From an optimization exercise on the open Yosys and OpenROAD flow, aimed at small area, a short achievable clock period and few clock cycles per item; shortcuts taken in it are not production practice. Where RTL was checked, it was by simulation tests only, not by an equivalence proof against the original. Not every run is shown, and edits may drop behaviour that the tests do not exercise. The RTL of runs 2 and 4 was laid out without a check of its function.

===== flow/config.mk =====
export PLATFORM = sky130hd
export DESIGN_NAME = multiplicacion
export DESIGN_NICKNAME = multiplicacion
export VERILOG_FILES = /design/flow/design.v
export SDC_FILE = /design/flow/constraint.sdc
export NUM_CORES = 4
export LEC_CHECK = 0
export CAP_MARGIN = 20
export CORE_MARGIN = 2
export CORE_UTILIZATION = 40
export SLEW_MARGIN = 20

===== flow/constraint.sdc =====
create_clock -name core_clock -period 5.0 [get_ports {clk}]
set_input_delay 1.0000 -clock core_clock [delete_from_list [all_inputs] [get_ports {clk}]]
set_output_delay 1.0000 -clock core_clock [all_outputs]
set_load 0.01 [all_outputs]

===== flow/design.v =====
`timescale 1ns / 1ps
typedef struct packed {
    logic load_A;
    logic load_B;
    logic load_add;
    logic shift_HQ_LQ_Q_1;
    logic add_sub;
} mult_control_t;
module multiplicacion #(
    parameter N = 32
    ) (
    input logic clk, rst,
    input logic valid,
    input logic [N-1:0] A, B,
    output logic [2*N-1:0] Mult,
    output logic done
    );
    mult_control_t mult_control;
    logic [1:0] Q_LSB;
    maquina_estados #(.N(N)) FSM (.clk(clk), .rst(rst), .valid(valid), .Q_LSB(Q_LSB), .mult_control(mult_control), .done(done));
    mult_with_no_sm #(.N(N)) Booth (.clk(clk), .rst(rst), .A(A), .B(B), .mult_control(mult_control), .Q_LSB(Q_LSB), .Y(Mult));
endmodule
module maquina_estados #(
    parameter N = 32
    ) (
    input logic clk, rst,
    input logic valid,
    input logic [1:0] Q_LSB,
    output mult_control_t mult_control,
    output logic done
    );
    localparam CW = $clog2(N+1);
    localparam [CW-1:0] ULTIMA = N;
    localparam
        Esperar = 3'b000,
        Inicio = 3'b001,
        Agregar = 3'b010,
        Sumar = 3'b011,
        Restar = 3'b100,
        Shift = 3'b101,
        Comprobar = 3'b110;
    logic [2:0] estado;
    logic [CW-1:0] iteraciones;
    always_ff @(posedge clk)
    begin
        if (rst)
        begin
            estado <= Esperar;
            iteraciones <= ULTIMA;
            done <= 1'b0;
        end
        else
        begin
            done <= 1'b0;
            case (estado)
                Esperar:
                begin
                    iteraciones <= ULTIMA;
                    if (valid)
                        estado <= Inicio;
                end
                Inicio:
                begin
                    if (Q_LSB[1] == Q_LSB[0])
                        estado <= Shift;
                    else
                        estado <= Agregar;
                end
                Agregar:
                begin 
                    if (Q_LSB[1] == 0)
                        estado <= Sumar;
                    else
                        estado <= Restar;
                end
                Sumar:
                    estado <= Shift;
                Restar:
                    estado <= Shift;
                Shift:
                    estado <= Comprobar;
                Comprobar:
                begin
                    if (iteraciones == '0)
                    begin
                        done <= 1'b1;
                        estado <= Esperar;
                    end
                    else
                    begin
                        iteraciones <= iteraciones - 1'b1;
                        estado <= Inicio;
                    end
                end
                default:
                    estado <= Esperar;
            endcase
        end
    end
    always_comb
    begin
        mult_control.load_A = 0;
        mult_control.load_B = 0;
        mult_control.add_sub = 0;
        mult_control.load_add = 0;
        mult_control.shift_HQ_LQ_Q_1 = 0;
        case (estado)
            Esperar:
            begin
                mult_control.load_A = 1;
                mult_control.load_B = 1;
            end
            Sumar:
            begin
                mult_control.add_sub = 1;
                mult_control.load_add = 1;
            end
            Restar:
            begin
                mult_control.add_sub = 0;
                mult_control.load_add = 1;
            end
            Shift:
                mult_control.shift_HQ_LQ_Q_1 = 1;
            default: ;
        endcase
    end
endmodule
module mult_with_no_sm#(
    parameter N = 32
    ) (
        input logic clk,
        input logic rst,
        input logic [N-1:0] A,
        input logic [N-1:0] B,
        input mult_control_t mult_control,
        output logic [1:0] Q_LSB,
        output logic [2*N-1:0] Y
    );
    logic [N:0] M;
    logic [N:0] adder_sub_out;
    logic [2*N+2:0] shift;
    logic [N:0] HQ;
    logic [N:0] LQ;
    logic Q_1;
    always_ff@ (posedge clk)
    begin
        if (rst)
            M <= 0;
        else
        begin
            if (mult_control.load_A)
                M <= {1'b0, A};
            else
                M <= M;
        end
    end
    always_comb
    begin
        if (mult_control.add_sub)
            adder_sub_out = HQ + M;
        else
            adder_sub_out = HQ - M;
    end
    always_comb
    begin
        HQ = shift [2*N+2:N+2];
        LQ = shift [N+1:1];
        Q_1 = shift [0];
        Y = {HQ[N-2:0], LQ};
        Q_LSB = {LQ[0], Q_1};
    end
    always_ff@ (posedge clk)
    begin
        if (rst)
            shift <= 0;
        else if (mult_control.shift_HQ_LQ_Q_1)
            shift <= $signed (shift)>>>1;
        else
        begin
            if (mult_control.load_B)
                shift <= {{(N+1){1'b0}}, 1'b0, B, 1'b0};
            else if (mult_control.load_add)
                shift [2*N+2:N+2] <= adder_sub_out;
        end
    end
endmodule

===== flow/run.sh =====
#!/bin/bash
# synth_recipe.tcl (not shown) runs the flow's synth.tcl, then flattens the netlist and writes it again
# the make line also repeats each setting of config.mk as NAME=value (left out here)
make -C /OpenROAD-flow-scripts/flow DESIGN_CONFIG=/design/flow/config.mk WORK_HOME=/design/flow/orfs CLKGATE_MAP_FILE= SYNTH_SCRIPT=/design/flow/synth_recipe.tcl finish

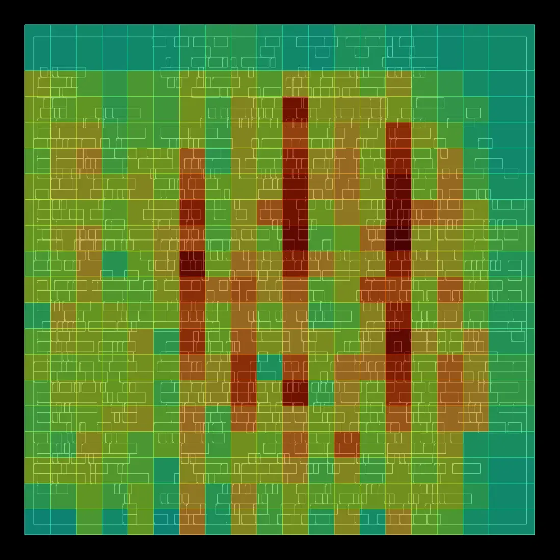
Fig. 1. Routing congestion map (run 1).
final core utilization: 0.498
most heavily used metal layer in global routing: met2
routing usage on met1: 0.266
met3 Resource Use GR: 0.0589
All-Layer GR Usage: 0.210

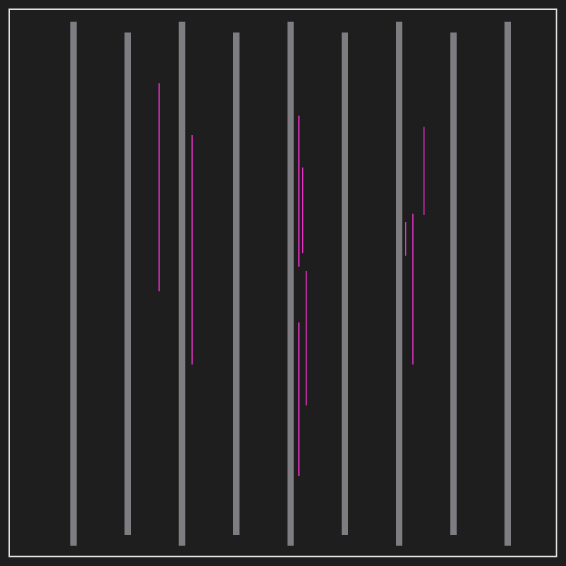
Fig. 2. M4 wires (run 1).
(4 px per um) Supply wires on this layer in grey.
wire length on this layer	306 um
longest straight run	57.1 um
nets with wire on the layer	7
main direction	vertical

==> impl_summary.txt, run 1 <==
----------------------------------------------------
[Run status]
  Outcome ... timing/DRC/antenna clean

[Clocking]
  Number of buffers inserted by hold repair at cts ... 0
  H-tree level count ... 3
  Postcts setup bufs ... 0
  Max clock buf depth ... 2
  Quantity of gates resized following cts ... 0
  Post-CTS clock slew at the launch and capture registers of the worst setup and hold paths ... 0.08 ns

[Timing]
  Final Cycle Share ... 0.865
  Max Transition Viols Final ... 0
  Max Freq ... 0.231 GHz
  Final critical path time including I/O delays and setup ... 4.32 ns
  Max_slew headroom ... 0.361
  Worst Hold Slack ... 0.462 ns
  Number of setup violations in the final report ... 0
  Slew @ Worst Pin ... 0.958 ns
  Unrepaired setup endpoints after global routing ... no

[Route]
  Wire length after detailed routing ... 19000 um
  Residual antenna-violating net count after detailed routing ... 0
  Count of routing violations after the opening detailed-route iteration ... 364
  Router iterations before antenna repair ... 5

[Hold path]
  Min-Delay Path Depth ... 2
  End point of the most critical hold path ... Booth.M[31]$_SDFFE_PP0P_

[Yosys]
  Cell types with the highest counts after synthesis ... sky130_fd_sc_hd__nand2_1, sky130_fd_sc_hd__dfxtp_1, sky130_fd_sc_hd__nor2_1, sky130_fd_sc_hd__a21oi_1, sky130_fd_sc_hd__nor3_1
  Count of flip-flops with a built-in enable after synthesis ... 0
  Register bit count reported by yosys ... 109
  Share of synthesized area occupied by flip-flops and latches ... 0.311
  Synth Instances ... 908

[Critical path]
  Highest net fanout along the worst path ... 5
  Slowest cell on the critical path ... sky130_fd_sc_hd__or4_1
  Peak per-stage delay on the critical path ... 0.61 ns
  Reg2reg start ... Booth.M[0]$_SDFFE_PP0P_
  Depth of the most critical reg-to-reg path ... 17
  Startpoint class of the critical path ... register
  Critical register-to-register path endpoint ... Booth.shift[64]$_SDFFE_PP0P_

[Cells and area]
  Area taken by flip-flops and latches ... 0.00218 mm^2
  Area of the multi-input gates ... 0.00436 mm^2
  Fraction of final layout cells sized beyond drive strength 1 ... 0.0527

[Global routing]
  First-pass GRT wire length ... 31400 um
  Overflow left after global routing ... 0
  Maximum number of pins on one net before global-route repair ... 68
  Number of global-route vias before repair ... 6411

[Floorplan]
  Vertical die dimension ... 136 um
  Die area ... 0.0186 mm^2

[Flow run]
  # Max-Cap Violations ... 0

----------------------------------------------------
Testbench counts for the RTL of run 1, summed over its fixed seeds: cycles 319,564, items 2,400.
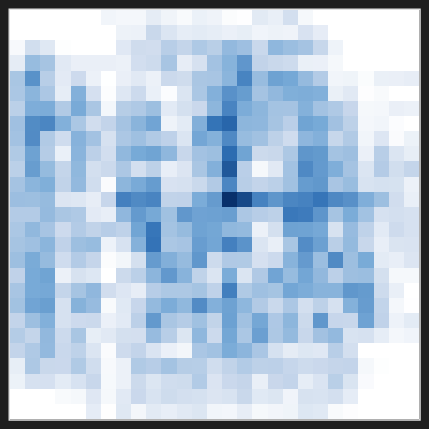
Fig. 3. Routed metal per tile (run 1).
(3 px per um) 27 x 27 tiles, from white (low) to dark blue (high), scaled to the fullest tile. Values are wire area over tile area, all layers added.
nearly empty tiles	11%
densest ninth of the die	centre
fullest tile	0.61
mean over tiles	0.16
emptiest ninth of the die	upper right

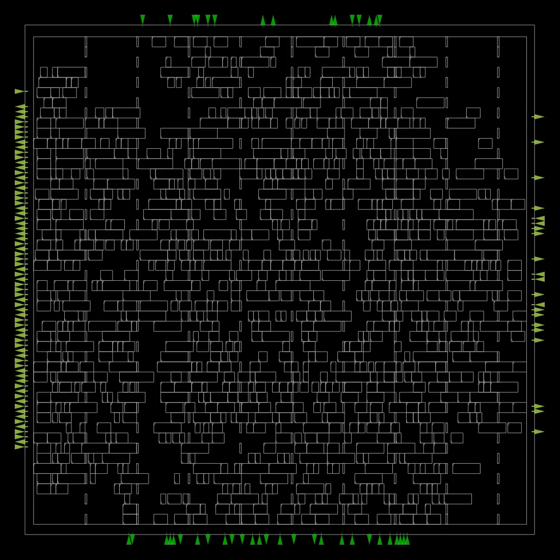
Fig. 4. Cell placement (run 1).
flip-flop and latch share of the layout cell area: 0.254
total number of sequential cells: 109
number of core rows: 48
TAP cells: 225
Fillers: 1687

==> run 1: cell usage in the layout (no fill, tap or decap), drive strengths merged, types with 8 or more instances in the layout <==
cell type      instances
a21o                  15
a21oi                 88
a221oi                23
a311oi                18
a31oi                 10
buf                   14
clkbuf                11
clkdlybuf4s50        130
dfxtp                109
ha                    42
inv                   22
nand2                146
nand3                  8
nor2                  90
nor3                  49
o21ai                 34
o21bai                 8
o22ai                 20
xnor2                 34
xor2                  28
==> run 1: layer usage <==
layer,share of wire,GRT usage,vias up
met1,0.47,0.266,3086
met3,0.069,0.0589,21
met4,0.016,0.0619,0
met2,0.45,0.346,168
li1,-,-,3353
met5,0,0,-
==> run 1: cell families (layout without fill, tap and decap cells) <==
logic type | Yosys count | after routing | share of synthesized area
simple gates | 332 | 332 | 0.211
mux | 5 | 5 | 0.00820
compound gates | 255 | 255 | 0.242
buf+inv | 101 | 179 | 0.0708
flops | 109 | 109 | 0.311
xor+xnor | 62 | 62 | 0.0774
fa+ha+maj | 44 | 44 | 0.0792
==> run 1: worst max-delay path: cells and delay by family (launching register included) <==
kind | cells | cell delay, ns
compound gates | 7 | 1.31
xor+xnor | 1 | 0.21
buf+inv | 1 | 0.16
simple gates | 7 | 1.87
flops | 1 | 0.35
fa+ha+maj | 1 | 0.28
==> run 1: metrics by stage <==
| stage | util | std cells | setup WS, ns | cell area, um^2 |
|---|---|---|---|---|
| 2_1_floorplan | - | 908 | 0.823 | 7020 |
| 3_5_place_dp | 0.482 | 1195 | 0.658 | 8300 |
| 4_1_cts | 0.498 | 1211 | 0.646 | 8580 |
| 5_1_grt | 0.498 | 1211 | 0.271 | 8580 |
| 6_report | 0.498 | 1211 | 0.675 | 8580 |
| 3_3_place_gp | 0.482 | 1195 | 0.775 | 8300 |
==> run 1: how the worst max path moves through the flow <==
| stage | from | endpoint | slack [ns] | cells past startpoint |
|---|---|---|---|---|
| after floorplan | FSM.estado[0]$_SDFFE_PP0P_ | Booth.shift[64]$_SDFFE_PP0P_ | 0.82 | 18 |
| after global placement | Booth.M[0]$_SDFFE_PP0P_ | Booth.shift[64]$_SDFFE_PP0P_ | 0.78 | 17 |
| after detailed placement | Booth.M[0]$_SDFFE_PP0P_ | Booth.shift[64]$_SDFFE_PP0P_ | 0.66 | 17 |
| after CTS | Booth.M[0]$_SDFFE_PP0P_ | Booth.shift[64]$_SDFFE_PP0P_ | 0.65 | 17 |
| after global routing | Booth.M[0]$_SDFFE_PP0P_ | Booth.shift[64]$_SDFFE_PP0P_ | 0.27 | 17 |
| final | Booth.M[0]$_SDFFE_PP0P_ | Booth.shift[64]$_SDFFE_PP0P_ | 0.68 | 17 |
==> run 1: sequential cells by signal (all words and copies together), names as in the netlist <==
register,cells
Booth.M,32
Booth.shift,67
FSM.done,1
FSM.estado,3
FSM.iteraciones,6
==> run 1: layout make-up <==
cell class,instances,area share
flip-flops and latches,109,0.254
multi-input cells,698,0.508
well taps,225,0.0328
inverters,19,0.00831
clock inverters,5,0.00496
clock buffers,11,0.0271
repair buffers,144,0.164
Fig. 5: run 1, clock distribution
(4 px per um)
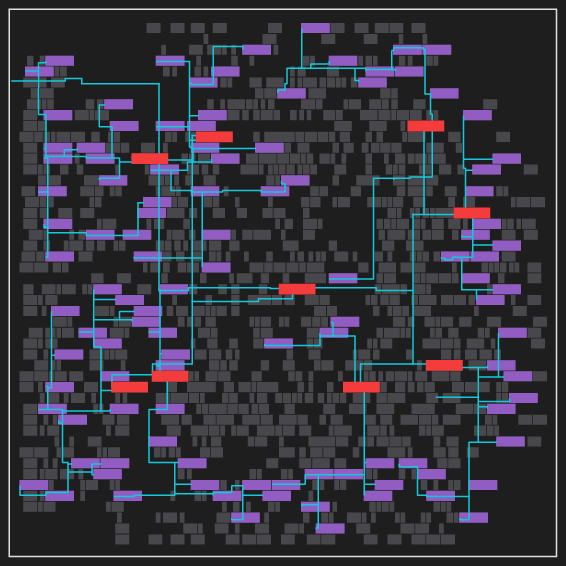

--- run 2: outline of the changes from run 1 ---
flow/design.v: 187 -> 1995 lines; modules unchanged: 0
  multiplicacion: edited, 14 -> 1986 lines
  fa_cell: new, 4 lines
  ha_cell: new, 4 lines
  removed: maquina_estados, mult_with_no_sm
==> module fa_cell as of run 2 <==
module fa_cell (input logic a, b, c, output logic s, co);
  assign s = a ^ b ^ c;
  assign co = (a & b) | (a & c) | (b & c);
endmodule
==> module ha_cell as of run 2 <==
module ha_cell (input logic a, b, output logic s, co);
  assign s = a ^ b;
  assign co = a & b;
endmodule
--- a/flow/config.mk
+++ b/flow/config.mk
@@ -6,6 +6,9 @@
 export NUM_CORES = 4
 export LEC_CHECK = 0
+export ABC_AREA = 1
 export CAP_MARGIN = 20
 export CORE_MARGIN = 2
-export CORE_UTILIZATION = 40
+export CORE_UTILIZATION = 55
+export SETUP_SLACK_MARGIN = 1.0
 export SLEW_MARGIN = 20
+export SYNTH_HIERARCHICAL = 1
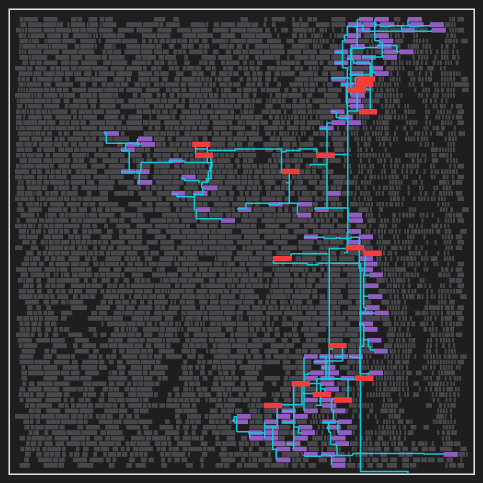
Fig. 6. Clock distribution (run 2).
(2 px per um)
[red] clock-net drivers | count: 17
[cyan] clock wires | length: 1850 um
[purple] flip-flops | count: 128
routed clock nets	18

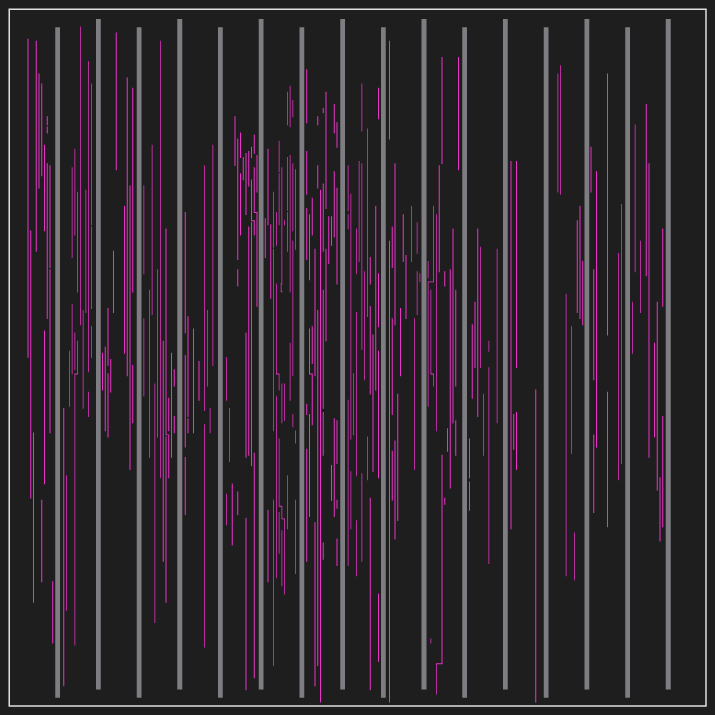
Fig. 7. M4 wires (run 2).
(3 px per um) Supply wires on this layer in grey.
share of all routed wire	7.4%
wire length on this layer	9160 um
main direction	vertical
nets with wire on the layer	217
longest straight run	171 um
wire length after detailed routing: 125000 um
total number of vias: 28.1k

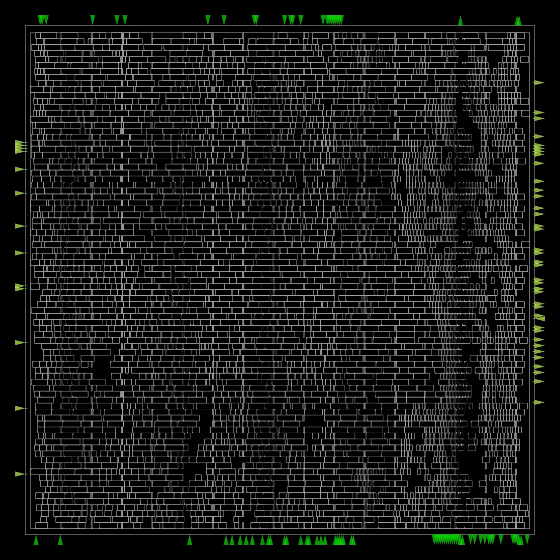
Fig. 8. Cell placement (run 2).
TAP cells: 680
Final Instance Count excl. Fillers: 4524
Fillers: 3646

==> run 2 against run 1 <==
Compared with the run above:
- synthesized area grew to 4.1 times the previous value
- sequential share of layout area is 19 points lower
- maximum frequency is 5.9% lower
- via count grew to 4.2 times the previous value
- synthesized cell count grew to 3.8 times the previous value
- critical path type is now in2reg
- critical endpoint is now q34_1$_DFF_P_
- largest cell class unchanged
==> impl_summary.txt, run 2 <==
----------------------------------------------------
[Critical path]
  End point of the critical path ... q34_1$_DFF_P_ (was Booth.shift[64]$_SDFFE_PP0P_)
  Peak per-stage delay on the critical path ... 0.57 ns (was 0.61 ns)
  Endpoint kind of the worst setup timing path ... register (unchanged)
  Startpoint of the worst setup timing path ... B[19] (was Booth.M[0]$_SDFFE_PP0P_)
  Slowest cell on the critical path ... sky130_fd_sc_hd__fa_2 (was sky130_fd_sc_hd__or4_1)
  Highest net fanout along the worst path ... 7 (was 5)
  Startpoint class of the critical path ... primary input (was register)

[Yosys]
  Synth Instances ... 3482 (was 908)
  Total standard cell area after synthesis ... 0.0285 mm^2 (was 0.00702 mm^2)
  Count of flip-flops with a built-in enable after synthesis ... 0 (unchanged)
  Share of synthesized area occupied by flip-flops and latches ... 0.0898 (was 0.311)
  Proportion of netlist area held by the largest area contributor ... 0.337 (was 0.311)
  Cell types with the highest counts after synthesis ... sky130_fd_sc_hd__nand2_1, sky130_fd_sc_hd__xor2_1, sky130_fd_sc_hd__o22ai_1, sky130_fd_sc_hd__fa_1, sky130_fd_sc_hd__inv_1 (was sky130_fd_sc_hd__nand2_1, sky130_fd_sc_hd__dfxtp_1, sky130_fd_sc_hd__nor2_1, sky130_fd_sc_hd__a21oi_1, sky130_fd_sc_hd__nor3_1)
  Register bit count reported by yosys ... 128 (was 109)

[Global routing]
  Overflow left after global routing ... 0 (unchanged)
  All-Layer GR Usage ... 0.447 (was 0.210)
  Number of global-route vias before repair ... 27.8k (was 6411)
  Maximum number of pins on one net before global-route repair ... 30 (was 68)
  First-pass GRT wire length ... 176000 um (was 31400 um)

[Clocking]
  Post-CTS clock slew at the launch and capture registers of the worst setup and hold paths ... 0.06 ns (was 0.08 ns)
  Max clock buf depth ... 2 (unchanged)
  Sinks on Clock Net ... 128 (was 109)
  Number of buffers inserted by hold repair at cts ... 0 (unchanged)
  H-tree level count ... 4 (was 3)

[Run status]
  Outcome ... timing/DRC/antenna clean (unchanged)

[Cells and area]
  Final core utilization ... 0.751 (was 0.498)
  Commonest cells after routing, fill and taps aside ... sky130_fd_sc_hd__nand2_1, sky130_fd_sc_hd__xor2_1, sky130_fd_sc_hd__inv_1, sky130_fd_sc_hd__o22ai_1, sky130_fd_sc_hd__buf_4 (was sky130_fd_sc_hd__nand2_1, sky130_fd_sc_hd__clkdlybuf4s50_1, sky130_fd_sc_hd__dfxtp_1, sky130_fd_sc_hd__nor2_1, sky130_fd_sc_hd__a21oi_1)
  Post-layout instance area ... 0.0385 mm^2 (was 0.00858 mm^2)
  Most common library cell in the layout ignoring fill and taps ... sky130_fd_sc_hd__nand2_1 (unchanged)
  Fraction of final layout cells sized beyond drive strength 1 ... 0.318 (was 0.0527)

[Floorplan]
  Vertical die dimension ... 232 um (was 136 um)
  Die area ... 0.0537 mm^2 (was 0.0186 mm^2)
  Number of core rows ... 83 (was 48)

[Flow run]
  # Max-Cap Violations ... 0 (unchanged)

[Timing]
  Unrepaired setup endpoints after global routing ... yes (was no)
  Max Freq ... 0.218 GHz (was 0.231 GHz)
  Number of setup violations in the final report ... 0 (unchanged)
  Max_slew headroom ... 0.582 (was 0.361)
  Max Transition Viols Final ... 0 (unchanged)
  Final Cycle Share ... 0.919 (was 0.865)
  Slew @ Worst Pin ... 0.626 ns (was 0.958 ns)
  Final critical path time including I/O delays and setup ... 4.60 ns (was 4.32 ns)

[Route]
  Post-detailed-route wirelength per cell ... 27.6 um (was 15.7 um)
  Residual antenna-violating net count after detailed routing ... 0 (unchanged)
  Router iterations before antenna repair ... 8 (was 5)
  Count of routing violations after the opening detailed-route iteration ... 3767 (was 364)

[Place]
  Area post-placement ... 0.0333 mm^2 (was 0.00830 mm^2)
  Detail Placement HPWL ... 91800 um (was 13400 um)

----------------------------------------------------
==> run 2: metrics by stage <==
| step | hold WS, ns | cells | setup WS (ns) | setup TNS [ns] |
|---|---|---|---|---|
| after floorplan | 1.03 | 3497 | 0.279 | 0 |
| after global placement | 1.29 | 4364 | -0.426 | -13.48 |
| after detailed placement | 1.28 | 4364 | -0.464 | -16.19 |
| after CTS | 0.721 | 4473 | 0.456 | 0 |
| after global routing | 0.730 | 4522 | 0.363 | 0 |
| final | 0.739 | 4524 | 0.405 | 0 |
==> run 2: modules after synthesis (local to each module, per instance) <==
module          cells inside  flip-flops and latches  times used
ha_cell                    1                       0          46
multiplicacion          2956                     128           1
fa_cell                    1                       0         480
==> run 2: cell families after synthesis <==
group                    after synthesis  share of synthesized area
AO/OA/AOI/OAI                        578                      0.126
buffers and inverters                694                     0.0976
flip-flops                           128                     0.0898
AND/OR/NAND/NOR                      948                      0.135
other                                  1                   0.000131
XOR/XNOR                             544                      0.167
adder cells (fa/ha/maj)              589                      0.385
==> run 2: how the worst min path moves through the flow <==
stage | start | slack (ns) | end | depth (start not counted)
after floorplan | B[1] | 1.03 | q0_0$_DFF_P_ | 0
after global placement | B[1] | 1.29 | q0_0$_DFF_P_ | 1
after detailed placement | B[1] | 1.28 | q0_0$_DFF_P_ | 1
after CTS | B[1] | 0.72 | q0_0$_DFF_P_ | 1
after global routing | B[1] | 0.73 | q0_0$_DFF_P_ | 1
final | B[1] | 0.74 | q0_0$_DFF_P_ | 1
==> run 2: area by class of cell <==
class | count | area, um^2
Sequential cell | 128 | 2560
Clock inverter | 13 | 141
Tap cell | 680 | 851
Timing Repair Buffer | 572 | 6130
Multi-Input combinational cell | 2675 | 26700
Antenna cell | 4 | 10.0
Clock buffer | 17 | 425
Timing Repair inverter | 2 | 15.0
Fill cell | 3646 | 12800
Inverter | 433 | 1720
==> run 2: layer usage <==
metal | vias up | share of wire | global-route usage
li1 | 11700 | - | -
met1 | 13700 | 0.37 | 0.577
met2 | 2138 | 0.43 | 0.672
met3 | 542 | 0.13 | 0.142
met4 | 4 | 0.073 | 0.238
met5 | - | 0.00026 | 0
==> run 2: critical path, delay by kind of cell <==
family                     cells  cell delay [ns]
AOI/OAI and AO/OA              1             0.21
xor gates and xnor gates       1             0.27
adders and majority gates      6             2.67
buffers and inverters          4             0.51
and+or+nand+nor                2             0.22
==> run 2: timing repair <==
item | CTS | global route
gates resized for setup | 410 | 468
setup buffers | 66 | 45
endpoints found under the setup margin | 91 | 113
cloned | 13 | 2
pin swaps | 134 | 187
hold endpoints to repair | 0 | 0
Fig. 9: run 2, layout detail
Region (43, 159) to (73, 189) um. Cells in grey, sequential cells in the stronger grey; small squares are vias.
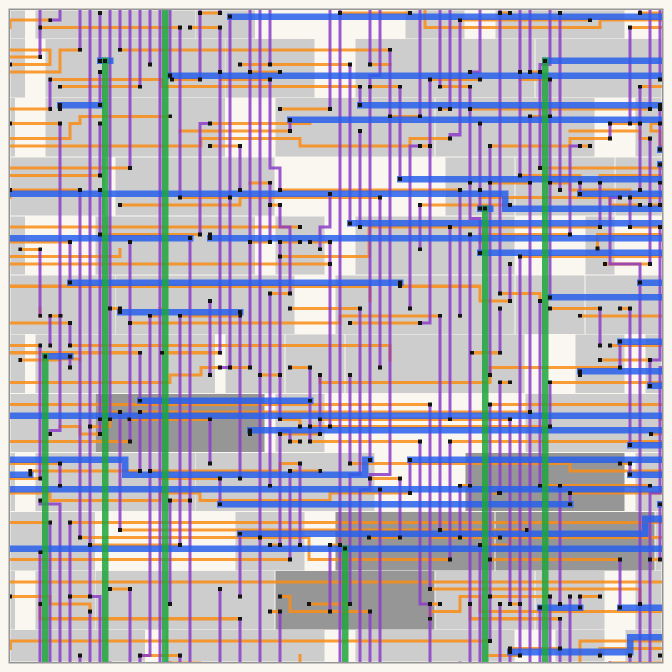

==> run 3, diff against run 2 <==
--- a/flow/design.v
+++ b/flow/design.v
@@ -1115,2 +1115,3 @@
   logic q2_1;
+  logic q2_2;
   logic q3_0;
@@ -1119,120 +1120,180 @@
   logic q4_1;
+  logic q4_2;
   logic q5_0;
   logic q5_1;
+  logic q5_2;
   logic q6_0;
   logic q6_1;
+  logic q6_2;
   logic q7_0;
   logic q7_1;
+  logic q7_2;
   logic q8_0;
   logic q8_1;
+  logic q8_2;
   logic q9_0;
   logic q9_1;
+  logic q9_2;
   logic q10_0;
   logic q10_1;
+  logic q10_2;
   logic q11_0;
   logic q11_1;
+  logic q11_2;
   logic q12_0;
   logic q12_1;
+  logic q12_2;
   logic q13_0;
   logic q13_1;
+  logic q13_2;
   logic q14_0;
   logic q14_1;
+  logic q14_2;
   logic q15_0;
   logic q15_1;
+  logic q15_2;
   logic q16_0;
   logic q16_1;
+  logic q16_2;
   logic q17_0;
   logic q17_1;
+  logic q17_2;
   logic q18_0;
   logic q18_1;
+  logic q18_2;
   logic q19_0;
   logic q19_1;
+  logic q19_2;
   logic q20_0;
   logic q20_1;
+  logic q20_2;
   logic q21_0;
   logic q21_1;
+  logic q21_2;
   logic q22_0;
   logic q22_1;
+  logic q22_2;
   logic q23_0;
   logic q23_1;
+  logic q23_2;
   logic q24_0;
   logic q24_1;
+  logic q24_2;
   logic q25_0;
   logic q25_1;
+  logic q25_2;
   logic q26_0;
   logic q26_1;
+  logic q26_2;
   logic q27_0;
   logic q27_1;
+  logic q27_2;
   logic q28_0;
   logic q28_1;
+  logic q28_2;
   logic q29_0;
   logic q29_1;
+  logic q29_2;
   logic q30_0;
   logic q30_1;
+  logic q30_2;
   logic q31_0;
   logic q31_1;
+  logic q31_2;
   logic q32_0;
   logic q32_1;
+  logic q32_2;
   logic q33_0;
   logic q33_1;
+  logic q33_2;
   logic q34_0;
   logic q34_1;
+  logic q34_2;
   logic q35_0;
   logic q35_1;
+  logic q35_2;
   logic q36_0;
   logic q36_1;
+  logic q36_2;
   logic q37_0;
   logic q37_1;
+  logic q37_2;
   logic q38_0;
   logic q38_1;
+  logic q38_2;
   logic q39_0;
   logic q39_1;
+  logic q39_2;
   logic q40_0;
   logic q40_1;
+  logic q40_2;
   logic q41_0;
   logic q41_1;
+  logic q41_2;
   logic q42_0;
   logic q42_1;
+  logic q42_2;
   logic q43_0;
   logic q43_1;
+  logic q43_2;
   logic q44_0;
   logic q44_1;
+  logic q44_2;
   logic q45_0;
   logic q45_1;
+  logic q45_2;
   logic q46_0;
   logic q46_1;
+  logic q46_2;
   logic q47_0;
   logic q47_1;
+  logic q47_2;
   logic q48_0;
   logic q48_1;
+  logic q48_2;
   logic q49_0;
   logic q49_1;
+  logic q49_2;
   logic q50_0;
   logic q50_1;
+  logic q50_2;
   logic q51_0;
   logic q51_1;
+  logic q51_2;
   logic q52_0;
   logic q52_1;
+  logic q52_2;
   logic q53_0;
   logic q53_1;
+  logic q53_2;
   logic q54_0;
   logic q54_1;
+  logic q54_2;
   logic q55_0;
   logic q55_1;
+  logic q55_2;
   logic q56_0;
   logic q56_1;
+  logic q56_2;
   logic q57_0;
   logic q57_1;
+  logic q57_2;
   logic q58_0;
   logic q58_1;
+  logic q58_2;
   logic q59_0;
   logic q59_1;
+  logic q59_2;
   logic q60_0;
   logic q60_1;
+  logic q60_2;
   logic q61_0;
   logic q61_1;
+  logic q61_2;
   logic q62_0;
   logic q62_1;
+  logic q62_2;
   logic q63_0;
   logic q63_1;
+  logic q63_2;
   assign one0 = B[0] ^ 1'b0;
@@ -1783,64 +1844,64 @@
   ha_cell u_s927 (.a(1'b1), .b(pp16[30]), .s(s927), .co(c928));
-  ha_cell u_s929 (.a(neg1), .b(pp0[2]), .s(s929), .co(c930));
-  ha_cell u_s931 (.a(pp0[3]), .b(pp1[1]), .s(s931), .co(c932));
-  fa_cell u_s933 (.a(pp1[2]), .b(pp2[0]), .c(s811), .s(s933), .co(c934));
-  fa_cell u_s935 (.a(pp2[1]), .b(c812), .c(s813), .s(s935), .co(c936));
-  fa_cell u_s937 (.a(c814), .b(s599), .c(s815), .s(s937), .co(c938));
-  fa_cell u_s939 (.a(s601), .b(c816), .c(s817), .s(s939), .co(c940));
-  fa_cell u_s941 (.a(s603), .b(c818), .c(s819), .s(s941), .co(c942));
-  fa_cell u_s943 (.a(s607), .b(c820), .c(s821), .s(s943), .co(c944));
-  fa_cell u_s945 (.a(c822), .b(s613), .c(s823), .s(s945), .co(c946));
-  fa_cell u_s947 (.a(s617), .b(c824), .c(s825), .s(s947), .co(c948));
-  fa_cell u_s949 (.a(s621), .b(c826), .c(s827), .s(s949), .co(c950));
-  fa_cell u_s951 (.a(s625), .b(c828), .c(s829), .s(s951), .co(c952));
-  fa_cell u_s953 (.a(s629), .b(c830), .c(s831), .s(s953), .co(c954));
-  fa_cell u_s955 (.a(s633), .b(c832), .c(s833), .s(s955), .co(c956));
-  fa_cell u_s957 (.a(c834), .b(s637), .c(s835), .s(s957), .co(c958));
-  fa_cell u_s959 (.a(c836), .b(s641), .c(s837), .s(s959), .co(c960));
-  fa_cell u_s961 (.a(s645), .b(c838), .c(s839), .s(s961), .co(c962));
-  fa_cell u_s963 (.a(s649), .b(c840), .c(s841), .s(s963), .co(c964));
-  fa_cell u_s965 (.a(s653), .b(c842), .c(s843), .s(s965), .co(c966));
-  fa_cell u_s967 (.a(s657), .b(c844), .c(s845), .s(s967), .co(c968));
-  fa_cell u_s969 (.a(s661), .b(c846), .c(s847), .s(s969), .co(c970));
-  fa_cell u_s971 (.a(s665), .b(c848), .c(s849), .s(s971), .co(c972));
-  fa_cell u_s973 (.a(s669), .b(c850), .c(s851), .s(s973), .co(c974));
-  fa_cell u_s975 (.a(s673), .b(c852), .c(s853), .s(s975), .co(c976));
-  fa_cell u_s977 (.a(c854), .b(s677), .c(s855), .s(s977), .co(c978));
-  fa_cell u_s979 (.a(s681), .b(c856), .c(s857), .s(s979), .co(c980));
-  fa_cell u_s981 (.a(s685), .b(c858), .c(s859), .s(s981), .co(c982));
-  fa_cell u_s983 (.a(s689), .b(c860), .c(s861), .s(s983), .co(c984));
-  fa_cell u_s985 (.a(s693), .b(c862), .c(s863), .s(s985), .co(c986));
-  fa_cell u_s987 (.a(s697), .b(c864), .c(s865), .s(s987), .co(c988));
-  fa_cell u_s989 (.a(s701), .b(c866), .c(s867), .s(s989), .co(c990));
-  fa_cell u_s991 (.a(s705), .b(c868), .c(s869), .s(s991), .co(c992));
-  fa_cell u_s993 (.a(s709), .b(c870), .c(s871), .s(s993), .co(c994));
-  fa_cell u_s995 (.a(s713), .b(c872), .c(s873), .s(s995), .co(c996));
-  fa_cell u_s997 (.a(s717), .b(c874), .c(s875), .s(s997), .co(c998));
-  fa_cell u_s999 (.a(s721), .b(c876), .c(s877), .s(s999), .co(c1000));
-  fa_cell u_s1001 (.a(s725), .b(c878), .c(s879), .s(s1001), .co(c1002));
-  fa_cell u_s1003 (.a(s729), .b(c880), .c(s881), .s(s1003), .co(c1004));
-  fa_cell u_s1005 (.a(s733), .b(c882), .c(s883), .s(s1005), .co(c1006));
-  fa_cell u_s1007 (.a(s737), .b(c884), .c(s885), .s(s1007), .co(c1008));
-  fa_cell u_s1009 (.a(s741), .b(c886), .c(s887), .s(s1009), .co(c1010));
-  fa_cell u_s1011 (.a(s745), .b(c888), .c(s889), .s(s1011), .co(c1012));
-  fa_cell u_s1013 (.a(c746), .b(s891), .c(c890), .s(s1013), .co(c1014));
-  fa_cell u_s1015 (.a(s753), .b(c892), .c(s893), .s(s1015), .co(c1016));
-  fa_cell u_s1017 (.a(s757), .b(c894), .c(s895), .s(s1017), .co(c1018));
-  fa_cell u_s1019 (.a(s761), .b(c896), .c(s897), .s(s1019), .co(c1020));
-  fa_cell u_s1021 (.a(s765), .b(c898), .c(s899), .s(s1021), .co(c1022));
-  fa_cell u_s1023 (.a(s769), .b(c900), .c(s901), .s(s1023), .co(c1024));
-  fa_cell u_s1025 (.a(c770), .b(c902), .c(s903), .s(s1025), .co(c1026));
-  fa_cell u_s1027 (.a(c774), .b(c904), .c(s905), .s(s1027), .co(c1028));
-  fa_cell u_s1029 (.a(c778), .b(s907), .c(c906), .s(s1029), .co(c1030));
-  fa_cell u_s1031 (.a(s785), .b(s909), .c(c908), .s(s1031), .co(c1032));
-  fa_cell u_s1033 (.a(s789), .b(c910), .c(s911), .s(s1033), .co(c1034));
-  fa_cell u_s1035 (.a(s793), .b(c912), .c(s913), .s(s1035), .co(c1036));
-  fa_cell u_s1037 (.a(s797), .b(c914), .c(s915), .s(s1037), .co(c1038));
-  fa_cell u_s1039 (.a(c798), .b(s917), .c(c916), .s(s1039), .co(c1040));
-  fa_cell u_s1041 (.a(s803), .b(c918), .c(s919), .s(s1041), .co(c1042));
-  fa_cell u_s1043 (.a(s807), .b(c920), .c(s921), .s(s1043), .co(c1044));
-  fa_cell u_s1045 (.a(c808), .b(s923), .c(c922), .s(s1045), .co(c1046));
-  fa_cell u_s1047 (.a(pp15[31]), .b(s925), .c(c924), .s(s1047), .co(c1048));
-  fa_cell u_s1049 (.a(s927), .b(pp15[32]), .c(c926), .s(s1049), .co(c1050));
-  fa_cell u_s1051 (.a(pp16[31]), .b(~neg15), .c(c928), .s(s1051), .co(c1052));
+  ha_cell u_s929 (.a(q2_0), .b(q2_1), .s(s929), .co(c930));
+  ha_cell u_s931 (.a(q3_0), .b(q3_1), .s(s931), .co(c932));
+  fa_cell u_s933 (.a(q4_0), .b(q4_1), .c(q4_2), .s(s933), .co(c934));
+  fa_cell u_s935 (.a(q5_0), .b(q5_1), .c(q5_2), .s(s935), .co(c936));
+  fa_cell u_s937 (.a(q6_0), .b(q6_1), .c(q6_2), .s(s937), .co(c938));
+  fa_cell u_s939 (.a(q7_0), .b(q7_1), .c(q7_2), .s(s939), .co(c940));
+  fa_cell u_s941 (.a(q8_0), .b(q8_1), .c(q8_2), .s(s941), .co(c942));
+  fa_cell u_s943 (.a(q9_0), .b(q9_1), .c(q9_2), .s(s943), .co(c944));
+  fa_cell u_s945 (.a(q10_0), .b(q10_1), .c(q10_2), .s(s945), .co(c946));
+  fa_cell u_s947 (.a(q11_0), .b(q11_1), .c(q11_2), .s(s947), .co(c948));
+  fa_cell u_s949 (.a(q12_0), .b(q12_1), .c(q12_2), .s(s949), .co(c950));
+  fa_cell u_s951 (.a(q13_0), .b(q13_1), .c(q13_2), .s(s951), .co(c952));
+  fa_cell u_s953 (.a(q14_0), .b(q14_1), .c(q14_2), .s(s953), .co(c954));
+  fa_cell u_s955 (.a(q15_0), .b(q15_1), .c(q15_2), .s(s955), .co(c956));
+  fa_cell u_s957 (.a(q16_0), .b(q16_1), .c(q16_2), .s(s957), .co(c958));
+  fa_cell u_s959 (.a(q17_0), .b(q17_1), .c(q17_2), .s(s959), .co(c960));
+  fa_cell u_s961 (.a(q18_0), .b(q18_1), .c(q18_2), .s(s961), .co(c962));
+  fa_cell u_s963 (.a(q19_0), .b(q19_1), .c(q19_2), .s(s963), .co(c964));
+  fa_cell u_s965 (.a(q20_0), .b(q20_1), .c(q20_2), .s(s965), .co(c966));
+  fa_cell u_s967 (.a(q21_0), .b(q21_1), .c(q21_2), .s(s967), .co(c968));
+  fa_cell u_s969 (.a(q22_0), .b(q22_1), .c(q22_2), .s(s969), .co(c970));
+  fa_cell u_s971 (.a(q23_0), .b(q23_1), .c(q23_2), .s(s971), .co(c972));
+  fa_cell u_s973 (.a(q24_0), .b(q24_1), .c(q24_2), .s(s973), .co(c974));
+  fa_cell u_s975 (.a(q25_0), .b(q25_1), .c(q25_2), .s(s975), .co(c976));
+  fa_cell u_s977 (.a(q26_0), .b(q26_1), .c(q26_2), .s(s977), .co(c978));
+  fa_cell u_s979 (.a(q27_0), .b(q27_1), .c(q27_2), .s(s979), .co(c980));
+  fa_cell u_s981 (.a(q28_0), .b(q28_1), .c(q28_2), .s(s981), .co(c982));
+  fa_cell u_s983 (.a(q29_0), .b(q29_1), .c(q29_2), .s(s983), .co(c984));
+  fa_cell u_s985 (.a(q30_0), .b(q30_1), .c(q30_2), .s(s985), .co(c986));
+  fa_cell u_s987 (.a(q31_0), .b(q31_1), .c(q31_2), .s(s987), .co(c988));
+  fa_cell u_s989 (.a(q32_0), .b(q32_1), .c(q32_2), .s(s989), .co(c990));
+  fa_cell u_s991 (.a(q33_0), .b(q33_1), .c(q33_2), .s(s991), .co(c992));
+  fa_cell u_s993 (.a(q34_0), .b(q34_1), .c(q34_2), .s(s993), .co(c994));
+  fa_cell u_s995 (.a(q35_0), .b(q35_1), .c(q35_2), .s(s995), .co(c996));
+  fa_cell u_s997 (.a(q36_0), .b(q36_1), .c(q36_2), .s(s997), .co(c998));
+  fa_cell u_s999 (.a(q37_0), .b(q37_1), .c(q37_2), .s(s999), .co(c1000));
+  fa_cell u_s1001 (.a(q38_0), .b(q38_1), .c(q38_2), .s(s1001), .co(c1002));
+  fa_cell u_s1003 (.a(q39_0), .b(q39_1), .c(q39_2), .s(s1003), .co(c1004));
+  fa_cell u_s1005 (.a(q40_0), .b(q40_1), .c(q40_2), .s(s1005), .co(c1006));
+  fa_cell u_s1007 (.a(q41_0), .b(q41_1), .c(q41_2), .s(s1007), .co(c1008));
+  fa_cell u_s1009 (.a(q42_0), .b(q42_1), .c(q42_2), .s(s1009), .co(c1010));
+  fa_cell u_s1011 (.a(q43_0), .b(q43_1), .c(q43_2), .s(s1011), .co(c1012));
+  fa_cell u_s1013 (.a(q44_0), .b(q44_1), .c(q44_2), .s(s1013), .co(c1014));
+  fa_cell u_s1015 (.a(q45_0), .b(q45_1), .c(q45_2), .s(s1015), .co(c1016));
+  fa_cell u_s1017 (.a(q46_0), .b(q46_1), .c(q46_2), .s(s1017), .co(c1018));
+  fa_cell u_s1019 (.a(q47_0), .b(q47_1), .c(q47_2), .s(s1019), .co(c1020));
+  fa_cell u_s1021 (.a(q48_0), .b(q48_1), .c(q48_2), .s(s1021), .co(c1022));
+  fa_cell u_s1023 (.a(q49_0), .b(q49_1), .c(q49_2), .s(s1023), .co(c1024));
+  fa_cell u_s1025 (.a(q50_0), .b(q50_1), .c(q50_2), .s(s1025), .co(c1026));
+  fa_cell u_s1027 (.a(q51_0), .b(q51_1), .c(q51_2), .s(s1027), .co(c1028));
+  fa_cell u_s1029 (.a(q52_0), .b(q52_1), .c(q52_2), .s(s1029), .co(c1030));
+  fa_cell u_s1031 (.a(q53_0), .b(q53_1), .c(q53_2), .s(s1031), .co(c1032));
+  fa_cell u_s1033 (.a(q54_0), .b(q54_1), .c(q54_2), .s(s1033), .co(c1034));
+  fa_cell u_s1035 (.a(q55_0), .b(q55_1), .c(q55_2), .s(s1035), .co(c1036));
+  fa_cell u_s1037 (.a(q56_0), .b(q56_1), .c(q56_2), .s(s1037), .co(c1038));
+  fa_cell u_s1039 (.a(q57_0), .b(q57_1), .c(q57_2), .s(s1039), .co(c1040));
+  fa_cell u_s1041 (.a(q58_0), .b(q58_1), .c(q58_2), .s(s1041), .co(c1042));
+  fa_cell u_s1043 (.a(q59_0), .b(q59_1), .c(q59_2), .s(s1043), .co(c1044));
+  fa_cell u_s1045 (.a(q60_0), .b(q60_1), .c(q60_2), .s(s1045), .co(c1046));
+  fa_cell u_s1047 (.a(q61_0), .b(q61_1), .c(q61_2), .s(s1047), .co(c1048));
+  fa_cell u_s1049 (.a(q62_0), .b(q62_1), .c(q62_2), .s(s1049), .co(c1050));
+  fa_cell u_s1051 (.a(q63_0), .b(q63_1), .c(q63_2), .s(s1051), .co(c1052));
   always_ff @(posedge clk)
@@ -1857,130 +1918,191 @@
     q1_0 <= pp0[1];
-    q2_0 <= s929;
-    q2_1 <= pp1[0];
-    q3_0 <= c930;
-    q3_1 <= s931;
-    q4_0 <= c932;
-    q4_1 <= s933;
-    q5_0 <= c934;
-    q5_1 <= s935;
-    q6_0 <= c936;
-    q6_1 <= s937;
-    q7_0 <= c938;
-    q7_1 <= s939;
-    q8_0 <= c940;
-    q8_1 <= s941;
-    q9_0 <= c942;
-    q9_1 <= s943;
-    q10_0 <= c944;
-    q10_1 <= s945;
-    q11_0 <= c946;
-    q11_1 <= s947;
-    q12_0 <= c948;
-    q12_1 <= s949;
-    q13_0 <= c950;
-    q13_1 <= s951;
-    q14_0 <= c952;
-    q14_1 <= s953;
-    q15_0 <= c954;
-    q15_1 <= s955;
-    q16_0 <= c956;
-    q16_1 <= s957;
-    q17_0 <= c958;
-    q17_1 <= s959;
-    q18_0 <= c960;
-    q18_1 <= s961;
-    q19_0 <= c962;
-    q19_1 <= s963;
-    q20_0 <= c964;
-    q20_1 <= s965;
-    q21_0 <= c966;
-    q21_1 <= s967;
-    q22_0 <= c968;
-    q22_1 <= s969;
-    q23_0 <= c970;
-    q23_1 <= s971;
-    q24_0 <= c972;
-    q24_1 <= s973;
-    q25_0 <= c974;
-    q25_1 <= s975;
-    q26_0 <= c976;
-    q26_1 <= s977;
-    q27_0 <= c978;
-    q27_1 <= s979;
-    q28_0 <= c980;
-    q28_1 <= s981;
-    q29_0 <= c982;
-    q29_1 <= s983;
-    q30_0 <= c984;
-    q30_1 <= s985;
-    q31_0 <= c986;
-    q31_1 <= s987;
-    q32_0 <= c988;
-    q32_1 <= s989;
-    q33_0 <= c990;
-    q33_1 <= s991;
-    q34_0 <= c992;
-    q34_1 <= s993;
-    q35_0 <= c994;
-    q35_1 <= s995;
-    q36_0 <= c996;
-    q36_1 <= s997;
-    q37_0 <= c998;
-    q37_1 <= s999;
-    q38_0 <= c1000;
-    q38_1 <= s1001;
-    q39_0 <= c1002;
-    q39_1 <= s1003;
-    q40_0 <= c1004;
-    q40_1 <= s1005;
-    q41_0 <= c1006;
-    q41_1 <= s1007;
-    q42_0 <= c1008;
-    q42_1 <= s1009;
-    q43_0 <= c1010;
-    q43_1 <= s1011;
-    q44_0 <= c1012;
-    q44_1 <= s1013;
-    q45_0 <= c1014;
-    q45_1 <= s1015;
-    q46_0 <= c1016;
-    q46_1 <= s1017;
-    q47_0 <= c1018;
-    q47_1 <= s1019;
-    q48_0 <= c1020;
-    q48_1 <= s1021;
-    q49_0 <= c1022;
-    q49_1 <= s1023;
-    q50_0 <= c1024;
-    q50_1 <= s1025;
-    q51_0 <= c1026;
-    q51_1 <= s1027;
-    q52_0 <= c1028;
-    q52_1 <= s1029;
-    q53_0 <= c1030;
-    q53_1 <= s1031;
-    q54_0 <= c1032;
-    q54_1 <= s1033;
-    q55_0 <= c1034;
-    q55_1 <= s1035;
-    q56_0 <= c1036;
-    q56_1 <= s1037;
-    q57_0 <= c1038;
-    q57_1 <= s1039;
-    q58_0 <= c1040;
-    q58_1 <= s1041;
-    q59_0 <= c1042;
-    q59_1 <= s1043;
-    q60_0 <= c1044;
-    q60_1 <= s1045;
-    q61_0 <= c1046;
-    q61_1 <= s1047;
-    q62_0 <= c1048;
-    q62_1 <= s1049;
-    q63_0 <= c1050;
-    q63_1 <= s1051;
+    q2_0 <= neg1;
+    q2_1 <= pp0[2];
+    q2_2 <= pp1[0];
+    q3_0 <= pp0[3];
+    q3_1 <= pp1[1];
+    q4_0 <= s811;
+    q4_1 <= pp1[2];
+    q4_2 <= pp2[0];
+    q5_0 <= c812;
+    q5_1 <= s813;
+    q5_2 <= pp2[1];
+    q6_0 <= c814;
+    q6_1 <= s815;
+    q6_2 <= s599;
+    q7_0 <= c816;
+    q7_1 <= s817;
+    q7_2 <= s601;
+    q8_0 <= c818;
+    q8_1 <= s819;
+    q8_2 <= s603;
+    q9_0 <= c820;
+    q9_1 <= s821;
+    q9_2 <= s607;
+    q10_0 <= c822;
+    q10_1 <= s823;
+    q10_2 <= s613;
+    q11_0 <= c824;
+    q11_1 <= s825;
+    q11_2 <= s617;
+    q12_0 <= c826;
+    q12_1 <= s827;
+    q12_2 <= s621;
+    q13_0 <= c828;
+    q13_1 <= s829;
+    q13_2 <= s625;
+    q14_0 <= c830;
+    q14_1 <= s831;
+    q14_2 <= s629;
+    q15_0 <= c832;
+    q15_1 <= s833;
+    q15_2 <= s633;
+    q16_0 <= c834;
+    q16_1 <= s835;
+    q16_2 <= s637;
+    q17_0 <= c836;
+    q17_1 <= s837;
+    q17_2 <= s641;
+    q18_0 <= c838;
+    q18_1 <= s839;
+    q18_2 <= s645;
+    q19_0 <= c840;
+    q19_1 <= s841;
+    q19_2 <= s649;
+    q20_0 <= c842;
+    q20_1 <= s843;
+    q20_2 <= s653;
+    q21_0 <= c844;
+    q21_1 <= s845;
+    q21_2 <= s657;
+    q22_0 <= c846;
+    q22_1 <= s847;
+    q22_2 <= s661;
+    q23_0 <= c848;
+    q23_1 <= s849;
+    q23_2 <= s665;
+    q24_0 <= c850;
+    q24_1 <= s851;
+    q24_2 <= s669;
+    q25_0 <= c852;
+    q25_1 <= s853;
+    q25_2 <= s673;
+    q26_0 <= c854;
+    q26_1 <= s855;
+    q26_2 <= s677;
+    q27_0 <= c856;
+    q27_1 <= s857;
+    q27_2 <= s681;
+    q28_0 <= c858;
+    q28_1 <= s859;
+    q28_2 <= s685;
+    q29_0 <= c860;
+    q29_1 <= s861;
+    q29_2 <= s689;
+    q30_0 <= c862;
+    q30_1 <= s863;
+    q30_2 <= s693;
+    q31_0 <= c864;
+    q31_1 <= s865;
+    q31_2 <= s697;
+    q32_0 <= c866;
+    q32_1 <= s867;
+    q32_2 <= s701;
+    q33_0 <= c868;
+    q33_1 <= s869;
+    q33_2 <= s705;
+    q34_0 <= c870;
+    q34_1 <= s871;
+    q34_2 <= s709;
+    q35_0 <= c872;
+    q35_1 <= s873;
+    q35_2 <= s713;
+    q36_0 <= c874;
+    q36_1 <= s875;
+    q36_2 <= s717;
+    q37_0 <= c876;
+    q37_1 <= s877;
+    q37_2 <= s721;
+    q38_0 <= c878;
+    q38_1 <= s879;
+    q38_2 <= s725;
+    q39_0 <= c880;
+    q39_1 <= s881;
+    q39_2 <= s729;
+    q40_0 <= c882;
+    q40_1 <= s883;
+    q40_2 <= s733;
+    q41_0 <= c884;
+    q41_1 <= s885;
+    q41_2 <= s737;
+    q42_0 <= c886;
+    q42_1 <= s887;
+    q42_2 <= s741;
+    q43_0 <= c888;
+    q43_1 <= s889;
+    q43_2 <= s745;
+    q44_0 <= c890;
+    q44_1 <= s891;
+    q44_2 <= c746;
+    q45_0 <= c892;
+    q45_1 <= s893;
+    q45_2 <= s753;
+    q46_0 <= c894;
+    q46_1 <= s895;
+    q46_2 <= s757;
+    q47_0 <= c896;
+    q47_1 <= s897;
+    q47_2 <= s761;
+    q48_0 <= c898;
+    q48_1 <= s899;
+    q48_2 <= s765;
+    q49_0 <= c900;
+    q49_1 <= s901;
+    q49_2 <= s769;
+    q50_0 <= c902;
+    q50_1 <= s903;
+    q50_2 <= c770;
+    q51_0 <= c904;
+    q51_1 <= s905;
+    q51_2 <= c774;
+    q52_0 <= c906;
+    q52_1 <= s907;
+    q52_2 <= c778;
+    q53_0 <= c908;
+    q53_1 <= s909;
+    q53_2 <= s785;
+    q54_0 <= c910;
+    q54_1 <= s911;
+    q54_2 <= s789;
+    q55_0 <= c912;
+    q55_1 <= s913;
+    q55_2 <= s793;
+    q56_0 <= c914;
+    q56_1 <= s915;
+    q56_2 <= s797;
+    q57_0 <= c916;
+    q57_1 <= s917;
+    q57_2 <= c798;
+    q58_0 <= c918;
+    q58_1 <= s919;
+    q58_2 <= s803;
+    q59_0 <= c920;
+    q59_1 <= s921;
+    q59_2 <= s807;
+    q60_0 <= c922;
+    q60_1 <= s923;
+    q60_2 <= c808;
+    q61_0 <= c924;
+    q61_1 <= s925;
+    q61_2 <= pp15[31];
+    q62_0 <= c926;
+    q62_1 <= s927;
+    q62_2 <= pp15[32];
+    q63_0 <= c928;
+    q63_1 <= pp16[31];
+    q63_2 <= ~neg15;
   end
   logic [2*N-1:0] row_a, row_b;
-  assign row_a = {q63_0, q62_0, q61_0, q60_0, q59_0, q58_0, q57_0, q56_0, q55_0, q54_0, q53_0, q52_0, q51_0, q50_0, q49_0, q48_0, q47_0, q46_0, q45_0, q44_0, q43_0, q42_0, q41_0, q40_0, q39_0, q38_0, q37_0, q36_0, q35_0, q34_0, q33_0, q32_0, q31_0, q30_0, q29_0, q28_0, q27_0, q26_0, q25_0, q24_0, q23_0, q22_0, q21_0, q20_0, q19_0, q18_0, q17_0, q16_0, q15_0, q14_0, q13_0, q12_0, q11_0, q10_0, q9_0, q8_0, q7_0, q6_0, q5_0, q4_0, q3_0, q2_0, q1_0, q0_0};
-  assign row_b = {q63_1, q62_1, q61_1, q60_1, q59_1, q58_1, q57_1, q56_1, q55_1, q54_1, q53_1, q52_1, q51_1, q50_1, q49_1, q48_1, q47_1, q46_1, q45_1, q44_1, q43_1, q42_1, q41_1, q40_1, q39_1, q38_1, q37_1, q36_1, q35_1, q34_1, q33_1, q32_1, q31_1, q30_1, q29_1, q28_1, q27_1, q26_1, q25_1, q24_1, q23_1, q22_1, q21_1, q20_1, q19_1, q18_1, q17_1, q16_1, q15_1, q14_1, q13_1, q12_1, q11_1, q10_1, q9_1, q8_1, q7_1, q6_1, q5_1, q4_1, q3_1, q2_1, 1'b0, q0_1};
+  assign row_a = {c1050, c1048, c1046, c1044, c1042, c1040, c1038, c1036, c1034, c1032, c1030, c1028, c1026, c1024, c1022, c1020, c1018, c1016, c1014, c1012, c1010, c1008, c1006, c1004, c1002, c1000, c998, c996, c994, c992, c990, c988, c986, c984, c982, c980, c978, c976, c974, c972, c970, c968, c966, c964, c962, c960, c958, c956, c954, c952, c950, c948, c946, c944, c942, c940, c938, c936, c934, c932, c930, s929, q1_0, q0_0};
+  assign row_b = {s1051, s1049, s1047, s1045, s1043, s1041, s1039, s1037, s1035, s1033, s1031, s1029, s1027, s1025, s1023, s1021, s1019, s1017, s1015, s1013, s1011, s1009, s1007, s1005, s1003, s1001, s999, s997, s995, s993, s991, s989, s987, s985, s983, s981, s979, s977, s975, s973, s971, s969, s967, s965, s963, s961, s959, s957, s955, s953, s951, s949, s947, s945, s943, s941, s939, s937, s935, s933, s931, q2_2, 1'b0, q0_1};
   assign Mult = row_a + row_b;
--- a/flow/config.mk
+++ b/flow/config.mk
@@ -11,3 +11,2 @@
 export CORE_UTILIZATION = 55
-export SETUP_SLACK_MARGIN = 1.0
 export SLEW_MARGIN = 20
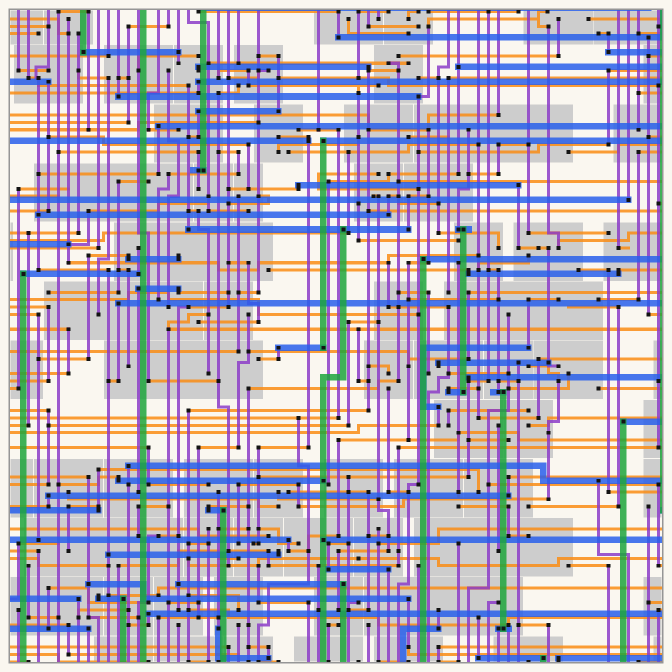
Fig. 10. Layout detail (run 3).
Region (44, 162) to (74, 192) um. Cells in grey, sequential cells in the stronger grey; small squares are vias.
colour	layer
blue	M3
green	M4
orange	M1
purple	M2
most frequent	o22ai_1 (21), xor2_1 (18), fa_1 (10)
cells with their middle in the window	53
sequential cells in the window	0

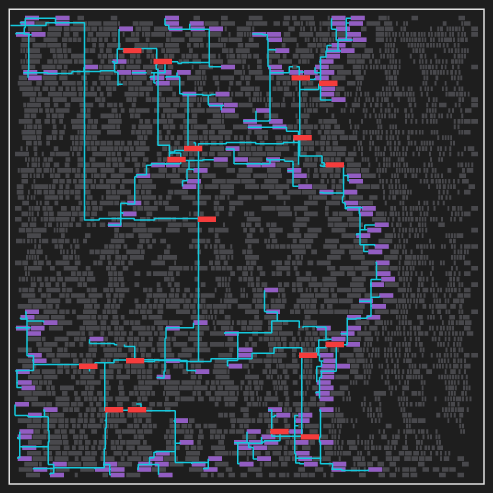
Fig. 11. Clock distribution (run 3).
(2 px per um)
[cyan] clock wires | length: 2620 um
[purple] flip-flops | count: 189
[red] clock-net drivers | count: 17
flops lie	spread over the die

==> run 3 against run 2 <==
Compared with the run above:
- synthesized cell count rose by 1.8%
- setup slack got worse by 0.18 ns
- routed wire length fell by 8.2%
- sequential share of layout area rose by 4.8 points
- utilization fell by 14 points
- first-iteration DRC count fell by 15%
- clock-buffer cell count did not move
- cell count fell by 4.1%
- critical path depth fell by 1
==> impl_summary.txt, run 3 <==
----------------------------------------------------
[Critical path]
  Endpoint kind of the worst setup timing path ... primary output (was register)
  Critical path buffers and inverters ... 2 (was 4)
  Slowest cell on the critical path ... sky130_fd_sc_hd__clkdlybuf4s50_1 (was sky130_fd_sc_hd__fa_2)
  Startpoint of the worst setup timing path ... q22_1$_DFF_P_ (was B[19])
  Startpoint class of the critical path ... register (was primary input)
  Highest net fanout along the worst path ... 4 (was 7)

[Route]
  Residual antenna-violating net count after detailed routing ... 0 (unchanged)
  Count of routing violations after the opening detailed-route iteration ... 3214 (was 3767)
  Post-detailed-route wirelength per cell ... 26.4 um (was 27.6 um)
  Router iterations before antenna repair ... 8 (unchanged)
  Wire length after detailed routing ... 114000 um (was 125000 um)

[Global routing]
  Overflow left after global routing ... 0 (unchanged)
  Number of global-route vias before repair ... 26.3k (was 27.8k)
  All-Layer GR Usage ... 0.411 (was 0.447)
  First-pass GRT wire length ... 169000 um (was 176000 um)

[Clocking]
  Max clock buf depth ... 2 (unchanged)
  Sinks on Clock Net ... 189 (was 128)
  Post-CTS clock slew at the launch and capture registers of the worst setup and hold paths ... 0.07 ns (was 0.06 ns)
  Quantity of gates resized following cts ... 0 (was 410)
  Number of buffers inserted by hold repair at cts ... 0 (unchanged)
  H-tree level count ... 4 (unchanged)

[Hold path]
  Worst hold start ... B[5] (was B[1])

[Timing]
  Unrepaired setup endpoints after global routing ... no (was yes)
  Number of setup violations in the final report ... 0 (unchanged)
  Max_slew headroom ... 0.520 (was 0.582)
  Max Transition Viols Final ... 0 (unchanged)
  Final critical path time including I/O delays and setup ... 4.77 ns (was 4.60 ns)
  Final Cycle Share ... 0.954 (was 0.919)
  Worst Hold Slack ... 0.922 ns (was 0.739 ns)
  Max Freq ... 0.210 GHz (was 0.218 GHz)
  Crit path setup slack, layout ... 0.228 ns (was 0.405 ns)

[Yosys]
  Proportion of netlist area held by the largest area contributor ... 0.323 (was 0.337)
  Total standard cell area after synthesis ... 0.0297 mm^2 (was 0.0285 mm^2)
  Share of synthesized area occupied by flip-flops and latches ... 0.127 (was 0.0898)
  Count of flip-flops with a built-in enable after synthesis ... 0 (unchanged)

[Run status]
  Outcome ... timing/DRC/antenna clean (unchanged)

[Cells and area]
  Commonest cells after routing, fill and taps aside ... sky130_fd_sc_hd__nand2_1, sky130_fd_sc_hd__xor2_1, sky130_fd_sc_hd__o22ai_1, sky130_fd_sc_hd__fa_1, sky130_fd_sc_hd__inv_1 (was sky130_fd_sc_hd__nand2_1, sky130_fd_sc_hd__xor2_1, sky130_fd_sc_hd__inv_1, sky130_fd_sc_hd__o22ai_1, sky130_fd_sc_hd__buf_4)
  Fraction of final layout cells sized beyond drive strength 1 ... 0.0850 (was 0.318)
  Final Instance Count excl. Fillers ... 4337 (was 4524)
  Final core utilization ... 0.615 (was 0.751)

[Floorplan]
  Vertical die dimension ... 237 um (was 232 um)
  Die area ... 0.0560 mm^2 (was 0.0537 mm^2)

----------------------------------------------------
Testbench counts for the RTL of run 3, summed over its fixed seeds: cycles 2,408, items 2,400.
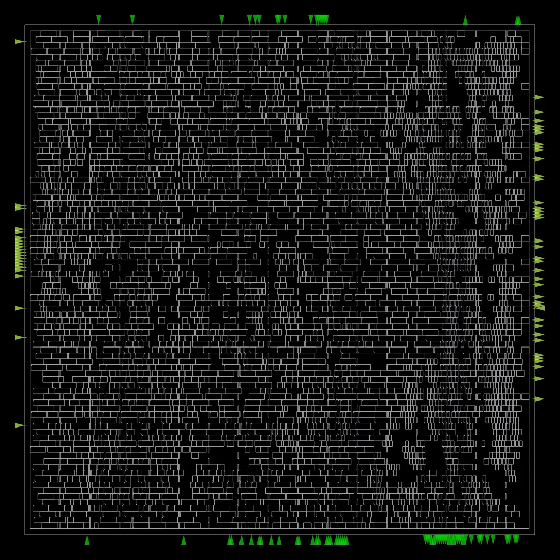
Fig. 12. Cell placement (run 3).
flip-flop and latch share of the layout cell area: 0.115
number of core rows: 85
Fillers: 4795

[run 3: cell types whose count changed after synthesis]
cell,delta
sky130_fd_sc_hd__dfxtp_1,+61
[run 3: layout make-up]
type / instances / area (um^2)
diodes: 5 / 12.5
clock buffers: 17 / 425
clock inverters: 14 / 156
fillers: 4795 / 20600
inverters: 433 / 1630
multi-input cells: 2675 / 23200
flip-flops and latches: 189 / 3780
well taps: 696 / 871
repair buffers: 308 / 2880
[run 3: kinds of logic after synthesis]
group / count (synthesis) / share of synthesized area
simple gates: 948 / 0.130
buf+inv: 694 / 0.0936
fa+ha+maj: 589 / 0.369
compound gates: 578 / 0.120
xor+xnor: 544 / 0.160
flops: 189 / 0.127
other cells: 1 / 0.000126
[run 3: path summary, 6_finish.rpt]
| path | endpoint | slack [ns] | cells after the start |
|---|---|---|---|
| setup / recovery | Mult[63] | 0.23 | 13 |
| hold / removal | q4_0$_DFF_P_ | 0.92 | 2 |
[run 3: metal layers]
metal	global-route usage	part of all wire	vias to the layer above
li1	-	-	11500
met5	0	0.0012	-
met1	0.548	0.39	12900
met2	0.616	0.43	1952
met3	0.124	0.13	332
met4	0.191	0.055	4
[run 3: metrics by stage]
step                      setup TNS [ns]  instance area (um^2)
after floorplan                        0                 29800
after detailed placement        -0.00925                 32400
after CTS                              0                 33000
after global placement                 0                 32400
final                                  0                 33000
after global routing                   0                 33000
[run 3: Yosys stat by module, one instance, submodules excluded]
module	copies in the design	flops+latches	cells inside
ha_cell	46	0	1
multiplicacion	1	189	3017
fa_cell	480	0	1
Fig. 13: run 3, M4 wires
(3 px per um) Supply wires on this layer in grey.
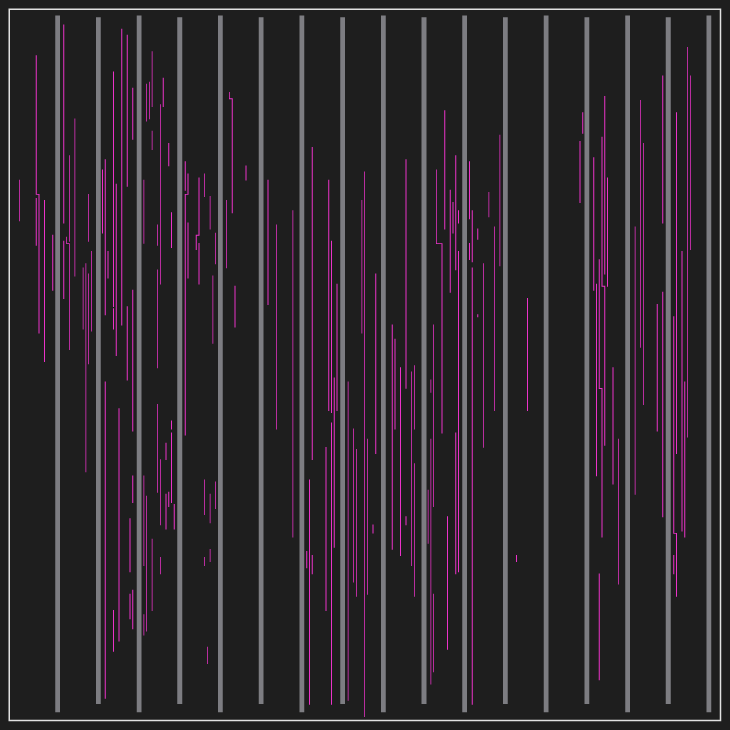

==> run 4: too many edits to list; what changed since run 3 <==
flow/design.v: 2117 -> 2421 lines; modules unchanged: 0
  multiplicacion: edited, 2108 -> 2420 lines
  removed: fa_cell, ha_cell
--- a/flow/config.mk
+++ b/flow/config.mk
@@ -6,8 +6,6 @@
 export NUM_CORES = 4
 export LEC_CHECK = 0
-export ABC_AREA = 1
 export CAP_MARGIN = 20
 export CORE_MARGIN = 2
-export CORE_UTILIZATION = 55
+export CORE_UTILIZATION = 40
 export SLEW_MARGIN = 20
-export SYNTH_HIERARCHICAL = 1
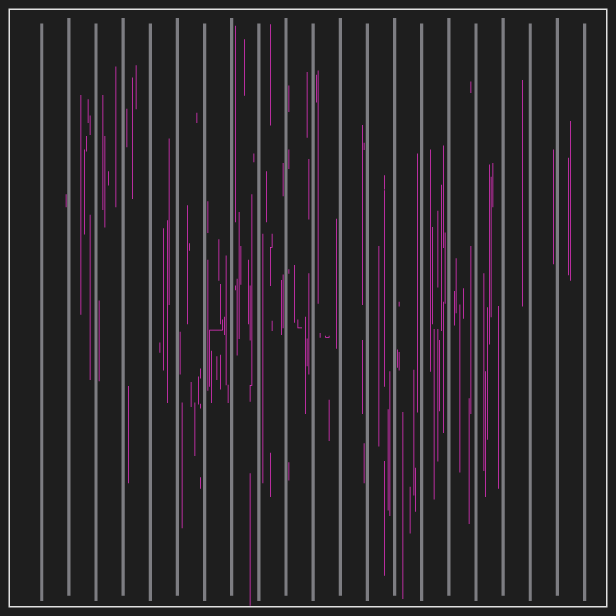
Fig. 14. M4 wires (run 4).
(2 px per um) Supply wires on this layer in grey.
nets with wire on the layer	113
longest straight run	129 um
total number of vias: 37.8k
wire length after detailed routing: 153000 um

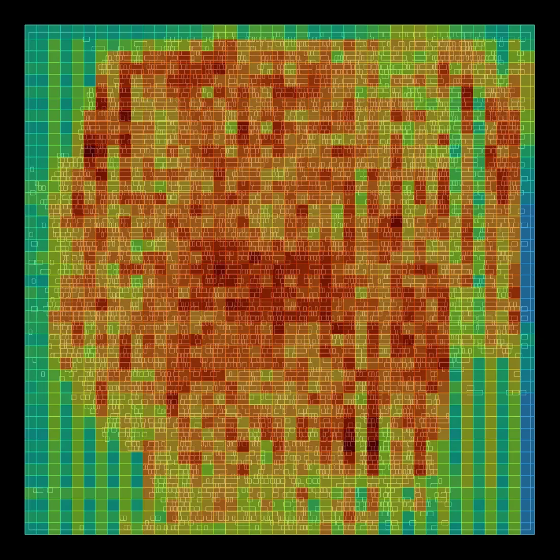
Fig. 15. Routing congestion map (run 4).
met2 Usage GRT: 0.479
met3 Resource Use GR: 0.111

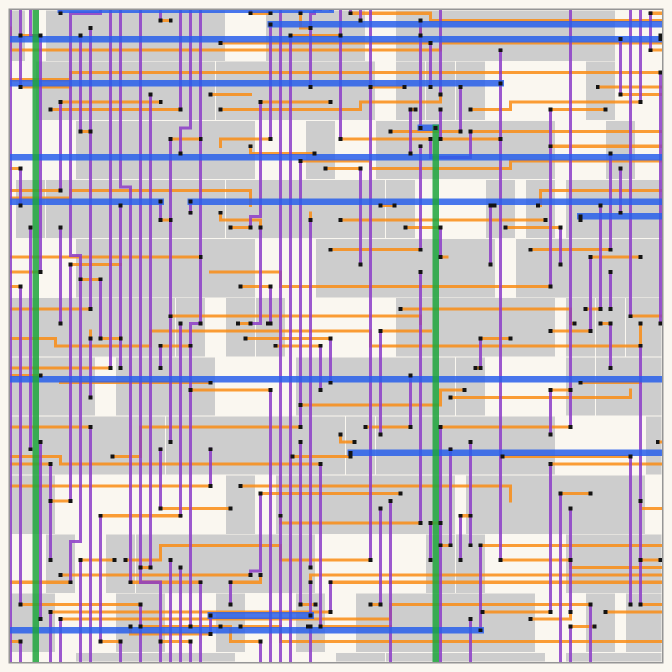
Fig. 16. Layout detail (run 4).
Region (60, 209) to (90, 239) um. Cells in grey, sequential cells in the stronger grey; small squares are vias.
colour	layer
orange	M1
green	M4
blue	M3
purple	M2
sequential cells in the window	0
most frequent	fa_2 (17), inv_1 (15), inv_2 (10)
cells with their middle in the window	53

==> run 4 against run 3 <==
Compared with the run above:
- now fails the layout checks on negative setup slack
- synthesized area rose by 16%
- via count is 42% higher
- utilization shrank 14 points
- non-clock buffer count up 376
- hold slack better by 0.18 ns
- sequential share of layout area decreased by 7.4 points
- setup slack got worse by 5.9 ns
- sequential cell count is 107 lower
- routed wire length grew 34%
- first-iteration DRC count is 72% higher
==> impl_summary.txt, run 4 <==
----------------------------------------------------
[Clocking]
  Number of buffers inserted by hold repair at cts ... 0 (unchanged)
  Post-CTS clock slew at the launch and capture registers of the worst setup and hold paths ... 0.06 ns (was 0.07 ns)

[Yosys]
  Synth Instances ... 4904 (was 3543)
  Proportion of netlist area held by the largest area contributor ... 0.294 (was 0.323)
  Total standard cell area after synthesis ... 0.0346 mm^2 (was 0.0297 mm^2)
  Count of flip-flops with a built-in enable after synthesis ... 0 (unchanged)

[Cells and area]
  Most common library cell in the layout ignoring fill and taps ... sky130_fd_sc_hd__nand2_1 (unchanged)
  Final core utilization ... 0.477 (was 0.615)
  Commonest cells after routing, fill and taps aside ... sky130_fd_sc_hd__nand2_1, sky130_fd_sc_hd__buf_4, sky130_fd_sc_hd__inv_1, sky130_fd_sc_hd__a21oi_1, sky130_fd_sc_hd__fa_1 (was sky130_fd_sc_hd__nand2_1, sky130_fd_sc_hd__xor2_1, sky130_fd_sc_hd__o22ai_1, sky130_fd_sc_hd__fa_1, sky130_fd_sc_hd__inv_1)

[Timing]
  Number of setup violations in the final report ... 50 (was 0)
  Unrepaired setup endpoints after global routing ... yes (was no)
  Final critical path time including I/O delays and setup ... 10.65 ns (was 4.77 ns)
  Max Transition Viols Final ... 0 (unchanged)
  Crit path setup slack, layout ... -5.65 ns (was 0.228 ns)

[Critical path]
  Highest net fanout along the worst path ... 4 (unchanged)
  Gate family responsible for the most delay along the worst path ... adder cells (was simple AND/OR/NAND/NOR gates)

[Run status]
  Causes of the layout check failure ... negative setup slack
  Outcome ... finished with violations (was timing/DRC/antenna clean)

[Global routing]
  Number of global-route vias before repair ... 34.4k (was 26.3k)
  Overflow left after global routing ... 0 (unchanged)

[Floorplan]
  Die area ... 0.0888 mm^2 (was 0.0560 mm^2)

[Place]
  Detail Placement HPWL ... 117000 um (was 91800 um)

----------------------------------------------------
## run 4: cell count changes in the layout (fill, tap and decap cells not counted), moves of 107 or more
cell / before / now
sky130_fd_sc_hd__a21oi_1: 43 / 414
sky130_fd_sc_hd__a22oi_1: 0 / 326
sky130_fd_sc_hd__buf_4: 153 / 463
sky130_fd_sc_hd__dfxtp_1: 189 / 82
sky130_fd_sc_hd__fa_2: 0 / 132
sky130_fd_sc_hd__maj3_1: 0 / 163
sky130_fd_sc_hd__nor2_1: 128 / 281
sky130_fd_sc_hd__o21ai_0: 18 / 307
sky130_fd_sc_hd__o22ai_1: 496 / 198
sky130_fd_sc_hd__xor2_1: 543 / 38
## run 4: area by class of cell
type	instances	area (um^2)
Multi-Input combinational cell	3676	29500
Tap cell	1144	1430
Antenna cell	6	15.0
Timing Repair Buffer	684	5990
Sequential cell	82	1640
Clock inverter	6	47.5
Inverter	501	1910
Fill cell	8618	44700
Clock buffer	9	225
## run 4: worst max path at each step
stage | startpoint | end | slack, ns
after global routing | B[2] | q31_0$_DFF_P_ | -5.89
final | B[2] | q31_0$_DFF_P_ | -5.65
after floorplan | B[1] | q31_0$_DFF_P_ | -5.77
after detailed placement | B[0] | q31_0$_DFF_P_ | -6.31
after global placement | B[0] | q31_0$_DFF_P_ | -6.29
after CTS | B[2] | q31_0$_DFF_P_ | -5.63
## run 4: per-stage QoR
| step | instances | TNS, ns | hold slack [ns] | area (um^2) |
|---|---|---|---|---|
| after floorplan | 4904 | -80.18 | 1.03 | 35700 |
| after global placement | 6060 | -125.06 | 1.51 | 39200 |
| after detailed placement | 6060 | -125.79 | 1.52 | 39200 |
| after CTS | 6101 | -84.85 | 1.11 | 40500 |
| after global routing | 6103 | -94.35 | 1.15 | 40700 |
| final | 6108 | -87.50 | 1.10 | 40700 |
## run 4: cells by family (layout without fill, tap and decap cells)
| logic type | Yosys count | in the layout | share of synthesized area |
|---|---|---|---|
| compound gates | 1645 | 1645 | 0.303 |
| simple gates | 1234 | 1234 | 0.149 |
| buf+inv | 1146 | 1200 | 0.124 |
| fa+ha+maj | 704 | 704 | 0.353 |
| xor+xnor | 91 | 91 | 0.0230 |
| flops | 82 | 82 | 0.0475 |
| mux | 2 | 2 | 0.000579 |
| other cells | 0 | 6 | 0 |
## run 4: repair_timing
item / CTS / global route
pin swaps: 63 / 36
setup endpoints to repair: 54 / 57
setup buffers: 25 / 2
gates cloned: 5 / 0
resized for setup: 226 / 79
## run 4: per-layer routing
metal / track usage / wire [um] / part of all wire
met3: 0.111 / 21400 / 0.14
met5: 0 / 34 / 0.00022
met4: 0.0994 / 5260 / 0.034
met1: 0.478 / 63200 / 0.41
met2: 0.479 / 63100 / 0.41

==> re-timing with driven ports <==
No port has a modelled driver above. Below, the same layouts with a new extraction and two added sets of constraints.
Step 1 assumes that a clkbuf_16 drives the clock port and a buf_2 every other input.
Step 2, shift: input delay + t, output delay - t, t = (earliest + latest rising clock arrival at the registers) / 2. This alone moves slack from input paths to output paths.
Slacks: ideal / step 1 / step 2; pairs: ideal / step 1.
run	shift t [ns]	setup slack, ns	worst register clock-pin slew, ns
run 1	0.401	0.675 / 0.675 / 0.675	0.08 / 0.08
run 2	0.484	0.405 / 0.401 / -0.083	0.07 / 0.07
run 3	0.538	0.228 / 0.169 / -0.094	0.08 / 0.08
run 4	0.447	-5.653 / -5.614 / -6.061	0.07 / 0.07
With both steps, setup timing fails in run 2 and run 3, where it was met with ideal ports. The setup slack of run 2, which loses most, moves by -0.004 ns with the drivers and by -0.488 ns with both steps.
